From an optimization exercise on the open Yosys and OpenROAD flow, aimed at small area; shortcuts taken in it are not production practice. Where RTL was checked, it was by simulation tests only, not by an equivalence proof against the original. Not every run is shown, and edits may drop behaviour that the tests do not exercise. Function not checked in run 8: the RTL went through the layout flow alone. The clock port is modelled as an ideal driver, which makes a skipped or thinned clock tree look cheaper than it is; a real chip needs a root buffer or a tree.

==> flow/design.v <==
`timescale 1ns / 1ps
module clk_psc(
    input  logic clk,
    input  logic reset,
    output logic tick
);
    localparam int PSC_BIT = 6;
    logic [PSC_BIT:0] myreg;
    always_ff @(posedge clk)
        if (reset) myreg <= '0;
        else       myreg <= myreg + 1;
    assign tick = (myreg == {1'b0, {PSC_BIT{1'b1}}});
endmodule
`timescale 1ns / 1ps
module clock(
    input  logic       clk, reset,
    output logic [3:0] hora_d, hora_u, min_d, min_u
);
    localparam int TICKS_PER_SEC = 40;
    logic [5:0]  contador;    
    logic [5:0]  segundos;    
    logic [3:0]  mins_u;
    logic [3:0]  mins_d;
    logic [3:0]  horas_u;
    logic [3:0]  horas_d;
    always_ff @(posedge clk) begin
        if (reset) begin
            contador <= '0; segundos <= '0;
            mins_u <= '0; mins_d <= '0;
            horas_u <= '0; horas_d <= '0;
        end else begin
            if (contador == TICKS_PER_SEC - 1) begin
                contador <= '0;
                if (segundos == 59) begin
                    segundos <= 0;
                    if (mins_u == 9) begin
                        mins_u <= 0;
                        if (mins_d == 5) begin
                            mins_d <= 0;
                            if (horas_d == 2 && horas_u == 3) begin
                                horas_d <= 0; horas_u <= 0;  
                            end else if (horas_u == 9) begin
                                horas_u <= 0; horas_d <= horas_d + 1;
                            end else begin
                                horas_u <= horas_u + 1;
                            end
                        end else begin
                            mins_d <= mins_d + 1;
                        end
                    end else begin
                        mins_u <= mins_u + 1;
                    end
                end else begin
                    segundos <= segundos + 1;
                end
            end else begin
                contador <= contador + 1;
            end
        end
    end
    assign min_u  = mins_u;
    assign min_d  = mins_d;
    assign hora_u = horas_u;
    assign hora_d = horas_d;
endmodule
`timescale 1ns / 1ps
module debouncer(
  input  logic clk,
  input  logic reset,
  input  logic btn_raw,
  output logic btn_stable
);
  logic [5:0] cnt;
  logic sync0, sync1;
  always_ff @(posedge clk) begin
    if (reset) begin
      sync0 <= 1'b0;
      sync1 <= 1'b0;
      cnt <= '0;
      btn_stable <= 1'b0;
    end else begin
      sync0 <= btn_raw;
      sync1 <= sync0;
      if (sync1) begin
        if (&cnt) btn_stable <= 1'b1;
        else      cnt <= cnt + 1;
      end else begin
        if (&cnt) btn_stable <= 1'b0;
        else      cnt <= cnt + 1;
      end
    end
  end
endmodule
`timescale 1ns / 1ps
module one_pulse(
  input  logic clk,
  input  logic reset,
  input  logic din,
  output logic pulse
);
  logic d_ff;
  always_ff @(posedge clk) begin
    if (reset) begin
      pulse <= 1'b0;
      d_ff  <= 1'b0;
    end else begin
      pulse <= din & ~d_ff;
      d_ff  <= din;
    end
  end
endmodule
`timescale 1ns / 1ps
module display_7segments(
    input  logic       clk,
    input  logic       reset,
    input  logic [3:0] d3, d2, d1, d0,    
    output logic [3:0] enabled,      
    output logic [6:0] ag            
);
    localparam int REFRESH = 5;
    logic [2:0]  conteo;   
    logic [1:0]  fsm;
    logic [3:0]  display_number;
    always_ff @(posedge clk) begin
        if (reset) begin
            conteo <= '0;
            fsm    <= '0;
        end else if (conteo == REFRESH - 1) begin
            conteo <= 0;
            fsm    <= fsm + 1;
        end else begin
            conteo <= conteo + 1;
        end
    end
    always_comb begin
        case (fsm)
            2'b00: begin enabled = 4'b1110; display_number = d0; end  
            2'b01: begin enabled = 4'b1101; display_number = d1; end  
            2'b10: begin enabled = 4'b1011; display_number = d2; end  
            2'b11: begin enabled = 4'b0111; display_number = d3; end  
        endcase
    end
    always_comb begin
        unique case (display_number)
            4'd0: ag = 7'b1000000;
            4'd1: ag = 7'b1111001;
            4'd2: ag = 7'b0100100;
            4'd3: ag = 7'b0110000;
            4'd4: ag = 7'b0011001;
            4'd5: ag = 7'b0010010;
            4'd6: ag = 7'b0000010;
            4'd7: ag = 7'b1111000;
            4'd8: ag = 7'b0000000;
            4'd9: ag = 7'b0010000;
            default: ag = 7'b1111111;  
        endcase
    end
endmodule
`timescale 1ns / 1ps
module M1_Moore(
    input  logic clk,
    input  logic en,
    input  logic iT,
    input  logic iM,
    input  logic R,
    output logic T, V,
    output logic [1:0] D
);
    typedef enum logic [2:0] {S0, S1, S2, S3} statetype;
    statetype state, nextstate;
    always_ff @(posedge clk)
        if (R)       state <= S0;
        else if (en) state <= nextstate;
    always_comb begin
        nextstate = state;
        case (state)
            S0: if (iT) nextstate = S1;
            S1: if (iM) nextstate = S2;
            S2: if (iM) nextstate = S3;
            S3: if (R)  nextstate = S0;
        endcase
    end
    always_comb begin
        T=0; V=0; D=2'b00;
        case (state)
            S0: begin T=0; V=0; D=2'b00; end
            S1: begin T=1; V=0; D=2'b00; end
            S2: begin T=1; V=0; D=2'b01; end
            S3: begin T=1; V=1; D=2'b10; end
        endcase
    end
endmodule
`timescale 1ns / 1ps
module M2_Mealy(
    input  logic clk,
    input  logic en,
    input  logic R,     
    input  logic T,     
    input  logic V,     
    input  logic C,     
    output logic [1:0] TAL
);
    typedef enum logic [1:0] {S0, S1, S2, S3} statetype;
    statetype state, nextstate;
    typedef enum logic [1:0] {DOWN, UP_START, UP, DOWN_START} outtype;
    outtype tal;
    always_ff @(posedge clk) begin
        if (R)       state <= S0;
        else if (en) state <= nextstate;
    end
    always_comb begin
        nextstate = state;
        case (state)
            S0: if (T & V & C) nextstate = S1;
            S1: if (T & V & C) nextstate = S2;
            S2: if (!C)        nextstate = S3;
            S3: if (!C)        nextstate = S0;
        endcase
    end
    always_comb begin
        tal = DOWN;
        case (state)
            S0: tal = (T & V & C) ? UP_START : DOWN;
            S1: tal = (T & V & C) ? UP       : UP_START;
            S2: tal = (!C)        ? DOWN_START : UP;
            S3: tal = (!C)        ? DOWN       : DOWN_START;
        endcase
    end
    assign TAL = tal;
endmodule
`timescale 1ns / 1ps
module Top_FSM(
    input  logic clk,
    input  logic en,    
    input  logic R,
    input  logic iT,    
    input  logic iM,    
    input  logic C,     
    output logic T1, V1,            
    output logic [1:0] D1,          
    output logic [1:0] TAL2         
);
    logic V2;
    typedef enum logic [1:0] {DOWN, UP_START, UP, DOWN_START} tal_state_t;
    tal_state_t TAL_text;
    M1_Moore Maquina_sellado (
        .clk(clk),
        .en(en),
        .iT(iT),
        .iM(iM),
        .R(R),
        .T(T1),
        .V(V1),
        .D(D1)
    );
    assign V2 = V1;
    M2_Mealy Talanquera (
        .clk(clk),
        .en(en),
        .R(R),
        .T(~iT),
        .V(V2),
        .C(C),
        .TAL(TAL2)
    );
    always_comb begin
        case(TAL2)
            2'b00: TAL_text = DOWN;
            2'b01: TAL_text = UP_START;
            2'b10: TAL_text = UP;
            2'b11: TAL_text = DOWN_START;
            default: TAL_text = DOWN;
        endcase
    end
endmodule
`timescale 1ns / 1ps
module Top_basys3(
  input  logic        clk,       
  input  logic        btnC,      
  input  logic        btnU,      
  input  logic [2:0]  sw,        
  output logic [3:0]  an,        
  output logic [6:0]  seg,       
  output logic        dp         
);
  logic fsm_tick;
  clk_psc clock_div (
    .clk(clk),
    .reset(btnC),
    .tick(fsm_tick)          
  );
  logic T1, V1;
  logic [1:0] D1, TAL2;
  Top_FSM sistema (
    .clk(clk),
    .en(fsm_tick),
    .R(btnC),
    .iT(sw[0]),
    .iM(sw[1]),
    .C(sw[2]),
    .T1(T1),
    .V1(V1),
    .D1(D1),
    .TAL2(TAL2)
  );
  logic [3:0] hora_d, hora_u, min_d, min_u;
  clock reloj_inst(
    .clk   (clk),
    .reset (btnC),
    .hora_d(hora_d),
    .hora_u(hora_u),
    .min_d (min_d),
    .min_u (min_u)
  );
  logic btn_db, btn_pulse;
  logic show_clock;          
  debouncer db(.clk(clk), .reset(btnC), .btn_raw(btnU), .btn_stable(btn_db));
  one_pulse  op(.clk(clk), .reset(btnC), .din(btn_db), .pulse(btn_pulse));
  always_ff @(posedge clk) begin
    if (btnC) show_clock <= 1'b0;   
    else if (btn_pulse) show_clock <= ~show_clock;
  end
  logic [3:0] d3, d2, d1_bcd, d0_bcd;
  always_comb begin
    if (show_clock) begin
      d3 = hora_d;             
      d2 = hora_u;             
      d1_bcd = min_d;          
      d0_bcd = min_u;          
    end else begin
      d3 = {2'b00, TAL2};      
      d2 = 4'hF;               
      d1_bcd = 4'hF;           
      d0_bcd = {2'b00, D1};    
    end
  end
  display_7segments disp(
    .clk(clk),
    .reset(btnC),
    .d3 (d3),
    .d2 (d2),
    .d1 (d1_bcd),
    .d0 (d0_bcd),
    .enabled(an),
    .ag(seg)
  );
  assign dp = 1'b1;  
endmodule
==> flow/run.sh <==
#!/bin/bash
# synth_recipe.tcl (not shown) runs the flow's synth.tcl, then flattens the netlist and writes it again
# the make line also repeats each setting of config.mk as NAME=value (left out here)
make -C /OpenROAD-flow-scripts/flow DESIGN_CONFIG=/design/flow/config.mk WORK_HOME=/design/flow/orfs CLKGATE_MAP_FILE= SYNTH_SCRIPT=/design/flow/synth_recipe.tcl finish
==> flow/config.mk <==
export PLATFORM = sky130hd
export DESIGN_NAME = Top_basys3
export DESIGN_NICKNAME = Top_basys3
export VERILOG_FILES = /design/flow/design.v
export SDC_FILE = /design/flow/constraint.sdc
export NUM_CORES = 4
export LEC_CHECK = 0
export CAP_MARGIN = 20
export CORE_MARGIN = 2
export CORE_UTILIZATION = 40
export PLACE_DENSITY = 0.6
export SLEW_MARGIN = 20
==> flow/constraint.sdc <==
create_clock -name core_clock -period 6.0 [get_ports {clk}]
set_input_delay 1.2000 -clock core_clock [delete_from_list [all_inputs] [get_ports {clk}]]
set_output_delay 1.2000 -clock core_clock [all_outputs]
set_load 0.01 [all_outputs]
Figure 1. Gate-type map (run 1).
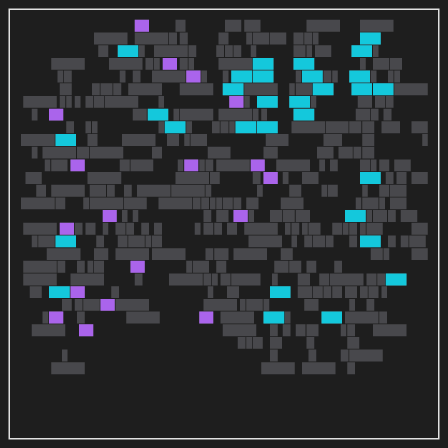
Purple stands for xor and xnor cells, cells 18. Cyan stands for fa/ha/maj cells, cells 30.
fraction of area in multi-input gates: 0.535
most common cell after layout, fill and taps aside: dfxtp_1
Layout Cells excl Fill: 469

Figure 2. The metal 1 layer (run 1).
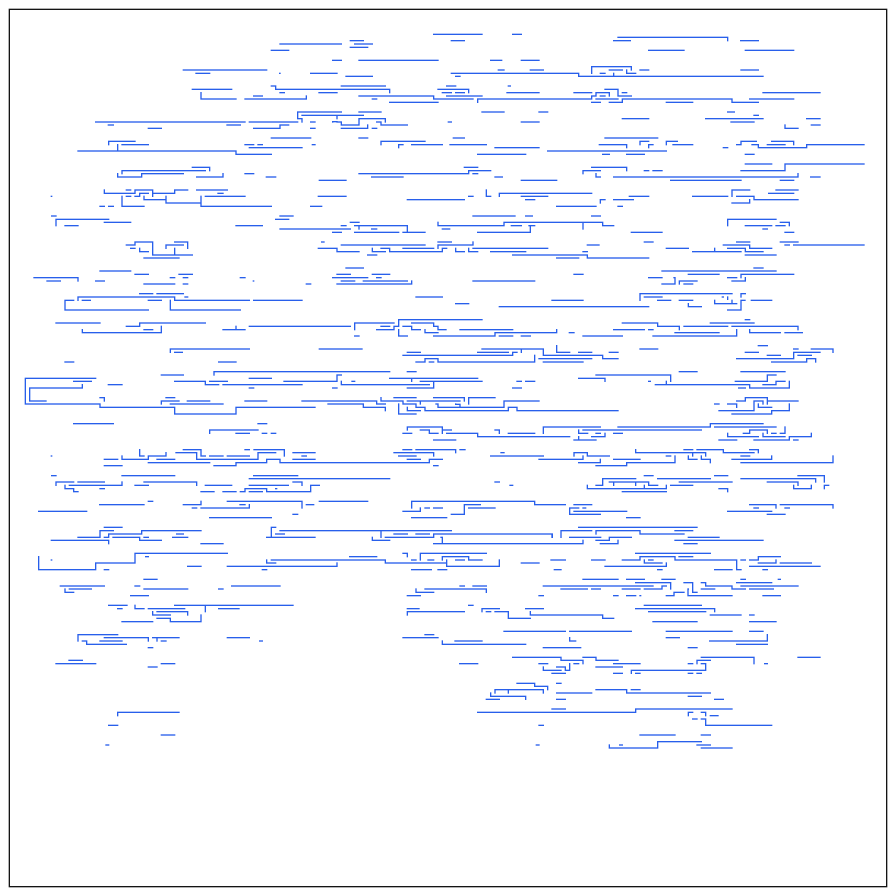
The wires run mostly horizontal. 357 nets have wire on it. The layer holds 51% of the routed length. The longest straight run is 19.3 microns.
via count of the routed design: 2377
routed wire length: 5430 microns
met1 Usage GRT: 0.182

Figure 3. Signal wires on met2 (run 1).
Bar = 20 microns.
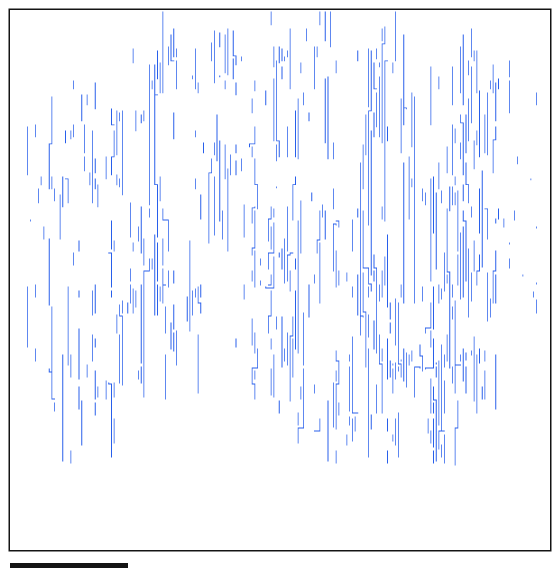
The wires run mostly vertical. The longest straight run is 35.0 microns. 309 nets have wire on it. The layer carries 2490 microns of wire. The layer holds 46% of the routed length.
GR met2 Demand/Resource: 0.225

Figure 4. Signal wires by layer (run 1).
Bar = 20 microns.
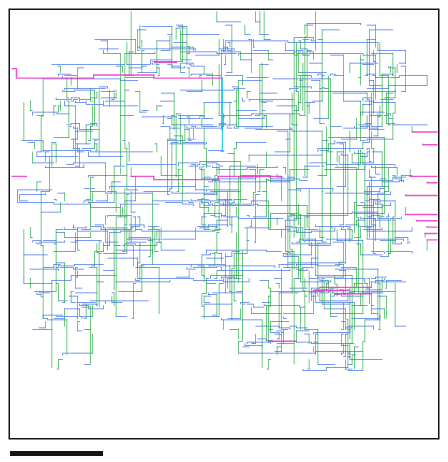
Magenta stands for metal 3, wire length 163 microns. Green stands for metal 2, wire length 2490 microns. Cyan stands for metal 4, wire length 15.6 microns. Blue stands for metal 1, wire length 2760 microns.
gr usage total: 0.135
wire per inst: 11.6 microns

==> summary.md, run 1 <==
| Metric | Value |
|---|---|
| Iteration-0 DRC count of the detailed router | 129 |
| Syn_area_per_cell | 8.61 sq um |
| Tmin final | 5.27 ns |
| Share of synthesized area spent on multiplexers | 0.0361 |
| WP depth | 11 |
| Post-synth EDFFs | 0 |
| Number of flip-flops in the largest register | 7 |
| Post-synthesis instance total | 358 |
| Inverters | 21 |
| Outcome | no timing/DRC/antenna violations |
| Largest class | multi-input combinational cells |
| DP Worst Slack | 0.757 ns |
| Sequential share of the synthesized area | 0.364 |
| Final Hold Viols | 0 |
| Seq area share | 0.332 |
| Starting Density | 0.405 |
| Synth cell count leaders | dfxtp_1 (56), nor2_1 (39), ha_1 (30) |
| Most Crowded Layer GR | met2 |
| Hold Slack | 0.390 ns |
| Pin count of the biggest net entering global routing | 56 |
| Cell Rows | 32 |
| Worst min path class | flip-flop to flip-flop |
| Die W | 91.8 microns |
| Reg2Reg Launch Point | reloj_inst.contador[0] |
| Design area | 3380 sq um |
| Top routing layer used | met4 |
| Clock Sinks | 56 |
| Most frequent cell after synthesis | dfxtp_1 |
| Mapped Area | 3080 sq um |
| Global-route wire length before repair | 9680 microns |
| Routed met2 length | 2490 microns |
| Clock latency (worst-skew pair) | 0.30 ns |
| CP required | 4.80 ns |
| Reg2reg setup slack | 3.71 ns |
| Initial antenna violation count | 0 |
| Multi-input gates | 266 |
| Bufs w/o clock | 16 |
| CP peak stage delay | 0.55 ns |
| Simple-gate share of the synthesized area | 0.240 |
| Crit path capture | seg[3] |
| Post-Route Setup TNS | 0 ns |
| Crit. Startpoint | sw[2] |
| Core Box Area | 7610 sq um |
| Via/cell ratio | 5.07 |
| RR Endpoint | reloj_inst.horas_d[3] |
| Crit-path most repeated cell | clkdlybuf4s50_1 |
| Actual slew at the worst max-slew pin | 0.990 ns |
| Number of global-route vias before repair | 2198 |
Figure 5. The clock tree on the layout (run 1).
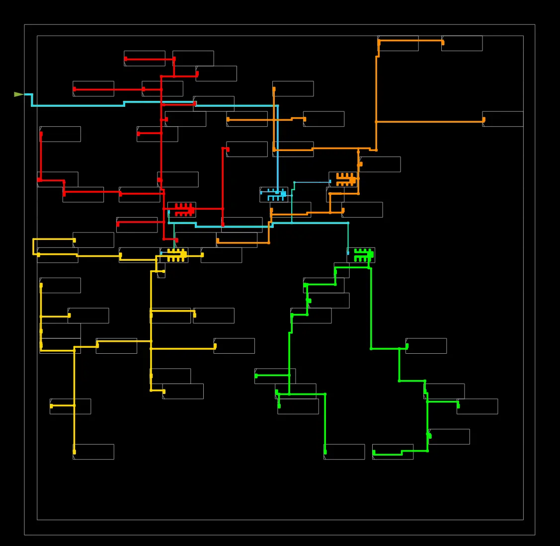

==> run 2: changes to the inputs <==
==> flow/design.v (replaced) <==
`timescale 1ns / 1ps
module Top_basys3(
  input  logic        clk,
  input  logic        btnC,
  input  logic        btnU,
  input  logic [2:0]  sw,
  output logic [3:0]  an,
  output logic [6:0]  seg,
  output logic        dp
);
  logic       rst;
  assign rst = btnC;
  logic [6:0] p;
  logic [2:0] r;
  logic [3:0] q;
  logic       r4, q14, p_hi, tick, mtick;
  assign r4    = r[2];                     
  assign q14   = q[3] & q[2] & q[1];       
  assign p_hi  = &p[5:1];                  
  assign tick  = p_hi & p[0] & ~p[6];      
  assign mtick = (&p[4:0]) & r4 & q14;     
  always_ff @(posedge clk) begin
    if (rst) begin
      p <= '0;
      r <= '0;
      q <= '0;
    end else begin
      p <= p + 7'd1;
      r <= r4 ? 3'd0 : r + 3'd1;
      if (r4) q <= q14 ? 4'd0 : q + 4'd1;
    end
  end
  logic [3:0] mu, hu;
  logic [2:0] md;
  logic [1:0] hd;
  logic       mu9, md5, hu9, h23;
  assign mu9 = mu[3] & mu[0];
  assign md5 = md[2] & md[0];
  assign hu9 = hu[3] & hu[0];
  assign h23 = hd[1] & hu[1] & hu[0];
  always_ff @(posedge clk) begin
    if (rst) begin
      mu <= '0; md <= '0; hu <= '0; hd <= '0;
    end else if (mtick) begin
      if (mu9) begin
        mu <= '0;
        if (md5) begin
          md <= '0;
          if (h23) begin
            hu <= '0; hd <= '0;
          end else if (hu9) begin
            hu <= '0; hd <= hd + 2'd1;
          end else begin
            hu <= hu + 4'd1;
          end
        end else begin
          md <= md + 3'd1;
        end
      end else begin
        mu <= mu + 4'd1;
      end
    end
  end
  logic [1:0] m1;
  logic       V1;
  logic [1:0] D1;
  assign V1 = m1[1] & m1[0];
  assign D1 = {V1, m1[1] & ~m1[0]};
  logic [1:0] m2, tal;
  logic       go, C;
  assign C  = sw[2];
  assign go = ~sw[0] & V1 & C;
  always_comb begin
    case (m2)
      2'd0: tal = go ? 2'd1 : 2'd0;
      2'd1: tal = go ? 2'd2 : 2'd1;
      2'd2: tal = C  ? 2'd2 : 2'd3;
      2'd3: tal = C  ? 2'd3 : 2'd0;
    endcase
  end
  always_ff @(posedge clk) begin
    if (rst) begin
      m1 <= 2'd0;
      m2 <= 2'd0;
    end else if (tick) begin
      case (m1)
        2'd0: if (sw[0]) m1 <= 2'd1;
        2'd1: if (sw[1]) m1 <= 2'd2;
        2'd2: if (sw[1]) m1 <= 2'd3;
        default: ;
      endcase
      m2 <= tal;
    end
  end
  logic sync0, sync1, sat, stable, dly, pulse, show_clock;
  always_ff @(posedge clk) begin
    sync0 <= btnU;
    sync1 <= sync0;
    dly   <= stable;
    if (rst) begin
      sat        <= 1'b0;
      stable     <= 1'b0;
      pulse      <= 1'b0;
      show_clock <= 1'b0;
    end else begin
      sat        <= sat | p_hi;           
      stable     <= sat & sync1;
      pulse      <= stable & ~dly;
      show_clock <= show_clock ^ pulse;
    end
  end
  logic [1:0] f;
  assign f = p[1:0] - r[1:0];
  logic [3:0] v;
  always_comb begin
    case (f)
      2'd0: v = show_clock ? mu           : {2'b00, D1};
      2'd1: v = show_clock ? {1'b0, md}   : 4'hF;
      2'd2: v = show_clock ? hu           : 4'hF;
      2'd3: v = show_clock ? {2'b00, hd}  : {2'b00, tal};
    endcase
  end
  always_comb begin
    case (f)
      2'd0: an = 4'b1110;
      2'd1: an = 4'b1101;
      2'd2: an = 4'b1011;
      2'd3: an = 4'b0111;
    endcase
  end
  always_comb begin
    case (v)
      4'd0: seg = 7'b1000000;
      4'd1: seg = 7'b1111001;
      4'd2: seg = 7'b0100100;
      4'd3: seg = 7'b0110000;
      4'd4: seg = 7'b0011001;
      4'd5: seg = 7'b0010010;
      4'd6: seg = 7'b0000010;
      4'd7: seg = 7'b1111000;
      4'd8: seg = 7'b0000000;
      4'd9: seg = 7'b0010000;
      default: seg = 7'b1111111;
    endcase
  end
  assign dp = 1'b1;
endmodule
--- a/flow/config.mk
+++ b/flow/config.mk
@@ -7,2 +7,3 @@
 export LEC_CHECK = 0
+export ABC_AREA = 1
 export CAP_MARGIN = 20
Figure 6. The clock tree on the layout (run 2).
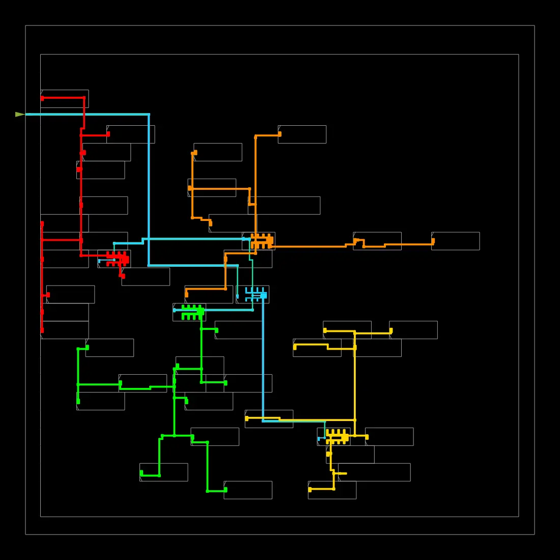
Seq cells: 38
total CTS buffers: 5

Figure 7. The metal 1 layer (run 2).
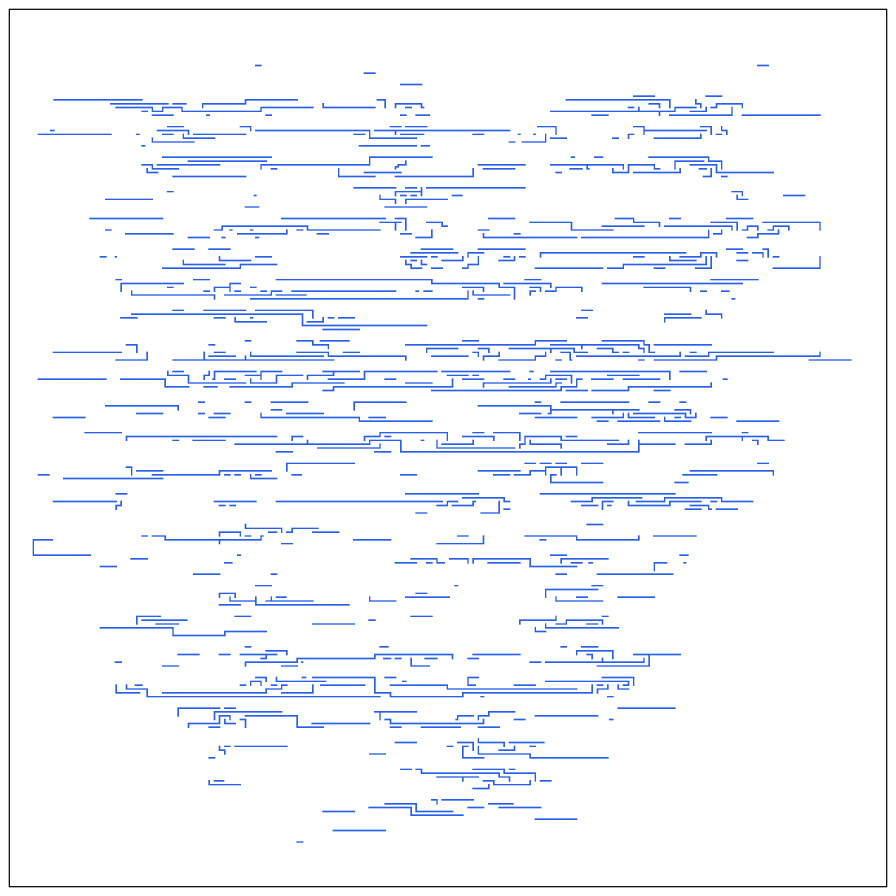
315 nets have wire on it. The wires run mostly horizontal. The layer holds 52% of the routed length.
via count of the routed design: 1822
met1 Usage GRT: 0.183
routed wire length: 3930 microns

Figure 8. Gate-type map (run 2).
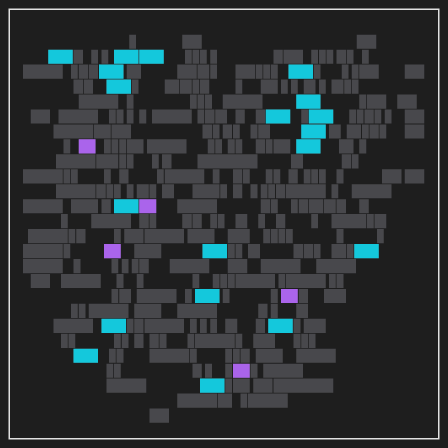
Purple stands for xor and xnor cells, cells 5. Cyan stands for fa/ha/maj cells, cells 19.
most common cell after layout, fill and taps aside: nand2_1
fraction of area in multi-input gates: 0.483
Layout Cells excl Fill: 392

==> run 2 against run 1 <==
Net effect: still clean; area after synthesis shrank 29%; maximum frequency grew 12%; global-route usage grew 1.0 points; core utilization grew 4.8 points; cell area shrank 25%.
==> summary.md, run 2 <==
| Metric | Value |
|---|---|
| Nets | 346 |
| Number of flip-flops in the largest register | 7 |
| Largest class | multi-input combinational cells |
| Post-synthesis instance total | 303 |
| Iteration-0 DRC count of the detailed router | 67 |
| Design area | 2540 sq um |
| Most frequent cell after synthesis | nand2_1 |
| Number of global-route vias before repair | 1681 |
| Mapped Area | 2180 sq um |
| Most Crowded Layer GR | met2 |
| Initial antenna violation count | 0 |
| Final Hold Viols | 0 |
| Starting Density | 0.422 |
| Clock latency (worst-skew pair) | 0.29 ns |
| Outcome | no timing/DRC/antenna violations |
| Crit. Startpoint | sw[2] |
| Die W | 77.9 microns |
| GR met2 Demand/Resource | 0.233 |
| Bufs w/o clock | 16 |
| RR Endpoint | hd[1] |
| Multi-input gates | 216 |
| Gr usage total | 0.145 |
| Via/cell ratio | 4.65 |
| Worst min path class | flip-flop to flip-flop |
| CP peak stage delay | 0.52 ns |
| Wire per inst | 10.0 microns |
| Syn_area_per_cell | 7.20 sq um |
| Sequential share of the synthesized area | 0.349 |
| Global-route wire length before repair | 7160 microns |
| DP Worst Slack | 1.30 ns |
| Synth warn | 1 |
| Reg2Reg Launch Point | p[1] |
| Simple-gate share of the synthesized area | 0.331 |
| Tmin final | 4.69 ns |
| Clock Sinks | 38 |
| Post-synth EDFFs | 0 |
| Synth cell count leaders | nand2_1 (75), inv_1 (41), dfxtp_1 (38) |
| Actual slew at the worst max-slew pin | 0.557 ns |
| Hold Slack | 0.333 ns |
| Inverters | 44 |
| Share of synthesized area spent on multiplexers | 0 |
| Seq area share | 0.299 |
| Routed met2 length | 1680 microns |
| Cell Rows | 26 |
| Crit path capture | seg[3] |
| Crit-path most repeated cell | nand2_1 |
| Netlist cell types | 35 |
| Filler Cell Count | 531 |
| WP depth | 14 |
| Delay-heaviest family, CP | buffers and inverters |
Figure 9. Signal wires on met2 (run 2).
Bar = 20 microns.
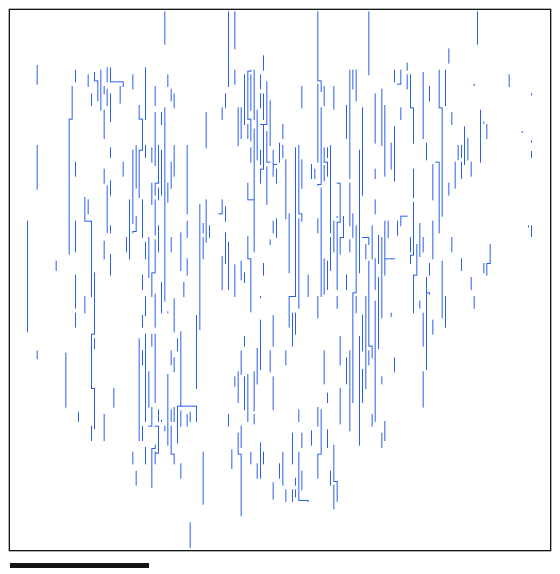

==> run 3: changes to the inputs <==
--- a/flow/config.mk
+++ b/flow/config.mk
@@ -7,3 +7,2 @@
 export LEC_CHECK = 0
-export ABC_AREA = 1
 export CAP_MARGIN = 20
Figure 10. Signal wires on met2 (run 3).
Bar = 20 microns.
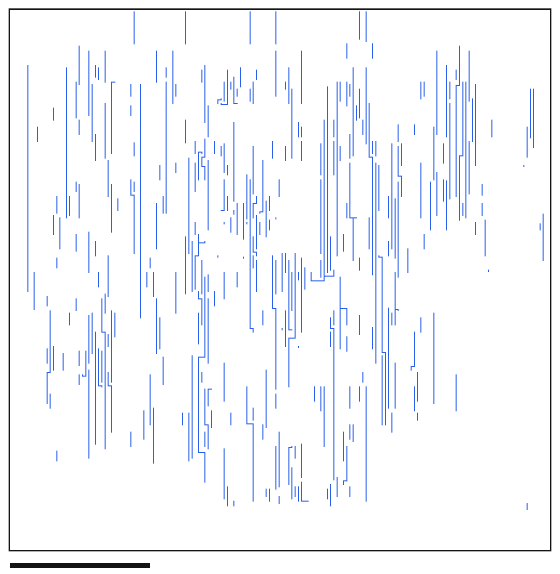
The longest straight run is 33.3 microns. 215 nets have wire on it.
via count of the routed design: 1671
GR met2 Demand/Resource: 0.232
routed wire length: 4000 microns

Figure 11. The clock tree on the layout (run 3).
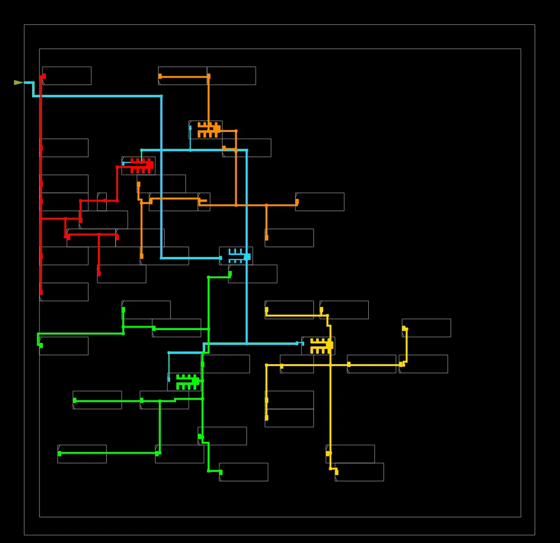
Clock Sinks: 38
root buffer cell: clkbuf_8
H-tree depth: 2

Figure 12. The metal 1 layer (run 3).
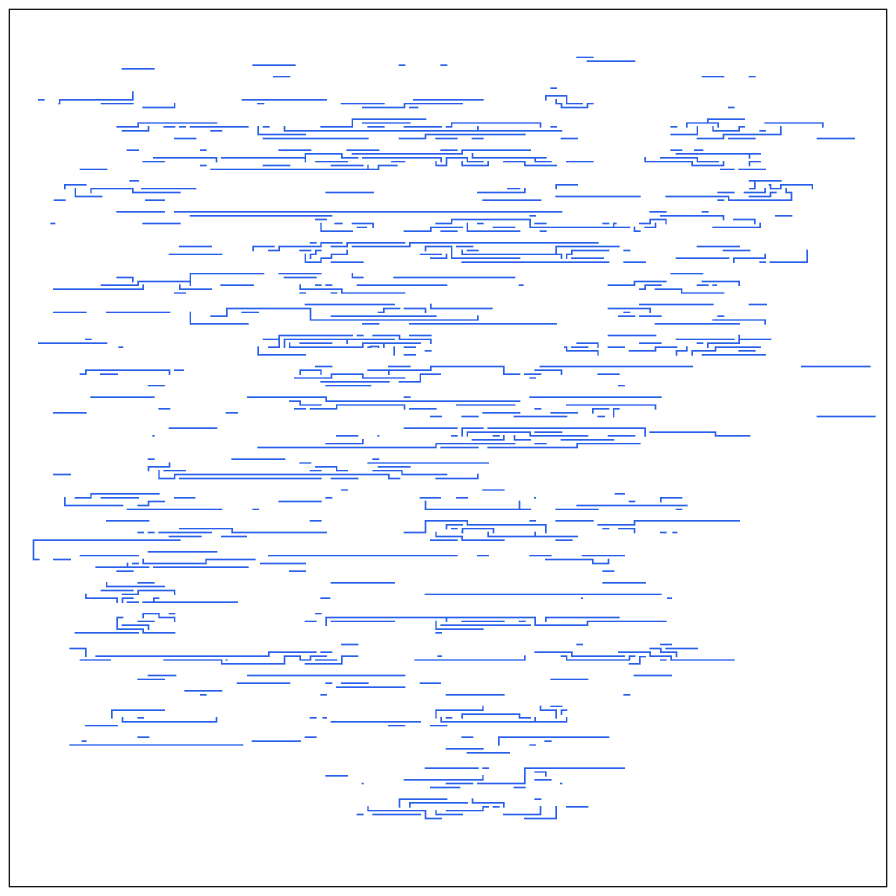
The layer holds 51% of the routed length. The layer carries 2040 microns of wire. The longest straight run is 34.0 microns. The wires run mostly horizontal.
met1 Usage GRT: 0.192

==> run 3 against run 2 <==
Net effect: area after synthesis decreased by 2.1%; worst hold slack got worse by 0.0033 ns; first-iteration DRC count decreased by 1.5%; final cell count decreased by 16%; flip-flop and latch count unchanged; via count decreased by 8.3%; die area decreased by 2.0%; wire length increased by 1.9%; synthesized cell count decreased by 18%; register-to-register slack got worse by 0.35 ns; critical path type unchanged; critical endpoint unchanged; largest cell class unchanged; highest routed layer unchanged.
==> summary.md, run 3 <==
| Metric | Value |
|---|---|
| Outcome | no timing/DRC/antenna violations |
| Crit. Startpoint | sw[2] |
| Share of synthesized area spent on multiplexers | 0.0281 |
| Synth cell count leaders | dfxtp_1 (38), nand2_1 (22), nor2_1 (21) |
| Initial antenna violation count | 0 |
| Number of flip-flops in the largest register | 7 |
| Fraction of area in multi-input gates | 0.524 |
| Sequential share of the synthesized area | 0.356 |
| Design area | 2410 sq um |
| Seq area share | 0.315 |
| CP peak stage delay | 0.57 ns |
| Reg2Reg Launch Point | p[1] |
| Simple-gate share of the synthesized area | 0.241 |
| Routed met2 length | 1770 microns |
| Worst min path class | flip-flop to flip-flop |
| Crit path capture | seg[3] |
| Starting Density | 0.416 |
| Filler Cell Count | 556 |
| Nets | 283 |
| Actual slew at the worst max-slew pin | 0.574 ns |
| Pin count of the biggest net entering global routing | 36 |
| CP required | 4.80 ns |
| Most common cell after layout, fill and taps aside | dfxtp_1 |
| Gr usage total | 0.144 |
| Total CTS buffers | 5 |
| WP depth | 9 |
| Tmin final | 5.22 ns |
| Die W | 77.1 microns |
| Top routing layer used | met4 |
| Bufs w/o clock | 17 |
| Layout Cells excl Fill | 329 |
| Reg2reg setup slack | 3.55 ns |
| Core Box Area | 5140 sq um |
| Most frequent cell after synthesis | dfxtp_1 |
| DP Worst Slack | 0.748 ns |
| Iteration-0 DRC count of the detailed router | 66 |
| Post-Route Setup TNS | 0 ns |
| Wire per inst | 12.2 microns |
| RR Endpoint | hd[1] |
| Hold Slack | 0.330 ns |
| Most Crowded Layer GR | met2 |
Figure 13. Signal wires by layer (run 3).
Bar = 20 microns.
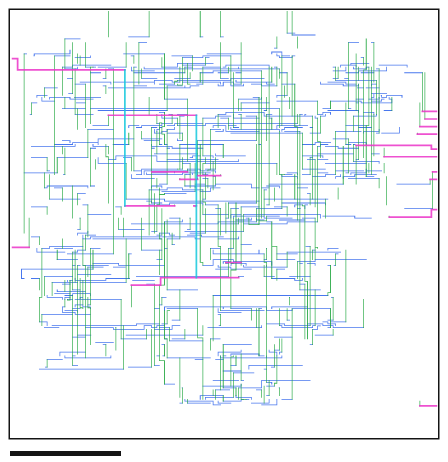

==> run 4: changes to the inputs <==
==> flow/flow/run.sh (new file) <==
#!/bin/bash
# Own flow: the standard synthesis, then an area re-mapping of its
# combinational logic (registers untouched), then the standard layout
# with minimum-size port buffers and small clock-tree buffers.
set -euo pipefail
HERE=$PWD
RES=$HERE/orfs/results/$FLOW_PLATFORM/Top_basys3/base
LIB=$FLOW_HOME/platforms/$FLOW_PLATFORM/lib/sky130_fd_sc_hd__tt_025C_1v80.lib
YOSYS=$(command -v yosys || echo $FLOW_HOME/../tools/install/yosys/bin/yosys)

bash standard.sh $RES/1_2_yosys.v > $HERE/std_synth.log 2>&1
cp $RES/1_2_yosys.v $HERE/std_netlist.v
sed -e "s|LIBFILE|$LIB|g" -e "s|NETIN|$HERE/std_netlist.v|" -e "s|NETOUT|$HERE/reopt_netlist.v|" \
    -e "s|ABCSCRIPT|$HERE/flow/reopt.abc|" flow/reopt.ys > $HERE/reopt_run.ys
$YOSYS -s $HERE/reopt_run.ys > $HERE/reopt_yosys.log 2>&1
cp $HERE/reopt_netlist.v $RES/1_2_yosys.v
touch $RES/1_2_yosys.v $RES/1_2_yosys.sdc
bash standard.sh "BUFFER_PORTS_ARGS=-buffer_cell sky130_fd_sc_hd__buf_1" finish > $HERE/std_layout.log 2>&1
==> flow/flow/reopt.abc (new file) <==
strash; balance -l; resub -K 6 -l; rewrite -l; resub -K 6 -N 2 -l; refactor -l; resub -K 8 -l; balance -l; resub -K 8 -N 2 -l; rewrite -l; resub -K 10 -l; rewrite -z -l; resub -K 10 -N 2 -l; balance -l; resub -K 12 -l; refactor -z -l; resub -K 12 -N 2 -l; rewrite -z -l; balance -l; balance -l; resub -K 6 -l; rewrite -l; resub -K 6 -N 2 -l; refactor -l; resub -K 8 -l; balance -l; resub -K 8 -N 2 -l; rewrite -l; resub -K 10 -l; rewrite -z -l; resub -K 10 -N 2 -l; balance -l; resub -K 12 -l; refactor -z -l; resub -K 12 -N 2 -l; rewrite -z -l; balance -l; dch -f; amap
==> flow/flow/reopt.ys (new file) <==
# Re-map the combinational logic of the standard synthesis for area.
# The flip-flops are kept as black boxes, so every register keeps its
# instance name and cell type.
read_liberty -ignore_miss_func LIBFILE
blackbox sky130_fd_sc_hd__dfxtp_1
read_verilog NETIN
hierarchy -top Top_basys3
flatten
opt -full
abc -liberty LIBFILE -dont_use sky130_fd_sc_hd__probe* -dont_use sky130_fd_sc_hd__lpflow* -script ABCSCRIPT
opt_clean -purge
hilomap -singleton -hicell sky130_fd_sc_hd__conb_1 HI -locell sky130_fd_sc_hd__conb_1 LO
splitnets
opt_clean -purge
hierarchy -top Top_basys3
stat -liberty LIBFILE
write_verilog -noattr -nohex -nodec NETOUT
==> flow/standard.sh (new file) <==
#!/bin/bash
# synth_recipe.tcl (not shown) runs the flow's synth.tcl, then flattens the netlist and writes it again
# the make line also repeats each setting of config.mk as NAME=value (left out here)
make -C /OpenROAD-flow-scripts/flow DESIGN_CONFIG=/design/flow/config.mk WORK_HOME=/design/flow/orfs CLKGATE_MAP_FILE= SYNTH_SCRIPT=/design/flow/synth_recipe.tcl "${@:-finish}"
--- a/flow/config.mk
+++ b/flow/config.mk
@@ -10,2 +10,3 @@
 export CORE_UTILIZATION = 40
+export CTS_BUF_LIST = sky130_fd_sc_hd__clkbuf_4
 export PLACE_DENSITY = 0.6
removed: flow/run.sh
Figure 14. Signal wires by layer (run 4).
Bar = 20 microns.
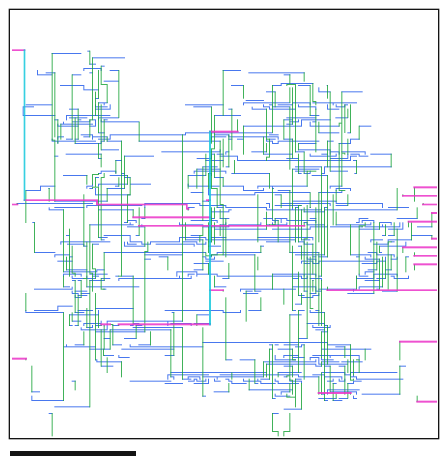
Green stands for metal 2, wire length 1250 microns. Blue stands for metal 1, wire length 1610 microns. Cyan stands for metal 4, wire length 54.4 microns. Magenta stands for metal 3, wire length 153 microns.
gr usage total: 0.150
via count of the routed design: 1450
routed wire length: 3070 microns
wire per inst: 10.4 microns

Figure 15. Gate-type map (run 4).
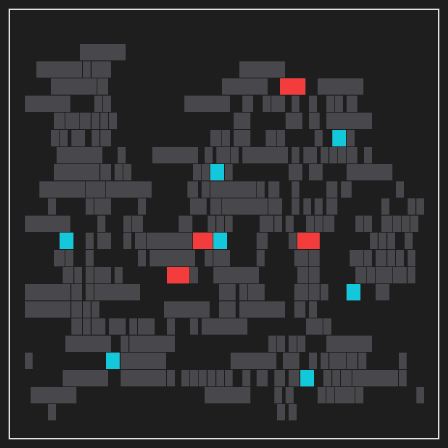
Red stands for non-inverting ao/oa cells, cells 4, where centre. Cyan stands for and/or cells, cells 7.
Layout Cells excl Fill: 295
fraction of area in multi-input gates: 0.425
most common cell after layout, fill and taps aside: nor2_1

Figure 16. Signal wires on met2 (run 4).
Bar = 20 microns.
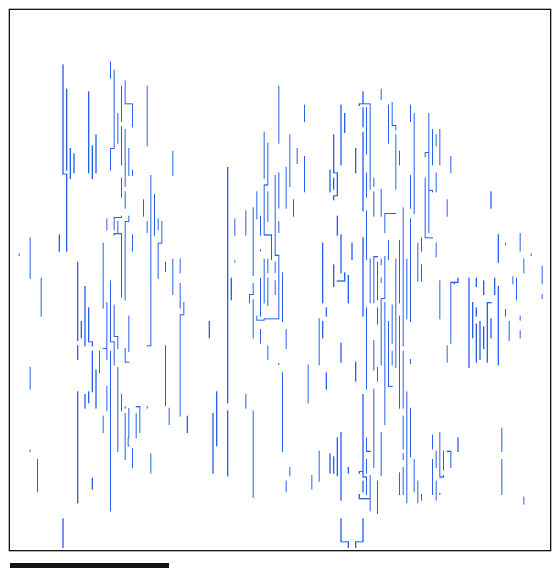
The layer carries 1250 microns of wire. The layer holds 41% of the routed length. The wires run mostly vertical. 191 nets have wire on it. The longest straight run is 29.6 microns.
GR met2 Demand/Resource: 0.245

==> run 4 against run 3 <==
Net effect: clock skew down 0.0048 ns; highest routed layer unchanged; global-route usage up 0.62 points; non-clock buffer count is 1 lower; register-to-register slack worse by 0.08 ns; core utilization is 1.4 points lower; critical path depth increased by 8.
==> summary.md, run 4 <==
| Metric | Value |
|---|---|
| Outcome | no timing/DRC/antenna violations |
| CP required | 4.80 ns |
| Total CTS buffers | 5 |
| Met1 Usage GRT | 0.185 |
| Filler Cell Count | 397 |
| Clock Sinks | 38 |
| Tmin final | 5.23 ns |
| Mapped Area | 1630 sq um |
| Seq area share | 0.420 |
| Number of flip-flops in the largest register | 7 |
| Top routing layer used | met4 |
| Pin count of the biggest net entering global routing | 22 |
| Final Hold Viols | 0 |
| Worst min path class | flip-flop to flip-flop |
| Root buffer cell | clkbuf_4 |
| Post-synthesis instance total | 222 |
| Seq cells | 38 |
| Clock latency (worst-skew pair) | 0.33 ns |
| CP peak stage delay | 0.64 ns |
| RR Endpoint | hd[1] |
| Hold Slack | 0.335 ns |
| Crit path capture | seg[4] |
| Initial antenna violation count | 0 |
| Syn_area_per_cell | 7.36 sq um |
| Cell Rows | 23 |
| H-tree depth | 2 |
| WP depth | 17 |
| Global-route wire length before repair | 5150 microns |
| Post-Route Setup TNS | 0 ns |
Figure 17. The metal 1 layer (run 4).
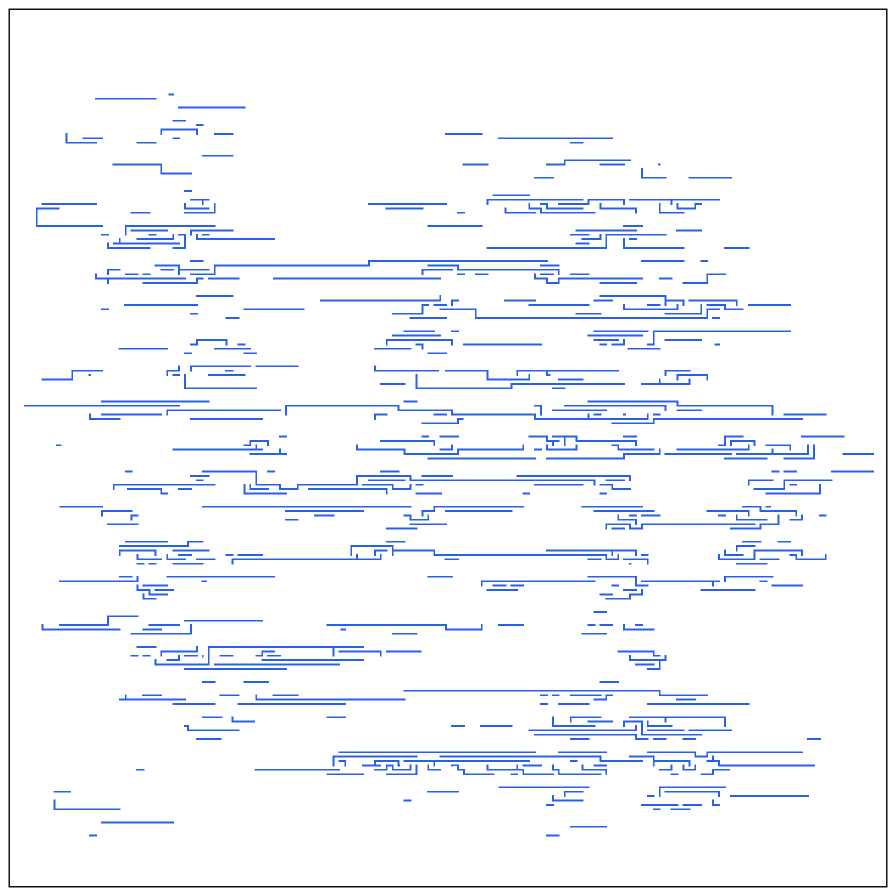

==> run 5: changes to the inputs <==
--- a/flow/flow/run.sh
+++ b/flow/flow/run.sh
@@ -17,2 +17,2 @@
 touch $RES/1_2_yosys.v $RES/1_2_yosys.sdc
-bash standard.sh "BUFFER_PORTS_ARGS=-buffer_cell sky130_fd_sc_hd__buf_1" finish > $HERE/std_layout.log 2>&1
+bash standard.sh "BUFFER_PORTS_ARGS=-buffer_cell sky130_fd_sc_hd__buf_1" "CTS_ARGS=-buf_list sky130_fd_sc_hd__clkbuf_4 -sink_clustering_enable -sink_clustering_size 20 -sink_clustering_max_diameter 300 -dont_use_dummy_load -repair_clock_nets" finish > $HERE/std_layout.log 2>&1
Figure 18. The metal 1 layer (run 5).
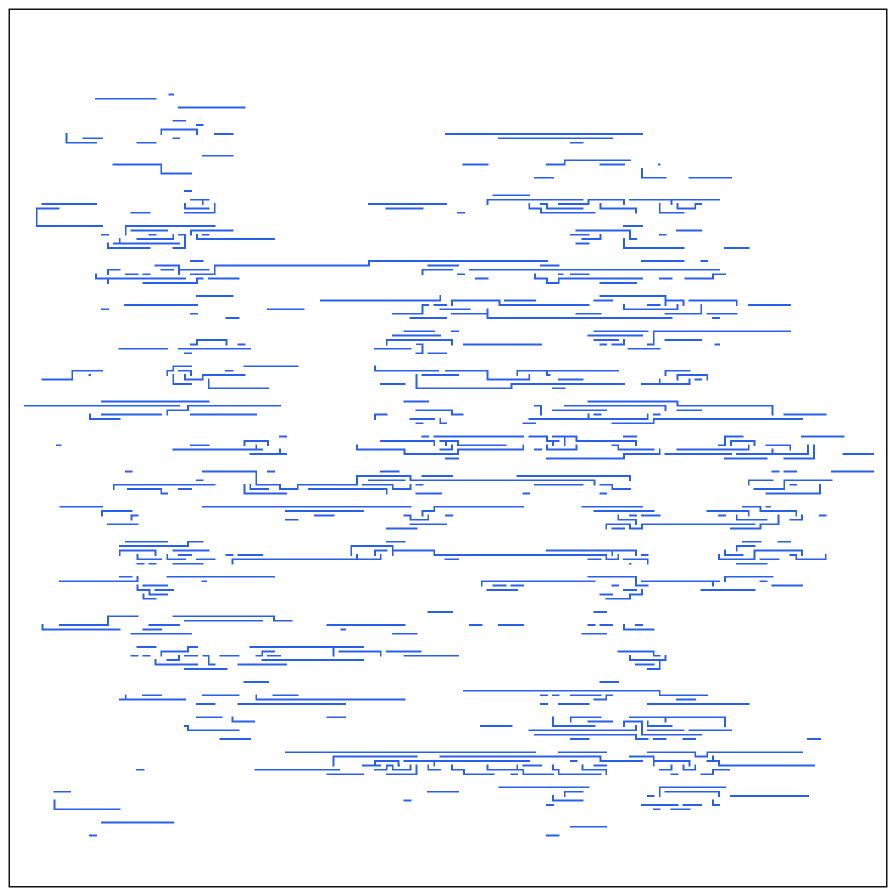
The wires run mostly horizontal. 231 nets have wire on it. The layer holds 51% of the routed length. The layer carries 1580 microns of wire. The longest straight run is 19.3 microns.
met1 Usage GRT: 0.186
routed wire length: 3080 microns
via count of the routed design: 1459

Figure 19. The clock tree on the layout (run 5).
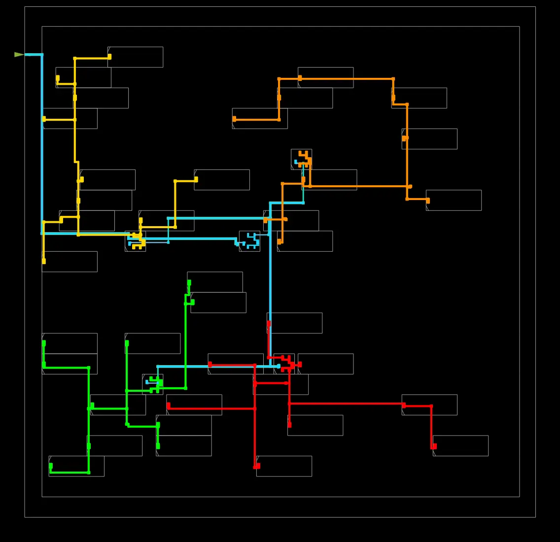
root buffer cell: clkbuf_4

==> run 5 against run 4 <==
Net effect: die area did not move; core utilization down 0.38 points; global-route usage is 0.14 points lower; critical endpoint unchanged; maximum frequency down 0.72%; synthesized cell count unchanged; critical path depth did not move; clock-buffer cell count decreased by 2; area after synthesis stayed put.
==> summary.md, run 5 <==
| Metric | Value |
|---|---|
| CP peak stage delay | 0.67 ns |
| Post-Route Setup TNS | 0 ns |
| Core Box Area | 3970 sq um |
| Final Hold Viols | 0 |
| Iteration-0 DRC count of the detailed router | 86 |
| Layout Cells excl Fill | 293 |
| Design area | 1790 sq um |
| DP Worst Slack | 1.03 ns |
| Starting Density | 0.411 |
| Reg2Reg Launch Point | p[0] |
| Inverters | 28 |
| Actual slew at the worst max-slew pin | 1.05 ns |
| Gr usage total | 0.149 |
| Most common cell after layout, fill and taps aside | nor2_1 |
| Mapped Area | 1630 sq um |
| Number of flip-flops in the largest register | 7 |
| WP depth | 17 |
| Post-synthesis instance total | 222 |
| Die W | 67.9 microns |
| Number of global-route vias before repair | 1239 |
| Multi-input gates | 156 |
| Most Crowded Layer GR | met2 |
| Seq area share | 0.424 |
| RR Endpoint | hd[1] |
| CP required | 4.80 ns |
| Filler Cell Count | 397 |
| Tmin final | 5.27 ns |
| Hold Slack | 0.335 ns |
| Clock latency (worst-skew pair) | 0.33 ns |
| Via/cell ratio | 4.98 |
| Synth warn | 1 |
| Wire per inst | 10.5 microns |
| Outcome | no timing/DRC/antenna violations |
| Bufs w/o clock | 16 |
| Fraction of area in multi-input gates | 0.428 |
| Nets | 251 |
| Pin count of the biggest net entering global routing | 22 |
| WP buf/inv | 5 |
| Total CTS buffers | 5 |
| Largest class | multi-input combinational cells |
| H-tree depth | 2 |
| Clock Sinks | 38 |
| Top routing layer used | met4 |
| Seq cells | 38 |
| Cell Rows | 23 |
| Worst min path class | flip-flop to flip-flop |
Figure 20. Signal wires on met2 (run 5).
Bar = 20 microns.
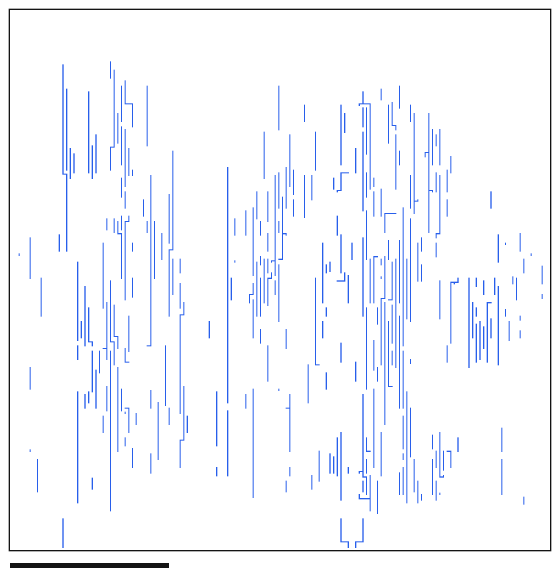
192 nets have wire on it. The longest straight run is 29.6 microns. The wires run mostly vertical. The layer carries 1270 microns of wire. The layer holds 41% of the routed length.
GR met2 Demand/Resource: 0.243

Figure 21. Signal wires by layer (run 5).
Bar = 20 microns.
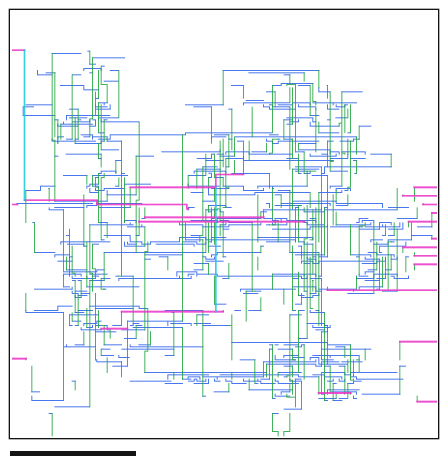

==> run 6: changes to the inputs <==
--- a/flow/flow/run.sh
+++ b/flow/flow/run.sh
@@ -17,2 +17,2 @@
 touch $RES/1_2_yosys.v $RES/1_2_yosys.sdc
-bash standard.sh "BUFFER_PORTS_ARGS=-buffer_cell sky130_fd_sc_hd__buf_1" "CTS_ARGS=-buf_list sky130_fd_sc_hd__clkbuf_4 -sink_clustering_enable -sink_clustering_size 20 -sink_clustering_max_diameter 300 -dont_use_dummy_load -repair_clock_nets" finish > $HERE/std_layout.log 2>&1
+bash standard.sh "BUFFER_PORTS_ARGS=-buffer_cell sky130_fd_sc_hd__buf_1" "CTS_ARGS=-buf_list sky130_fd_sc_hd__clkbuf_8 -root_buf sky130_fd_sc_hd__clkbuf_8 -sink_clustering_enable -sink_clustering_size 40 -sink_clustering_max_diameter 300 -dont_use_dummy_load -repair_clock_nets" finish > $HERE/std_layout.log 2>&1
Figure 22. Signal wires by layer (run 6).
Bar = 20 microns.
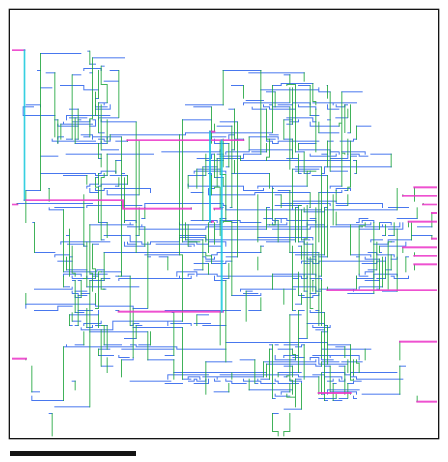
Blue stands for metal 1, wire length 1670 microns. Green stands for metal 2, wire length 1300 microns. Magenta stands for metal 3, wire length 129 microns. Cyan stands for metal 4, wire length 65.3 microns.
gr usage total: 0.152
routed wire length: 3160 microns
wire per inst: 10.8 microns
via count of the routed design: 1447

Figure 23. Signal wires on met2 (run 6).
Bar = 20 microns.
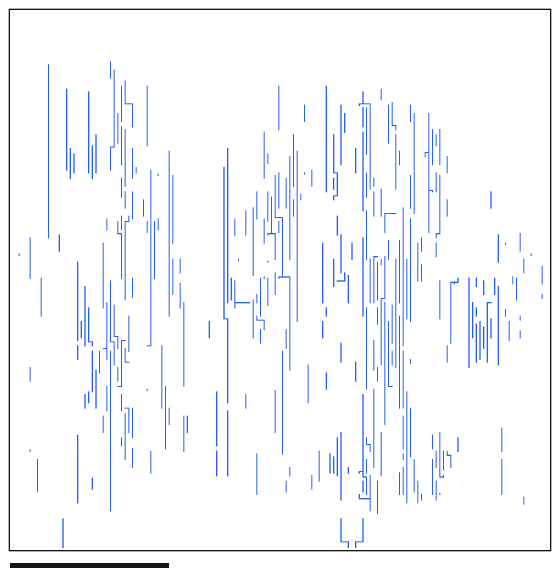
192 nets have wire on it. The layer carries 1300 microns of wire. The longest straight run is 22.1 microns. The layer holds 41% of the routed length. The wires run mostly vertical.
GR met2 Demand/Resource: 0.246

Figure 24. The metal 1 layer (run 6).
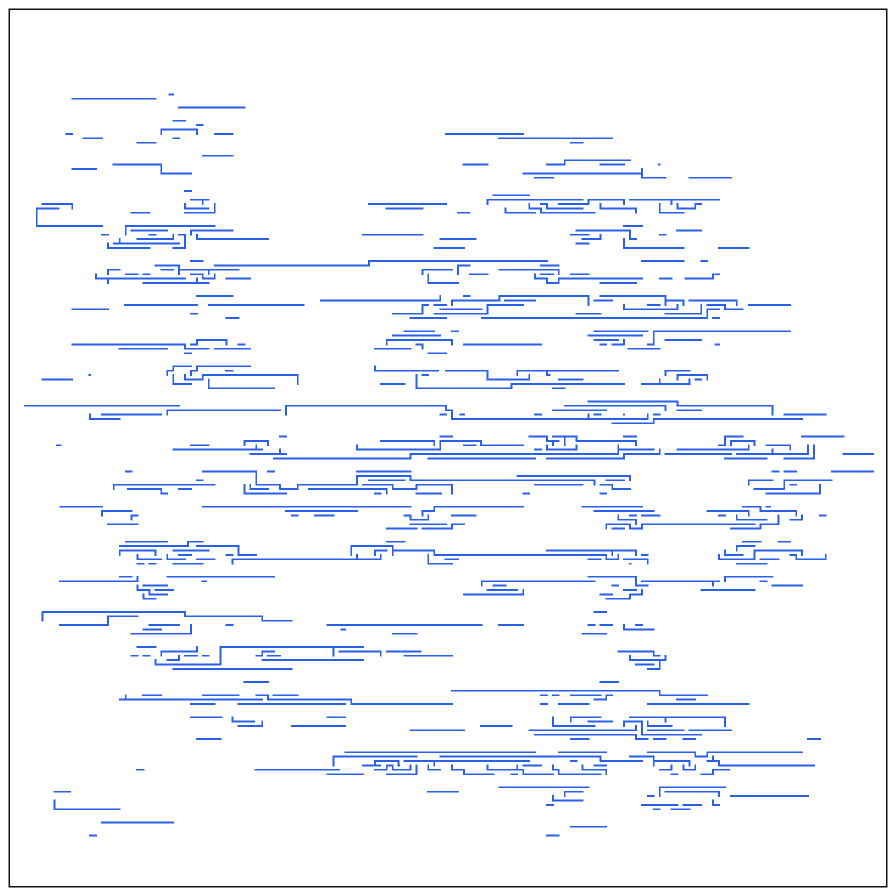
The wires run mostly horizontal. The layer holds 53% of the routed length.
met1 Usage GRT: 0.190

==> run 6 against run 5 <==
Net effect: flip-flop and latch count is the same; still clean on timing, DRC and antenna; critical path type unchanged; cell area rose by 1.7%.
==> summary.md, run 6 <==
| Metric | Value |
|---|---|
| WP buf/inv | 5 |
| WP depth | 17 |
| Worst min path class | flip-flop to flip-flop |
| Post-Route Setup TNS | 0 ns |
| Syn_area_per_cell | 7.36 sq um |
| Global-route wire length before repair | 5240 microns |
| Multi-input gates | 156 |
| Top routing layer used | met4 |
| Outcome | no timing/DRC/antenna violations |
| Nets | 251 |
| Reg2reg setup slack | 3.45 ns |
| Die W | 67.9 microns |
| Actual slew at the worst max-slew pin | 1.06 ns |
| Synth warn | 1 |
| Most Crowded Layer GR | met2 |
| Crit. Startpoint | p[0] |
| Layout Cells excl Fill | 293 |
| Most common cell after layout, fill and taps aside | nor2_1 |
| Initial antenna violation count | 0 |
| CP peak stage delay | 0.64 ns |
| Design area | 1830 sq um |
| Crit path capture | seg[4] |
| CP required | 4.80 ns |
| RR Endpoint | hd[1] |
| Clock Sinks | 38 |
| Bufs w/o clock | 16 |
| Inverters | 28 |
| Largest class | multi-input combinational cells |
| Delay-heaviest family, CP | compound AO/OA/AOI/OAI gates |
| Hold Slack | 0.327 ns |
| Routed met2 length | 1300 microns |
| Mapped Area | 1630 sq um |
| Via/cell ratio | 4.94 |
| Number of flip-flops in the largest register | 7 |
| Core Box Area | 3970 sq um |
| Seq cells | 38 |
| Total CTS buffers | 5 |
| CP Launch Type | flip-flop |
| Tmin final | 5.17 ns |
| Clock latency (worst-skew pair) | 0.28 ns |
| Starting Density | 0.411 |
| Slew Viols, Final | 0 |
| H-tree depth | 2 |
| DP Worst Slack | 1.03 ns |
| Pin count of the biggest net entering global routing | 22 |
| Cell Rows | 23 |
| Seq area share | 0.417 |
| Iteration-0 DRC count of the detailed router | 102 |
Figure 25. Gate-type map (run 6).
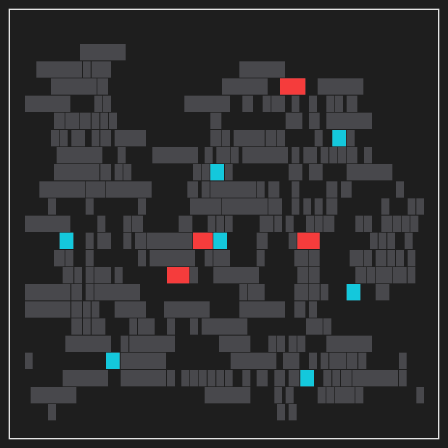

==> run 7: changes to the inputs <==
==> flow/flow/run.sh (replaced) <==
#!/bin/bash
# Own flow: the standard synthesis, then an area re-mapping of its
# combinational logic (registers untouched, several ABC runs, smallest
# kept), then the standard layout with minimum-size port buffers and a
# small clock tree without dummy loads.
set -euo pipefail
HERE=$PWD
RES=$HERE/orfs/results/$FLOW_PLATFORM/Top_basys3/base
LIB=$FLOW_HOME/platforms/$FLOW_PLATFORM/lib/sky130_fd_sc_hd__tt_025C_1v80.lib
YOSYS=$(command -v yosys || echo $FLOW_HOME/../tools/install/yosys/bin/yosys)

bash standard.sh $RES/1_2_yosys.v > $HERE/std_synth.log 2>&1
cp $RES/1_2_yosys.v $HERE/std_netlist.v

mkdir -p $HERE/reopt
run_one() {
  local n=$1 script=$2
  echo "$script" > $HERE/reopt/r$n.abc
  sed -e "s|LIBFILE|$LIB|g" -e "s|NETIN|$HERE/std_netlist.v|" -e "s|NETOUT|$HERE/reopt/r$n.v|" \
      -e "s|ABCSCRIPT|$HERE/reopt/r$n.abc|" -e "s|AREAFILE|$HERE/reopt/r$n.area|" \
      flow/reopt.ys > $HERE/reopt/r$n.ys
  timeout 600 $YOSYS -s $HERE/reopt/r$n.ys > $HERE/reopt/r$n.log 2>&1 || true
}
i=0
for S in 1 2 3 4; do
  for M in "amap" "map -a"; do
    i=$((i+1))
    run_one $i "strash; &get -n; &deepsyn -T 20 -S $S; &put; dch -f; $M" &
    if (( i % 4 == 0 )); then wait; fi
  done
done
wait
best=""; bestA=1e18
for a in $HERE/reopt/r*.area; do
  A=$(grep -oP "Chip area for module .*: \K[0-9.]+" $a || true)
  [[ -z "$A" ]] && continue
  if python3 -c "import sys; sys.exit(0 if $A < $bestA else 1)"; then bestA=$A; best=${a%.area}.v; fi
done
echo "best: $best $bestA" | tee $HERE/reopt/choice.txt
[[ -n "$best" ]] || exit 1
cp $best $RES/1_2_yosys.v
touch $RES/1_2_yosys.v $RES/1_2_yosys.sdc
bash standard.sh "BUFFER_PORTS_ARGS=-buffer_cell sky130_fd_sc_hd__buf_1" \
  "CTS_ARGS=-buf_list sky130_fd_sc_hd__clkbuf_4 -sink_clustering_enable -sink_clustering_size 20 -sink_clustering_max_diameter 300 -dont_use_dummy_load -repair_clock_nets" \
  finish > $HERE/std_layout.log 2>&1
--- a/flow/flow/reopt.ys
+++ b/flow/flow/reopt.ys
@@ -15,3 +15,3 @@
 hierarchy -top Top_basys3
-stat -liberty LIBFILE
+tee -o AREAFILE stat -liberty LIBFILE
 write_verilog -noattr -nohex -nodec NETOUT
removed: flow/flow/reopt.abc
Figure 26. Gate-type map (run 7).
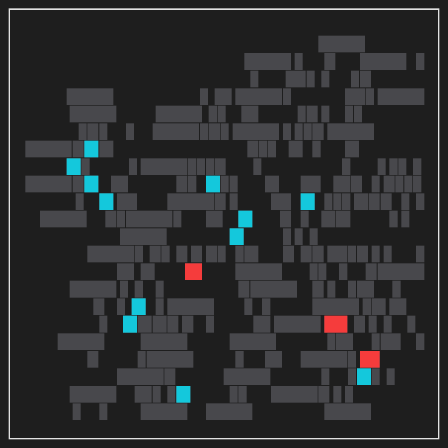
Red stands for non-inverting ao/oa cells, cells 3. Cyan stands for and/or cells, cells 12.
fraction of area in multi-input gates: 0.407
Layout Cells excl Fill: 272

Figure 27. Signal wires by layer (run 7).
Bar = 20 microns.
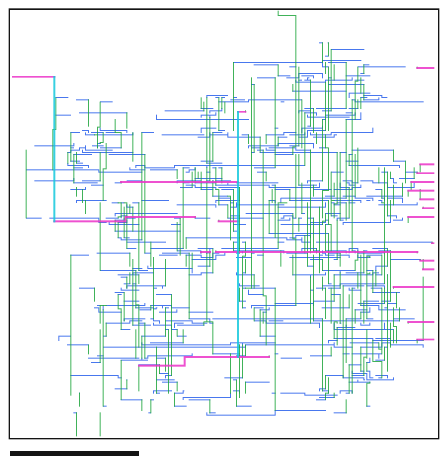
Green stands for metal 2, wire length 1380 microns. Cyan stands for metal 4, wire length 60.5 microns. Magenta stands for metal 3, wire length 144 microns. Blue stands for metal 1, wire length 1530 microns.
wire per inst: 11.4 microns
via count of the routed design: 1398
gr usage total: 0.166

==> run 7 against run 6 <==
Net effect: maximum frequency grew 11%; wire length shrank 1.7%; clock-buffer cell count is the same; via count shrank 3.4%; critical endpoint is now seg[1]; register-to-register slack gained 0.14 ns; first-iteration DRC count shrank 26%.
==> summary.md, run 7 <==
| Metric | Value |
|---|---|
| Largest class | registers |
| Syn_area_per_cell | 7.69 sq um |
| Design area | 1720 sq um |
| CP required | 4.80 ns |
| Outcome | no timing/DRC/antenna violations |
| Tmin final | 4.65 ns |
| Reg2Reg Launch Point | p[0] |
| CP peak stage delay | 0.64 ns |
| Delay-heaviest family, CP | compound AO/OA/AOI/OAI gates |
| Bufs w/o clock | 16 |
| Filler Cell Count | 403 |
| Routed met2 length | 1380 microns |
| Global-route wire length before repair | 5440 microns |
| Clock latency (worst-skew pair) | 0.35 ns |
| Initial antenna violation count | 0 |
| Number of flip-flops in the largest register | 7 |
| Final Hold Viols | 0 |
| Seq area share | 0.443 |
| Top routing layer used | met4 |
| Crit-path most repeated cell | o21ai_0 |
| Multi-input gates | 138 |
| Via/cell ratio | 5.14 |
| RR Endpoint | hu[2] |
| Number of global-route vias before repair | 1243 |
| Crit path capture | seg[1] |
| WP depth | 11 |
| H-tree depth | 2 |
| Hold Slack | 0.334 ns |
| Worst min path class | flip-flop to flip-flop |
| Mapped Area | 1560 sq um |
| WP buf/inv | 3 |
| Actual slew at the worst max-slew pin | 0.864 ns |
| Core Box Area | 3720 sq um |
| Cell Rows | 22 |
| Slew Viols, Final | 0 |
| Nets | 232 |
| Clock Sinks | 38 |
| Most Crowded Layer GR | met2 |
| Pin count of the biggest net entering global routing | 20 |
Figure 28. Signal wires on met2 (run 7).
Bar = 20 microns.
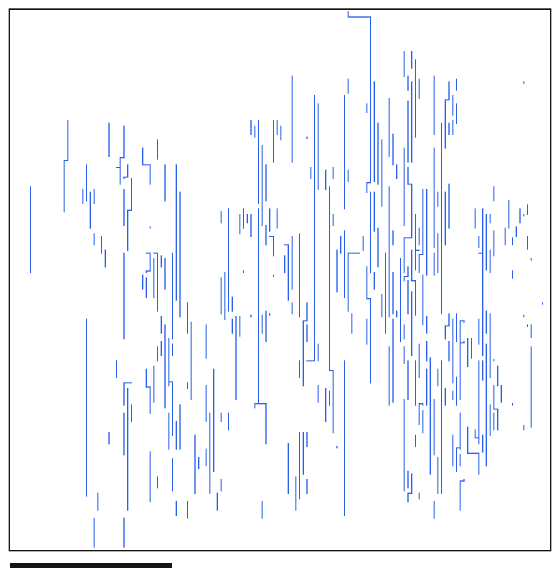
The layer holds 44% of the routed length. 193 nets have wire on it. The wires run mostly vertical. The longest straight run is 32.6 microns. The layer carries 1380 microns of wire.
routed wire length: 3110 microns
GR met2 Demand/Resource: 0.276

Figure 29. The metal 1 layer (run 7).
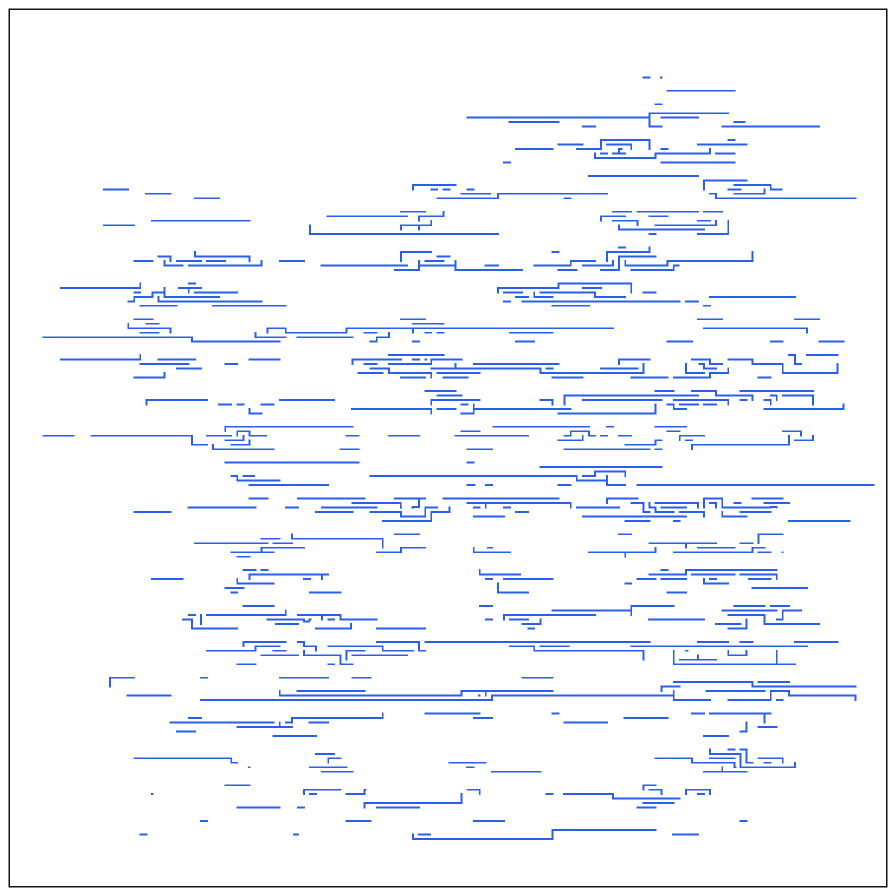

==> run 8: changes to the inputs <==
--- a/flow/design.v
+++ b/flow/design.v
@@ -32,13 +32,13 @@
   end
-  logic [3:0] mu, hu;
+  logic [3:0] mu, hx;
   logic [2:0] md;
-  logic [1:0] hd;
-  logic       mu9, md5, hu9, h23;
+  logic       h10;
+  logic       mu9, md5, hx9, h2x;
   assign mu9 = mu[3] & mu[0];
   assign md5 = md[2] & md[0];
-  assign hu9 = hu[3] & hu[0];
-  assign h23 = hd[1] & hu[1] & hu[0];
+  assign h2x = hx[3] & hx[2];              
+  assign hx9 = hx[3] & ~hx[2] & hx[0];     
   always_ff @(posedge clk) begin
     if (rst) begin
-      mu <= '0; md <= '0; hu <= '0; hd <= '0;
+      mu <= '0; md <= '0; hx <= '0; h10 <= 1'b0;
     end else if (mtick) begin
@@ -48,8 +48,7 @@
           md <= '0;
-          if (h23) begin
-            hu <= '0; hd <= '0;
-          end else if (hu9) begin
-            hu <= '0; hd <= hd + 2'd1;
+          if (hx9) begin
+            hx  <= h10 ? 4'd12 : 4'd0;
+            h10 <= ~h10;
           end else begin
-            hu <= hu + 4'd1;
+            hx <= hx + 4'd1;
           end
@@ -63,2 +62,6 @@
   end
+  logic [3:0] hu;
+  logic [1:0] hd;
+  assign hu = {hx[3] & ~hx[2], hx[2] & ~hx[3], hx[1], hx[0]};
+  assign hd = {h2x, h10};
   logic [1:0] m1;
@@ -66,4 +69,4 @@
   logic [1:0] D1;
-  assign V1 = m1[1] & m1[0];
-  assign D1 = {V1, m1[1] & ~m1[0]};
+  assign V1 = m1[1] & ~m1[0];
+  assign D1 = {V1, m1[1] & m1[0]};
   logic [1:0] m2, tal;
@@ -86,5 +89,5 @@
       case (m1)
-        2'd0: if (sw[0]) m1 <= 2'd1;
-        2'd1: if (sw[1]) m1 <= 2'd2;
-        2'd2: if (sw[1]) m1 <= 2'd3;
+        2'b00: if (sw[0]) m1 <= 2'b01;
+        2'b01: if (sw[1]) m1 <= 2'b11;
+        2'b11: if (sw[1]) m1 <= 2'b10;
         default: ;
--- a/flow/flow/run.sh
+++ b/flow/flow/run.sh
@@ -24,4 +24,4 @@
 i=0
-for S in 1 2 3 4; do
-  for M in "amap" "map -a"; do
+for S in 1 2 3 4 5 6 7 8; do
+  for M in "amap"; do
     i=$((i+1))
Figure 30. The metal 1 layer (run 8).
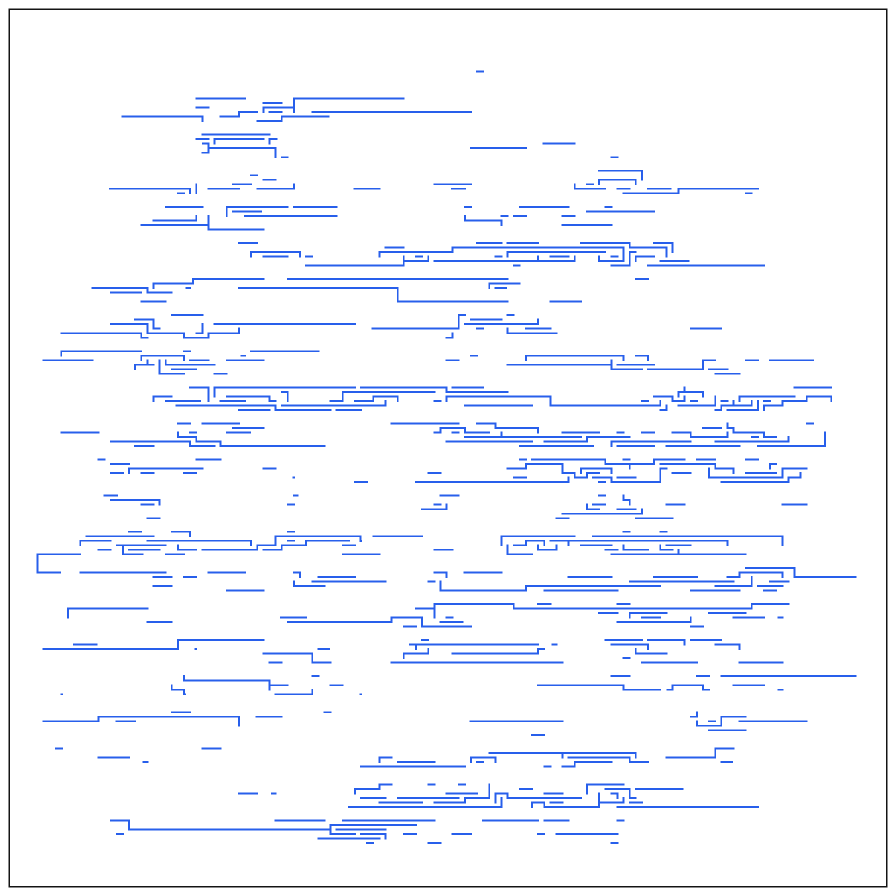
The layer holds 51% of the routed length. The wires run mostly horizontal.
routed wire length: 2930 microns
via count of the routed design: 1329

Figure 31. Signal wires on met2 (run 8).
Bar = 20 microns.
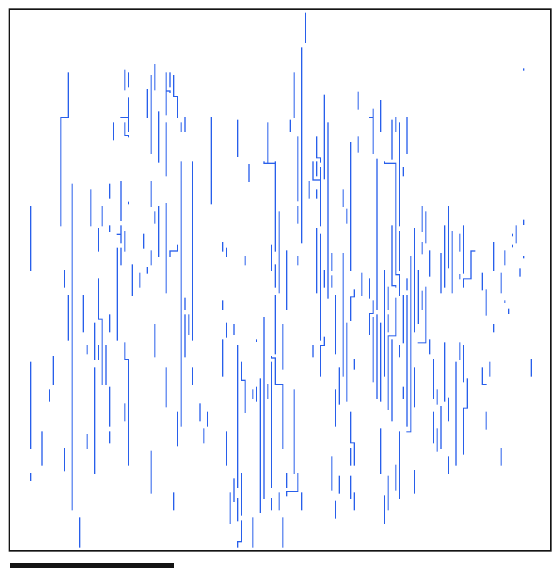
181 nets have wire on it. The layer carries 1250 microns of wire.
GR met2 Demand/Resource: 0.249

==> run 8 against run 7 <==
Net effect: highest routed layer unchanged; synthesized cell count increased by 1.5%; critical path type unchanged; via count down 4.9%; critical endpoint unchanged.
==> summary.md, run 8 <==
| Metric | Value |
|---|---|
| WP depth | 16 |
| Reg2reg setup slack | 3.12 ns |
| Inverters | 31 |
| Cell Rows | 22 |
| Tmin final | 4.63 ns |
| Final Cycle Share | 0.772 |
| Root buffer cell | clkbuf_4 |
| Most common cell after layout, fill and taps aside | nor2_1 |
| Global-route wire length before repair | 5210 microns |
| Filler Cell Count | 410 |
| Fraction of area in multi-input gates | 0.401 |
| Pin count of the biggest net entering global routing | 18 |
| Via/cell ratio | 4.83 |
| Starting Density | 0.417 |
| Syn_area_per_cell | 7.46 sq um |
| Seq cells | 37 |
| Outcome | no timing/DRC/antenna violations |
| Iteration-0 DRC count of the detailed router | 51 |
| Synth warn | 1 |
| Crit path capture | seg[1] |
| Post-synthesis instance total | 206 |
| Number of flip-flops in the largest register | 7 |
| Clock latency (worst-skew pair) | 0.34 ns |
| Total CTS buffers | 5 |
| Core Box Area | 3690 sq um |
| Worst min path class | flip-flop to flip-flop |
| DP Worst Slack | 1.57 ns |
| Met1 Usage GRT | 0.199 |
| Most Crowded Layer GR | met2 |
| Seq area share | 0.437 |
| CP required | 4.80 ns |
| Delay-heaviest family, CP | compound AO/OA/AOI/OAI gates |
| Slew Viols, Final | 0 |
| RR Endpoint | hx[3] |
| H-tree depth | 2 |
| Layout Cells excl Fill | 275 |
| Design area | 1700 sq um |
| Largest class | registers |
| Nets | 235 |
| Actual slew at the worst max-slew pin | 0.792 ns |
| Share of cells above drive strength 1 | 0.0220 |
| Multi-input gates | 138 |
| Initial antenna violation count | 0 |
| Final Hold Viols | 0 |
| Reg2Reg Launch Point | p[0] |
| Post-Route Setup TNS | 0 ns |
| WP buf/inv | 4 |
Figure 32. Signal wires by layer (run 8).
Bar = 20 microns.
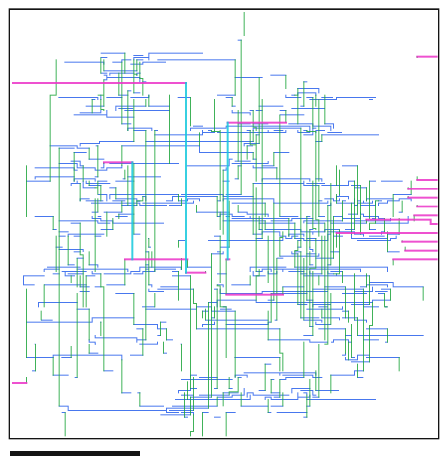
Green stands for metal 2, wire length 1250 microns. Blue stands for metal 1, wire length 1490 microns. Magenta stands for metal 3, wire length 129 microns. Cyan stands for metal 4, wire length 65.3 microns.
wire per inst: 10.6 microns
gr usage total: 0.160

Figure 33. Gate-type map (run 8).
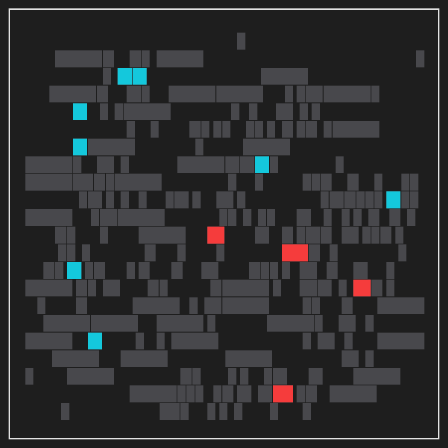

==> run 9: changes to the inputs <==
--- a/flow/design.v
+++ b/flow/design.v
@@ -21,2 +21,4 @@
   assign mtick = (&p[4:0]) & r4 & q14;     
+  logic unsat;
+  assign unsat = &q;
   always_ff @(posedge clk) begin
@@ -25,3 +27,3 @@
       r <= '0;
-      q <= '0;
+      q <= 4'hF;
     end else begin
@@ -29,3 +31,5 @@
       r <= r4 ? 3'd0 : r + 3'd1;
-      if (r4) q <= q14 ? 4'd0 : q + 4'd1;
+      if (unsat) begin
+        if (p_hi) q <= 4'd12;
+      end else if (r4) q <= q14 ? 4'd0 : q + 4'd1;
     end
@@ -97,3 +101,3 @@
   end
-  logic sync0, sync1, sat, stable, dly, pulse, show_clock;
+  logic sync0, sync1, stable, dly, pulse, show_clock;
   always_ff @(posedge clk) begin
@@ -103,3 +107,2 @@
     if (rst) begin
-      sat        <= 1'b0;
       stable     <= 1'b0;
@@ -108,4 +111,3 @@
     end else begin
-      sat        <= sat | p_hi;           
-      stable     <= sat & sync1;
+      stable     <= ~unsat & sync1;
       pulse      <= stable & ~dly;
Figure 34. Gate-type map (run 9).
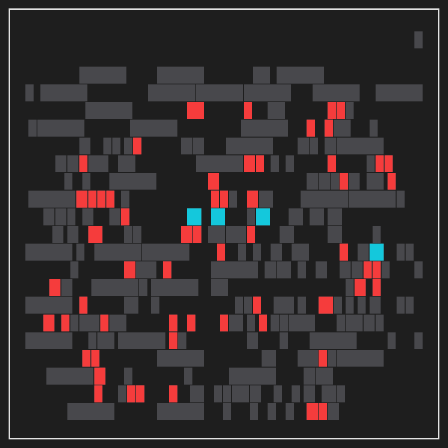
Cyan stands for and/or cells, cells 4, where centre. Red stands for nor cells, cells 58.
fraction of area in multi-input gates: 0.407
Layout Cells excl Fill: 275

Figure 35. The metal 1 layer (run 9).
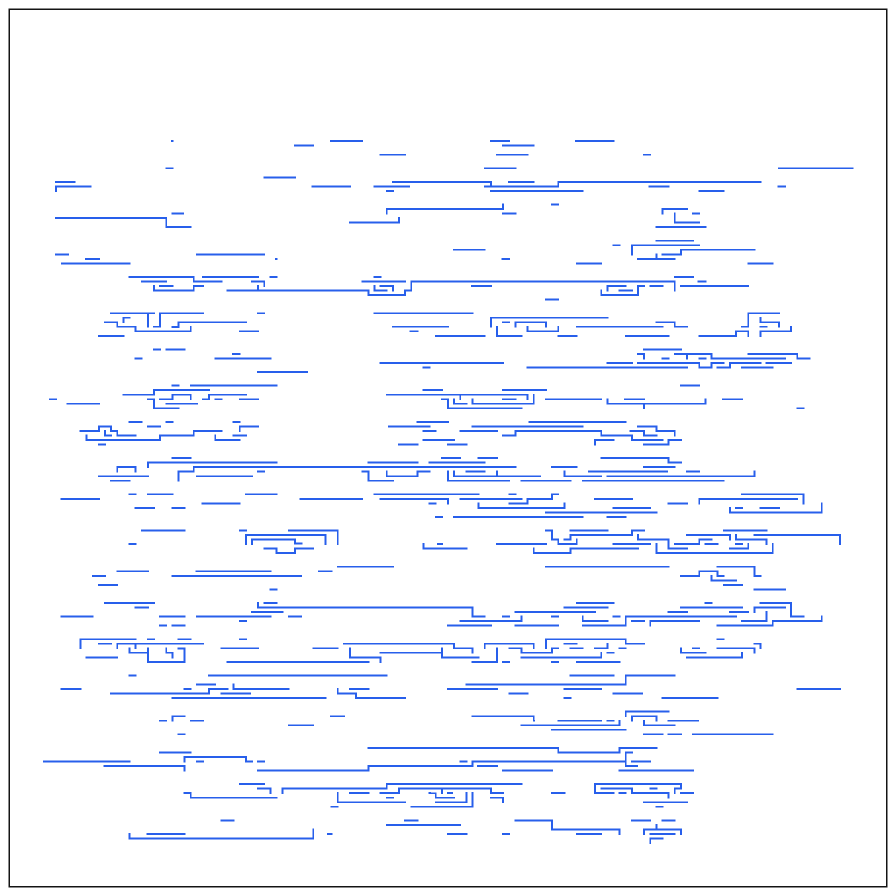
The longest straight run is 24.2 microns. The wires run mostly horizontal. The layer holds 49% of the routed length.
routed wire length: 3020 microns
met1 Usage GRT: 0.193
via count of the routed design: 1395

Figure 36. Signal wires on met2 (run 9).
Bar = 20 microns.
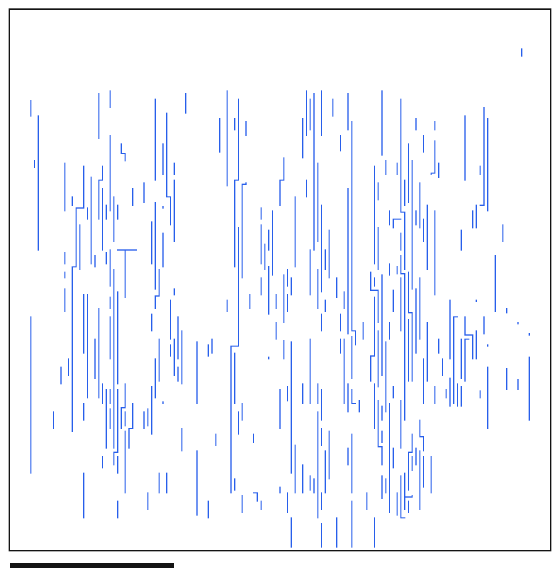
The wires run mostly vertical. The longest straight run is 25.5 microns. The layer carries 1350 microns of wire.
GR met2 Demand/Resource: 0.263

==> run 9 against run 8 <==
Net effect: non-clock buffer count is the same; first-iteration DRC count increased by 20%; clock skew is 0.0035 ns lower; via count grew 5.0%; still clean; die area shrank 0.68%; cell area shrank 0.66%; critical path depth down 2.
==> summary.md, run 9 <==
| Metric | Value |
|---|---|
| Die area | 4330 sq um |
| Inverters | 32 |
| Number of flip-flops in the largest register | 7 |
| Total CTS buffers | 5 |
| Clock Sinks | 36 |
| Hold Slack | 0.333 ns |
| Post-synthesis instance total | 206 |
| Seq area share | 0.428 |
| Nets | 235 |
| Slew Viols, Final | 0 |
| Global-route wire length before repair | 5290 microns |
| Multi-input gates | 138 |
| Synth warn | 1 |
| Share of cells above drive strength 1 | 0.0220 |
| Delay-heaviest family, CP | compound AO/OA/AOI/OAI gates |
| Number of global-route vias before repair | 1263 |
| Reg2reg setup slack | 2.85 ns |
| Post-Route Setup TNS | 0 ns |
| Clock latency (worst-skew pair) | 0.34 ns |
| Bufs w/o clock | 16 |
| Core Box Area | 3660 sq um |
| Worst min path class | flip-flop to flip-flop |
| CP required | 4.80 ns |
| Final Hold Viols | 0 |
| Syn_area_per_cell | 7.41 sq um |
| Crit. Startpoint | p[1] |
| Crit path capture | seg[1] |
| Die W | 65.8 microns |
| Pin count of the biggest net entering global routing | 21 |
| Design area | 1680 sq um |
| Reg2Reg Launch Point | p[0] |
| Via/cell ratio | 5.07 |
| Seq cells | 36 |
| Wire per inst | 11.0 microns |
| WP buf/inv | 3 |
| Starting Density | 0.417 |
| Root buffer cell | clkbuf_4 |
| Outcome | no timing/DRC/antenna violations |
| Iteration-0 DRC count of the detailed router | 61 |
| Cell Rows | 22 |
| Gr usage total | 0.162 |
| Routed met2 length | 1350 microns |
| Tmin final | 4.74 ns |
| Final Cycle Share | 0.789 |
| Most Crowded Layer GR | met2 |
| Top routing layer used | met4 |
| Initial antenna violation count | 0 |
Figure 37. Signal wires by layer (run 9).
Bar = 20 microns.
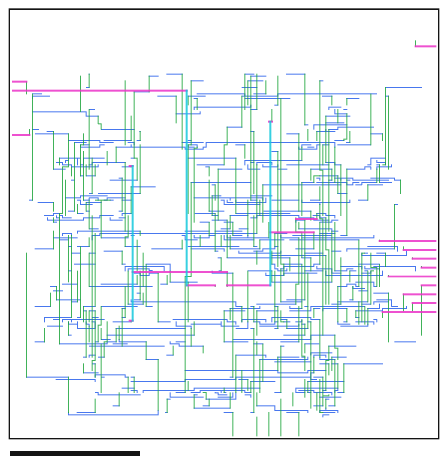

==> run 10: changes to the inputs <==
--- a/flow/flow/run.sh
+++ b/flow/flow/run.sh
@@ -4,3 +4,4 @@
 # kept), then the standard layout with minimum-size port buffers and a
-# small clock tree without dummy loads.
+# small clock tree without dummy loads whose root buffer is then
+# removed (flow/clock_tree.tcl).
 set -euo pipefail
@@ -44,2 +45,3 @@
   "CTS_ARGS=-buf_list sky130_fd_sc_hd__clkbuf_4 -sink_clustering_enable -sink_clustering_size 20 -sink_clustering_max_diameter 300 -dont_use_dummy_load -repair_clock_nets" \
+  "POST_CTS_TCL=$HERE/flow/clock_tree.tcl" \
   finish > $HERE/std_layout.log 2>&1
==> flow/flow/clock_tree.tcl (new file) <==
set block [ord::get_db_block]
set root [$block findInst clkbuf_0_clk]
set innet [[$root findITerm A] getNet]
set rootnet [[$root findITerm X] getNet]
set leaves {}
foreach it [$rootnet getITerms] {
  if {[$it getInst] eq $root} { continue }
  lappend leaves $it
}
if {[llength $leaves] <= 4} {
  foreach it $leaves {
    $it disconnect
    $it connect $innet
  }
  [$root findITerm A] disconnect
  [$root findITerm X] disconnect
  odb::dbInst_destroy $root
  odb::dbNet_destroy $rootnet
  if {[info exists ::env(CLK_LEAF_CELL)]} {
    foreach it $leaves { replace_cell [[$it getInst] getName] $::env(CLK_LEAF_CELL) }
  }
}
detailed_placement
estimate_parasitics -placement
report_clock_skew
Figure 38. Signal wires by layer (run 10).
Bar = 20 microns.
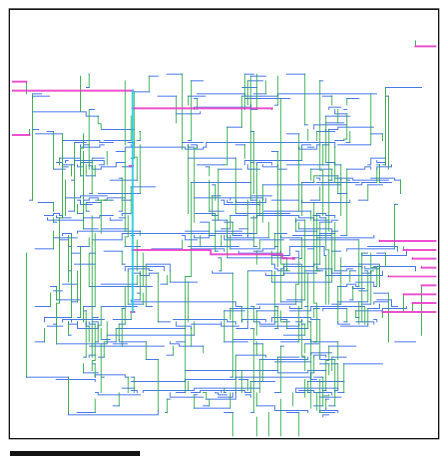
Blue stands for metal 1, wire length 1480 microns. Cyan stands for metal 4, wire length 34.0 microns. Green stands for metal 2, wire length 1340 microns. Magenta stands for metal 3, wire length 119 microns.
routed wire length: 2980 microns
gr usage total: 0.156
wire per inst: 10.9 microns
via count of the routed design: 1382

Figure 39. Signal wires on met2 (run 10).
Bar = 20 microns.
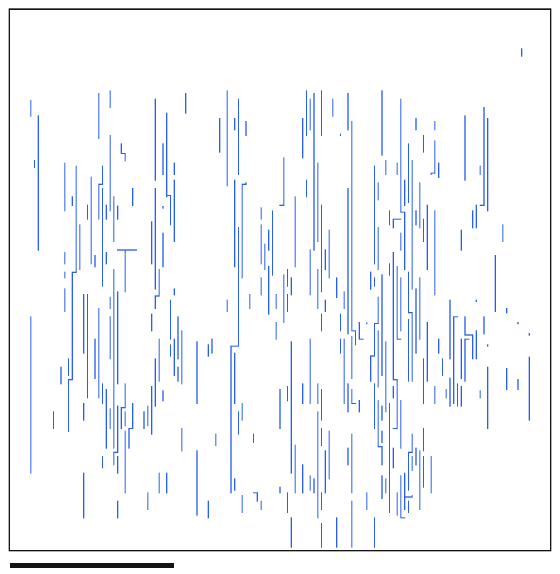
The wires run mostly vertical. The longest straight run is 25.5 microns.

Figure 40. Gate-type map (run 10).
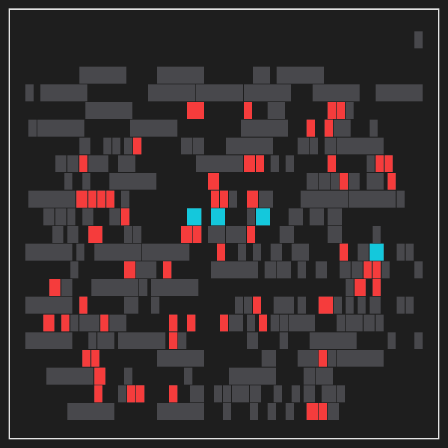
Red stands for nor cells, cells 58. Cyan stands for and/or cells, cells 4, where centre.
Layout Cells excl Fill: 274
fraction of area in multi-input gates: 0.409

==> run 10 against run 9 <==
Net effect: clock skew grew 0.0023 ns; clock-buffer cell count shrank 1; largest cell class unchanged.
==> summary.md, run 10 <==
| Metric | Value |
|---|---|
| Iteration-0 DRC count of the detailed router | 48 |
| Tmin final | 4.64 ns |
| CP required | 4.80 ns |
| Pin count of the biggest net entering global routing | 21 |
| Global-route wire length before repair | 5220 microns |
| Number of global-route vias before repair | 1242 |
| Initial antenna violation count | 0 |
| GR met2 Demand/Resource | 0.263 |
| Most common cell after layout, fill and taps aside | nor2_1 |
| DP Worst Slack | 1.36 ns |
| Clock Sinks | 36 |
| WP buf/inv | 5 |
| Met1 Usage GRT | 0.193 |
| Most Crowded Layer GR | met2 |
| Largest class | registers |
| Outcome | no timing/DRC/antenna violations |
| Number of flip-flops in the largest register | 7 |
| Clock latency (worst-skew pair) | 0.17 ns |
| WP depth | 15 |
| Bufs w/o clock | 16 |
| Reg2reg setup slack | 2.85 ns |
| Worst min path class | flip-flop to flip-flop |
| Multi-input gates | 138 |
| Top routing layer used | met4 |
| Crit. Startpoint | sw[2] |
| Hold Slack | 0.333 ns |
| Filler Cell Count | 388 |
| Post-synthesis instance total | 206 |
| CP peak stage delay | 0.34 ns |
| Cell Rows | 22 |
| Slew Viols, Final | 0 |
| Share of cells above drive strength 1 | 0.0177 |
| Starting Density | 0.417 |
| Inverters | 32 |
| Crit-path most repeated cell | clkinv_1 |
| Post-Route Setup TNS | 0 ns |
| RR Endpoint | hx[3] |
| CP Launch Type | primary input |
| Synth warn | 1 |
| Final Cycle Share | 0.773 |
Figure 41. The metal 1 layer (run 10).
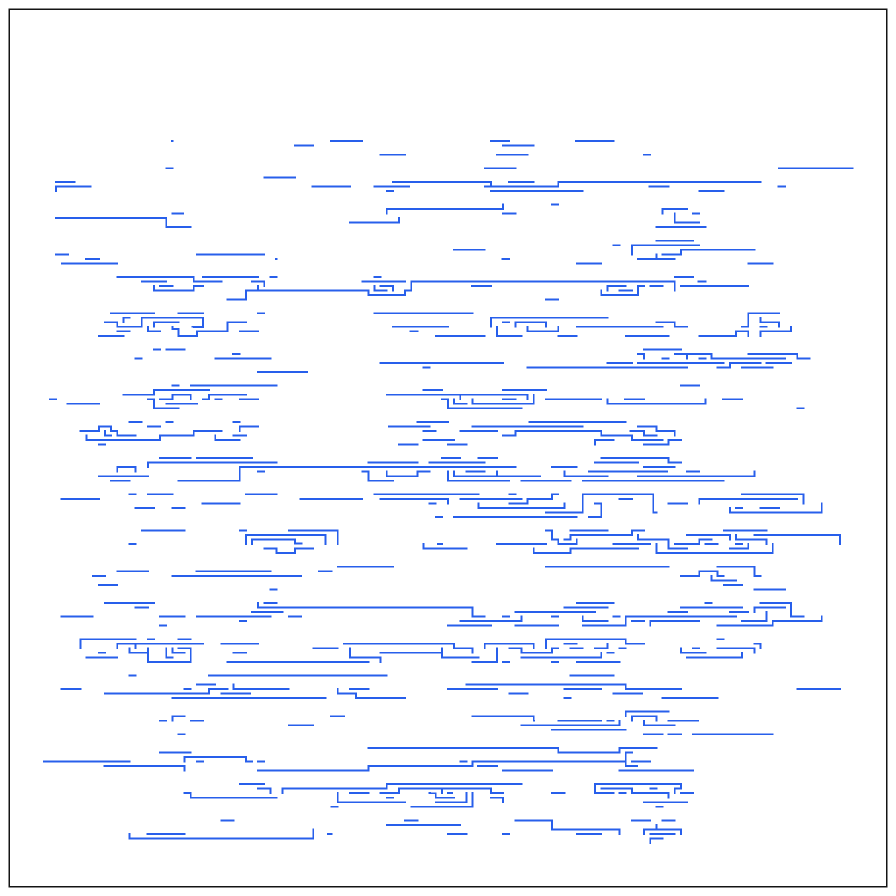

==> run 11: changes to the inputs <==
==> flow/flow/run.sh (replaced) <==
#!/bin/bash
# Own flow: the standard synthesis, then an area re-mapping of its
# combinational logic (registers untouched, three rounds of ABC runs,
# smallest kept), then the standard layout with minimum-size port buffers and a
# small clock tree without dummy loads whose root buffer is then
# removed (flow/clock_tree.tcl).
set -euo pipefail
HERE=$PWD
RES=$HERE/orfs/results/$FLOW_PLATFORM/Top_basys3/base
LIB=$FLOW_HOME/platforms/$FLOW_PLATFORM/lib/sky130_fd_sc_hd__tt_025C_1v80.lib
YOSYS=$(command -v yosys || echo $FLOW_HOME/../tools/install/yosys/bin/yosys)

bash standard.sh $RES/1_2_yosys.v > $HERE/std_synth.log 2>&1
cp $RES/1_2_yosys.v $HERE/std_netlist.v

mkdir -p $HERE/reopt
run_one() {
  local n=$1 script=$2 netin=$3
  echo "$script" > $HERE/reopt/r$n.abc
  sed -e "s|LIBFILE|$LIB|g" -e "s|NETIN|$netin|" -e "s|NETOUT|$HERE/reopt/r$n.v|" \
      -e "s|ABCSCRIPT|$HERE/reopt/r$n.abc|" -e "s|AREAFILE|$HERE/reopt/r$n.area|" \
      flow/reopt.ys > $HERE/reopt/r$n.ys
  timeout 600 $YOSYS -s $HERE/reopt/r$n.ys > $HERE/reopt/r$n.log 2>&1 || true
}
area_of() { grep -oP "Chip area for module .*: \K[0-9.]+" $1 2>/dev/null || true; }
# Three rounds of 8 ABC runs (deepsyn with different seeds); each round
# starts from the smallest netlist so far.
best=$HERE/std_netlist.v; bestA=1e18
for round in 1 2 3; do
  start=$best
  for S in 1 2 3 4 5 6 7 8; do
    run_one ${round}_$S "strash; &get -n; &deepsyn -T 20 -S $S; &put; dch -f; amap" $start &
    if (( S % 4 == 0 )); then wait; fi
  done
  wait
  for S in 1 2 3 4 5 6 7 8; do
    A=$(area_of $HERE/reopt/r${round}_$S.area)
    [[ -z "$A" ]] && continue
    if python3 -c "import sys; sys.exit(0 if $A < $bestA else 1)"; then bestA=$A; best=$HERE/reopt/r${round}_$S.v; fi
  done
  echo "round $round best: $best $bestA" | tee -a $HERE/reopt/choice.txt
done
[[ "$best" != "$HERE/std_netlist.v" ]] || exit 1
cp $best $RES/1_2_yosys.v
touch $RES/1_2_yosys.v $RES/1_2_yosys.sdc
bash standard.sh "BUFFER_PORTS_ARGS=-buffer_cell sky130_fd_sc_hd__buf_1" \
  "CTS_ARGS=-buf_list sky130_fd_sc_hd__clkbuf_4 -sink_clustering_enable -sink_clustering_size 20 -sink_clustering_max_diameter 300 -dont_use_dummy_load -repair_clock_nets" \
  "POST_CTS_TCL=$HERE/flow/clock_tree.tcl" \
  finish > $HERE/std_layout.log 2>&1
Figure 42. The metal 1 layer (run 11).
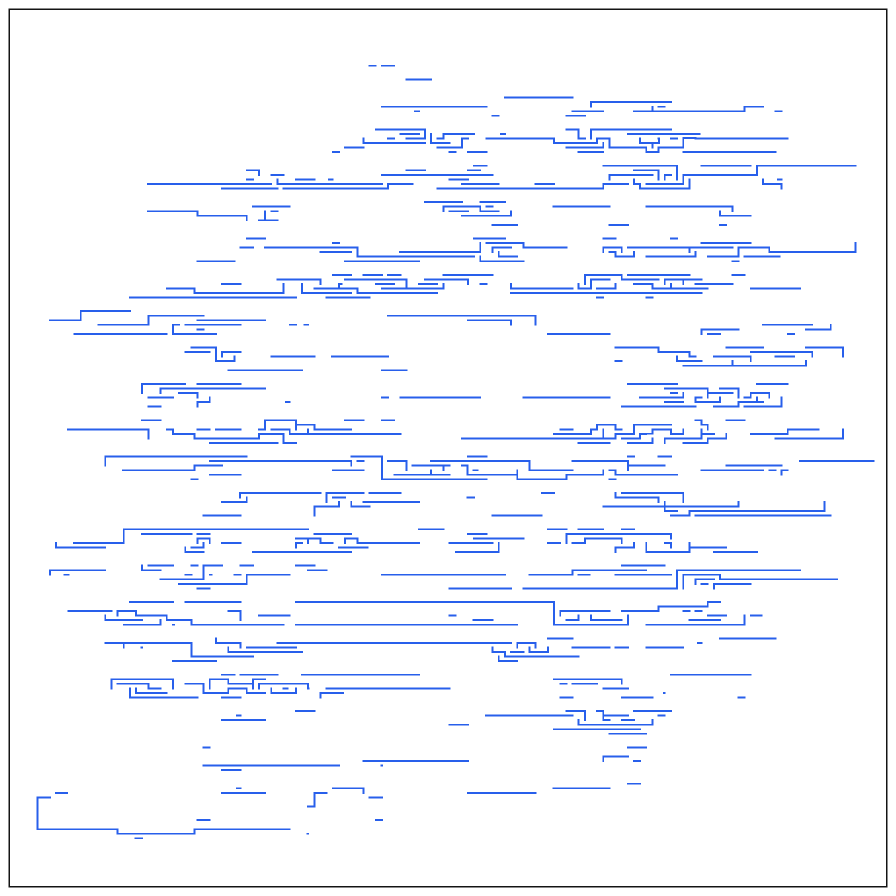
The layer holds 53% of the routed length. The longest straight run is 19.3 microns. The wires run mostly horizontal. 210 nets have wire on it. The layer carries 1550 microns of wire.
routed wire length: 2900 microns
met1 Usage GRT: 0.198

Figure 43. Signal wires by layer (run 11).
Bar = 20 microns.
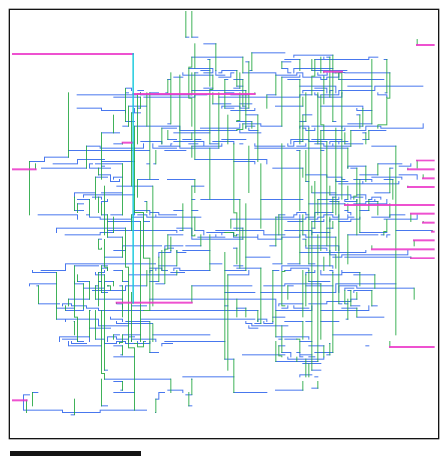
Green stands for metal 2, wire length 1200 microns. Cyan stands for metal 4, wire length 38.1 microns. Magenta stands for metal 3, wire length 114 microns. Blue stands for metal 1, wire length 1550 microns.
gr usage total: 0.157
wire per inst: 10.8 microns
via count of the routed design: 1324

==> run 11 against run 10 <==
Net effect: via count shrank 4.2%; maximum frequency grew 1.8%; critical endpoint unchanged.
==> summary.md, run 11 <==
| Metric | Value |
|---|---|
| Die W | 65.5 microns |
| Bufs w/o clock | 16 |
| Filler Cell Count | 381 |
| GR met2 Demand/Resource | 0.263 |
| Inverters | 31 |
| Biggest register | p |
| Pin count of the biggest net entering global routing | 18 |
| Hold Slack | 0.341 ns |
| Delay-heaviest family, CP | simple AND/OR/NAND/NOR gates |
| DP Worst Slack | 1.43 ns |
| Clock Sinks | 36 |
| RR Endpoint | hx[3] |
| Reg2reg setup slack | 3.07 ns |
| Crit. Startpoint | sw[0] |
| Most Crowded Layer GR | met2 |
| Core Box Area | 3660 sq um |
| Share of cells above drive strength 1 | 0.0181 |
| Via/cell ratio | 4.92 |
| Mapped Area | 1520 sq um |
| Synth warn | 1 |
| Iteration-0 DRC count of the detailed router | 88 |
| Crit path capture | seg[1] |
| Post-Route Setup TNS | 0 ns |
| Clock latency (worst-skew pair) | 0.17 ns |
| Post-synthesis instance total | 201 |
| Cell Rows | 22 |
| WP depth | 17 |
| Syn_area_per_cell | 7.54 sq um |
| Number of flip-flops in the largest register | 7 |
| Routed met2 length | 1200 microns |
| Starting Density | 0.414 |
| Global-route wire length before repair | 5230 microns |
| Largest class | registers |
| WP buf/inv | 4 |
| Reg2Reg Launch Point | p[0] |
| CP Launch Type | primary input |
| Worst min path class | flip-flop to flip-flop |
| Outcome | no timing/DRC/antenna violations |
| Final Hold Viols | 0 |
| CP required | 4.80 ns |
| Actual slew at the worst max-slew pin | 0.809 ns |
| Grt total ovfl | 0 |
| Design area | 1670 sq um |
| Seq area share | 0.433 |
Figure 44. Gate-type map (run 11).
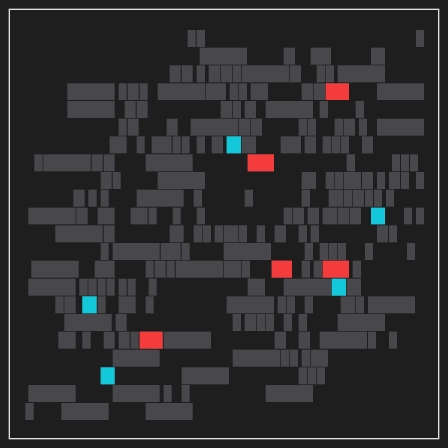
Cyan stands for and/or cells, cells 5. Red stands for non-inverting ao/oa cells, cells 5.
Layout Cells excl Fill: 269
fraction of area in multi-input gates: 0.407
most common cell after layout, fill and taps aside: dfxtp_1

Figure 45. Signal wires on met2 (run 11).
Bar = 20 microns.
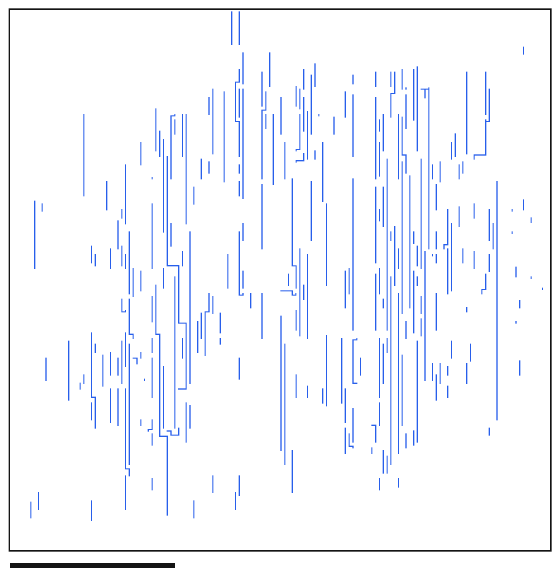

==> run 12: changes to the inputs <==
--- a/flow/flow/run.sh
+++ b/flow/flow/run.sh
@@ -2,3 +2,3 @@
 # Own flow: the standard synthesis, then an area re-mapping of its
-# combinational logic (registers untouched, three rounds of ABC runs,
+# combinational logic (registers untouched, five rounds of ABC runs,
 # smallest kept), then the standard layout with minimum-size port buffers and a
@@ -25,6 +25,6 @@
 area_of() { grep -oP "Chip area for module .*: \K[0-9.]+" $1 2>/dev/null || true; }
-# Three rounds of 8 ABC runs (deepsyn with different seeds); each round
+# Five rounds of 8 ABC runs (deepsyn with different seeds); each round
 # starts from the smallest netlist so far.
 best=$HERE/std_netlist.v; bestA=1e18
-for round in 1 2 3; do
+for round in 1 2 3 4 5; do
   start=$best
Figure 46. Signal wires on met2 (run 12).
Bar = 20 microns.
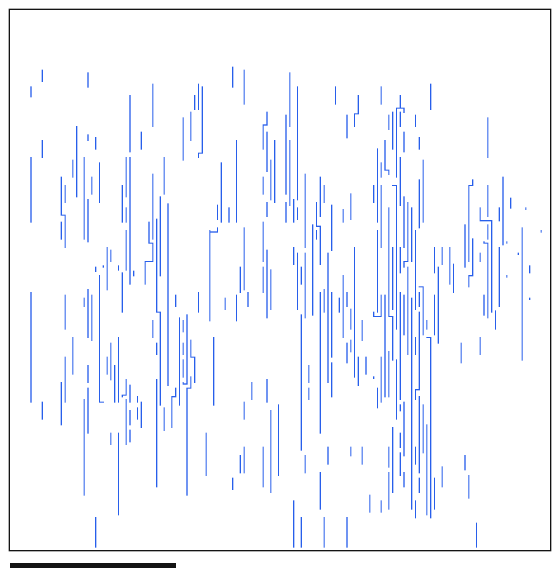
180 nets have wire on it. The layer carries 1330 microns of wire. The layer holds 44% of the routed length. The longest straight run is 25.5 microns. The wires run mostly vertical.
GR met2 Demand/Resource: 0.256
via count of the routed design: 1358
routed wire length: 3020 microns

Figure 47. Gate-type map (run 12).
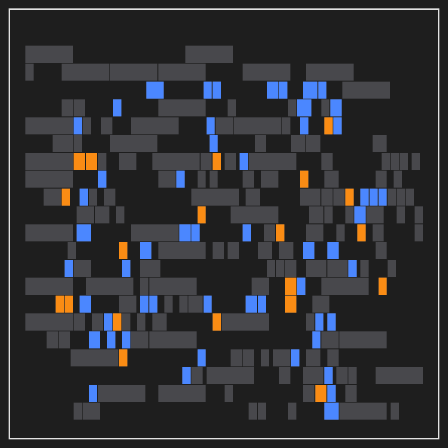
Orange stands for nand cells, cells 20. Blue stands for nor cells, cells 54.
most common cell after layout, fill and taps aside: nor2_1
Layout Cells excl Fill: 267
fraction of area in multi-input gates: 0.407

Figure 48. Signal wires by layer (run 12).
Bar = 20 microns.
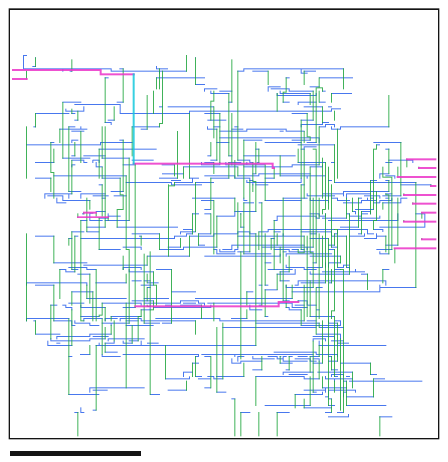
Magenta stands for metal 3, wire length 112 microns. Green stands for metal 2, wire length 1330 microns. Cyan stands for metal 4, wire length 13.6 microns. Blue stands for metal 1, wire length 1570 microns.
gr usage total: 0.156
wire per inst: 11.3 microns

==> run 12 against run 11 <==
Net effect: critical path type unchanged; global-route usage decreased by 0.10 points; flip-flop and latch count is the same; largest cell class unchanged; first-iteration DRC count fell by 18%; die area shrank 0.93%; cell area shrank 0.45%; worst setup slack got worse by 0.66 ns; clock-buffer cell count stayed put; register-to-register slack lost 0.36 ns; area after synthesis decreased by 0.99%.
==> summary.md, run 12 <==
| Metric | Value |
|---|---|
| Multi-input gates | 134 |
| Filler Cell Count | 379 |
| Slew Viols, Final | 0 |
| Iteration-0 DRC count of the detailed router | 72 |
| Reg2Reg Launch Point | p[0] |
| WP depth | 17 |
| Largest class | registers |
| Number of flip-flops in the largest register | 7 |
| Clock Sinks | 36 |
| Outcome | no timing/DRC/antenna violations |
| CP required | 4.80 ns |
| Bufs w/o clock | 17 |
| Number of global-route vias before repair | 1226 |
| Clock latency (worst-skew pair) | 0.16 ns |
| Initial antenna violation count | 0 |
| Die W | 65.2 microns |
| Worst min path class | flip-flop to flip-flop |
| Syn_area_per_cell | 7.58 sq um |
| Nets | 227 |
| Core Box Area | 3630 sq um |
| Die area | 4260 sq um |
| Hold Slack | 0.337 ns |
==> run 13: changes to the inputs <==
--- a/flow/flow/run.sh
+++ b/flow/flow/run.sh
@@ -2,4 +2,4 @@
 # Own flow: the standard synthesis, then an area re-mapping of its
-# combinational logic (registers untouched, five rounds of ABC runs,
-# smallest kept), then the standard layout with minimum-size port buffers and a
+# combinational logic (registers untouched, rounds of ABC runs, smallest
+# kept), then the standard layout with minimum-size port buffers and a
 # small clock tree without dummy loads whose root buffer is then
@@ -25,9 +25,11 @@
 area_of() { grep -oP "Chip area for module .*: \K[0-9.]+" $1 2>/dev/null || true; }
-# Five rounds of 8 ABC runs (deepsyn with different seeds); each round
-# starts from the smallest netlist so far.
-best=$HERE/std_netlist.v; bestA=1e18
-for round in 1 2 3 4 5; do
-  start=$best
+# Rounds of 8 ABC runs (deepsyn with seeds 1-8, or new seeds after a round
+# without a gain); each round starts
+# from the smallest netlist so far. Stop after 3 rounds without a gain,
+# or after 8 rounds.
+best=$HERE/std_netlist.v; bestA=1e18; stale=0
+for round in 1 2 3 4 5 6 7 8; do
+  start=$best; prevA=$bestA
   for S in 1 2 3 4 5 6 7 8; do
-    run_one ${round}_$S "strash; &get -n; &deepsyn -T 20 -S $S; &put; dch -f; amap" $start &
+    run_one ${round}_$S "strash; &get -n; &deepsyn -T 20 -S $(( stale * 8 + S )); &put; dch -f; amap" $start &
     if (( S % 4 == 0 )); then wait; fi
@@ -41,2 +43,4 @@
   echo "round $round best: $best $bestA" | tee -a $HERE/reopt/choice.txt
+  if [[ "$bestA" == "$prevA" ]]; then stale=$((stale+1)); else stale=0; fi
+  (( stale < 3 )) || break
 done
--- a/flow/config.mk
+++ b/flow/config.mk
@@ -7,3 +7,3 @@
 export LEC_CHECK = 0
-export CAP_MARGIN = 20
+export CAP_MARGIN = 0
 export CORE_MARGIN = 2
@@ -12,2 +12,2 @@
 export PLACE_DENSITY = 0.6
-export SLEW_MARGIN = 20
+export SLEW_MARGIN = 0
Figure 49. The metal 1 layer (run 13).
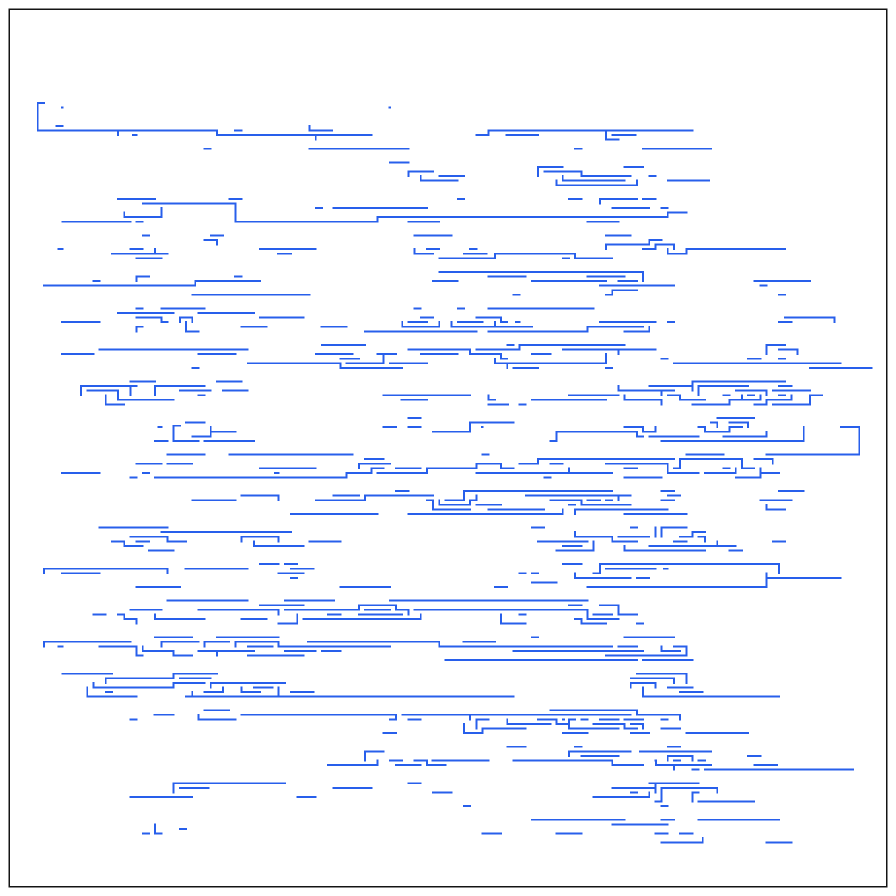
The wires run mostly horizontal. The longest straight run is 24.4 microns. The layer holds 52% of the routed length. 211 nets have wire on it. The layer carries 1570 microns of wire.
met1 Usage GRT: 0.198

==> run 13 against run 12 <==
Net effect: worst setup slack stayed put; area after synthesis stayed put; clock skew stayed put; global-route usage stayed put; critical endpoint unchanged.
==> summary.md, run 13 <==
| Metric | Value |
|---|---|
| Grt total ovfl | 0 |
| Inverters | 28 |
| Largest class | registers |
| Outcome | no timing/DRC/antenna violations |
| Fraction of area in multi-input gates | 0.407 |
| Layout Cells excl Fill | 267 |
| Crit-path most repeated cell | nor2_1 |
| RR Endpoint | hx[3] |
| Via count of the routed design | 1358 |
| Reg2Reg Launch Point | p[0] |
| Slew Viols, Final | 0 |
| Actual slew at the worst max-slew pin | 0.862 ns |
| Post-Route Setup TNS | 0 ns |
| Die W | 65.2 microns |
| DP Worst Slack | 0.832 ns |
| Filler Cell Count | 379 |
| GR met2 Demand/Resource | 0.256 |
| Clock Sinks | 36 |
| Routed met2 length | 1330 microns |
| Synth warn | 1 |
| Pin count of the biggest net entering global routing | 21 |
| Tmin final | 5.22 ns |
| CP required | 4.80 ns |
| Share of cells above drive strength 1 | 0.0228 |
| Starting Density | 0.413 |
| Global-route wire length before repair | 5170 microns |
| Crit. Startpoint | sw[0] |
| Top routing layer used | met4 |
| Design area | 1660 sq um |
| Final Hold Viols | 0 |
| Iteration-0 DRC count of the detailed router | 72 |
| Number of flip-flops in the largest register | 7 |
| Core Box Area | 3630 sq um |
| Initial antenna violation count | 0 |
| Most Crowded Layer GR | met2 |
| Mapped Area | 1500 sq um |
==> run 14: changes to the inputs <==
--- a/flow/config.mk
+++ b/flow/config.mk
@@ -7,3 +7,3 @@
 export LEC_CHECK = 0
-export CAP_MARGIN = 0
+export CAP_MARGIN = 20
 export CORE_MARGIN = 2
@@ -11,3 +11,4 @@
 export CTS_BUF_LIST = sky130_fd_sc_hd__clkbuf_4
+export GPL_TIMING_DRIVEN = 0
 export PLACE_DENSITY = 0.6
-export SLEW_MARGIN = 0
+export SLEW_MARGIN = 20
Figure 50. Signal wires by layer (run 14).
Bar = 20 microns.
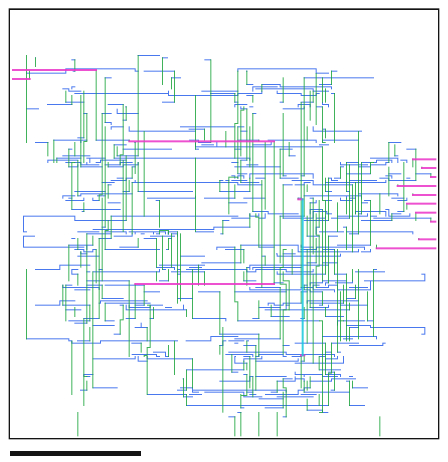
Magenta stands for metal 3, wire length 94.3 microns. Green stands for metal 2, wire length 1270 microns. Blue stands for metal 1, wire length 1550 microns. Cyan stands for metal 4, wire length 23.8 microns.
routed wire length: 2940 microns
gr usage total: 0.159
via count of the routed design: 1321
wire per inst: 11.1 microns

Figure 51. The metal 1 layer (run 14).
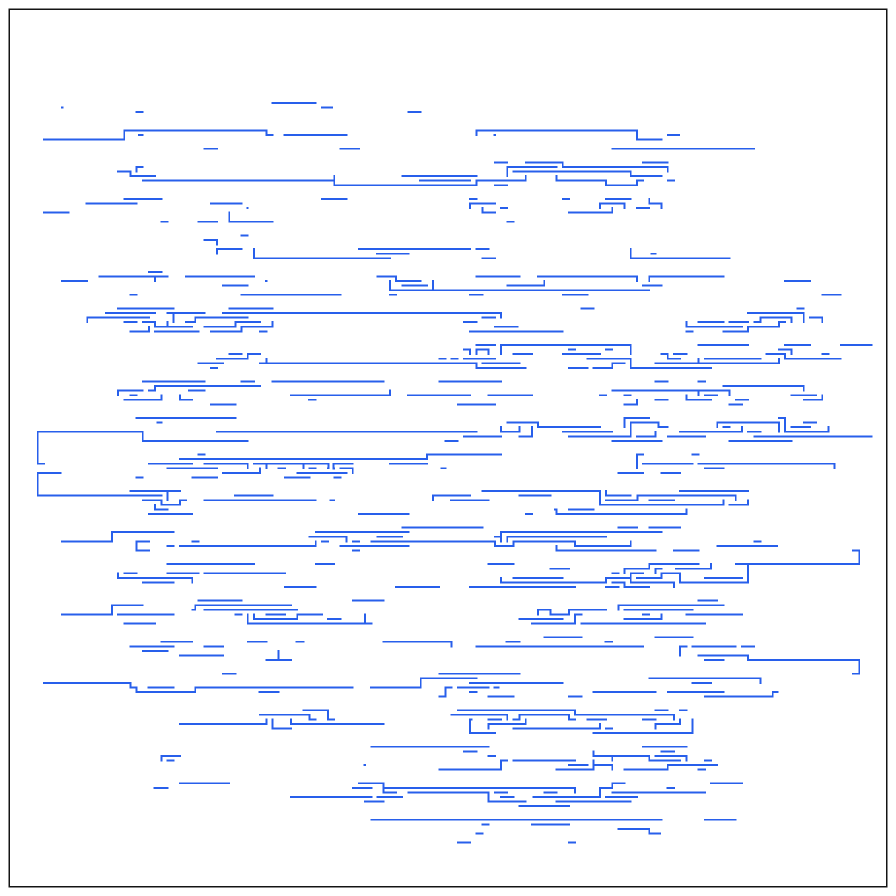
The longest straight run is 21.6 microns. The wires run mostly horizontal. The layer carries 1550 microns of wire.
met1 Usage GRT: 0.208

Figure 52. Signal wires on met2 (run 14).
Bar = 20 microns.
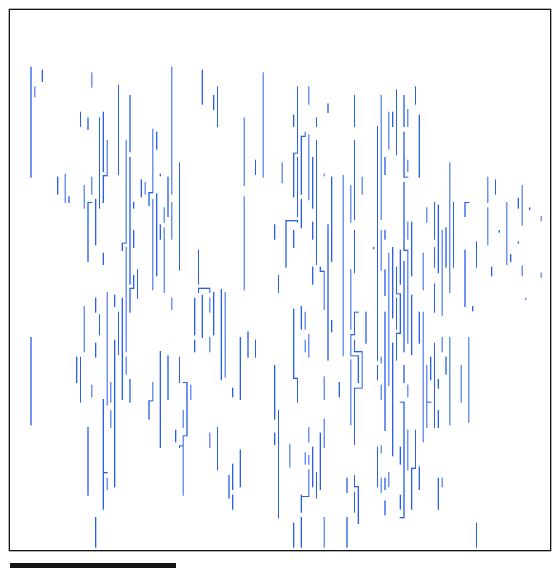
The longest straight run is 28.2 microns. The layer carries 1270 microns of wire. The layer holds 43% of the routed length.
GR met2 Demand/Resource: 0.245

==> run 14 against run 13 <==
Net effect: largest cell class unchanged; critical path type unchanged; highest routed layer unchanged; maximum frequency is 2.3% higher; global-route usage is 0.26 points higher; worst setup slack better by 0.12 ns; via count is 2.7% lower.
==> summary.md, run 14 <==
| Metric | Value |
|---|---|
| Grt total ovfl | 0 |
| Nets | 226 |
| Clock latency (worst-skew pair) | 0.17 ns |
| Multi-input gates | 134 |
| Seq area share | 0.437 |
| Bufs w/o clock | 16 |
| Synth warn | 1 |
| Number of flip-flops in the largest register | 7 |
| Top routing layer used | met4 |
| Starting Density | 0.413 |
| CP peak stage delay | 0.61 ns |
| Clock slew at reported path FFs | 0.11 ns |
| CP required | 4.80 ns |
| Layout Cells excl Fill | 266 |
| Crit path capture | seg[1] |
| Worst min path class | flip-flop to flip-flop |
| Final Cycle Share | 0.850 |
| Filler Cell Count | 402 |
| Initial antenna violation count | 0 |
| Actual slew at the worst max-slew pin | 0.967 ns |
| Iteration-0 DRC count of the detailed router | 86 |
| Global-route wire length before repair | 5160 microns |
| Core Box Area | 3630 sq um |
| Design area | 1650 sq um |
| Largest class | registers |
| Post-Route Setup TNS | 0 ns |
| Die W | 65.2 microns |
| Biggest register | p |
| Inverters | 28 |
| Number of global-route vias before repair | 1176 |
| Pin count of the biggest net entering global routing | 21 |
| Reg2Reg Launch Point | p[0] |
| Cell Rows | 22 |
| Clock Sinks | 36 |
| Most common cell after layout, fill and taps aside | nor2_1 |
| Share of cells above drive strength 1 | 0.0183 |
| Post-synthesis instance total | 198 |
| Slew Viols, Final | 0 |
| Outcome | no timing/DRC/antenna violations |
| Reg2reg setup slack | 2.73 ns |
| Delay-heaviest family, CP | compound AO/OA/AOI/OAI gates |
| Seq cells | 36 |
| Die area | 4260 sq um |
| Mapped Area | 1500 sq um |
| Routed met2 length | 1270 microns |
| WP buf/inv | 4 |
| Most Crowded Layer GR | met2 |
| Via/cell ratio | 4.97 |
| Final Hold Viols | 0 |
| Hold Slack | 0.340 ns |
| RR Endpoint | hx[3] |

==> afterwards: timing with drivers on the ports <==
The results above use ideal ports. As a check the final layouts listed here were re-extracted and re-timed, cells and wires unchanged.
Step 1 sets driving cells, clkbuf_16 on the clock port and buf_2 on the other inputs (assumed; they add their load-dependent delay and slew).
Step 2 moves the port delays by t, midway between the first and last clock arrival at a register: inputs arrive t later, outputs are due t later. That takes back most of the time a late clock gives input paths.
Three values: ideal ports, drivers, drivers and shift; two values: the first two.
run | t (ns) | setup WS [ns] | clock arrival spread, ns
run 1 | 0.328 | 0.725 / 0.702 / 0.702 | 0.004 / 0.004
run 2 | 0.313 | 1.308 / 1.284 / 1.284 | 0.008 / 0.008
run 3 | 0.309 | 0.778 / 0.756 / 0.756 | 0.009 / 0.009
run 4 | 0.352 | 0.767 / 0.744 / 1.011 | 0.004 / 0.004
run 5 | 0.346 | 0.729 / 0.706 / 1.011 | 0.006 / 0.007
run 6 | 0.301 | 0.827 / 0.802 / 1.011 | 0.003 / 0.003
run 7 | 0.356 | 1.348 / 1.326 / 1.563 | 0.030 / 0.030
run 8 | 0.353 | 1.369 / 1.345 / 1.546 | 0.030 / 0.031
run 9 | 0.355 | 1.264 / 1.240 / 1.340 | 0.026 / 0.027
run 10 | 0.199 | 1.363 / 1.340 / 1.340 | 0.028 / 0.029
run 11 | 0.199 | 1.443 / 1.421 / 1.421 | 0.029 / 0.028
run 12 | 0.196 | 0.784 / 0.765 / 0.765 | 0.022 / 0.023
run 13 | 0.196 | 0.784 / 0.765 / 0.765 | 0.022 / 0.023
run 14 | 0.196 | 0.900 / 0.881 / 0.881 | 0.027 / 0.028
After both steps every run listed still meets setup and hold. For run 2, which loses most, drivers alone change the setup slack by -0.024 ns; drivers and shift together by -0.024 ns.
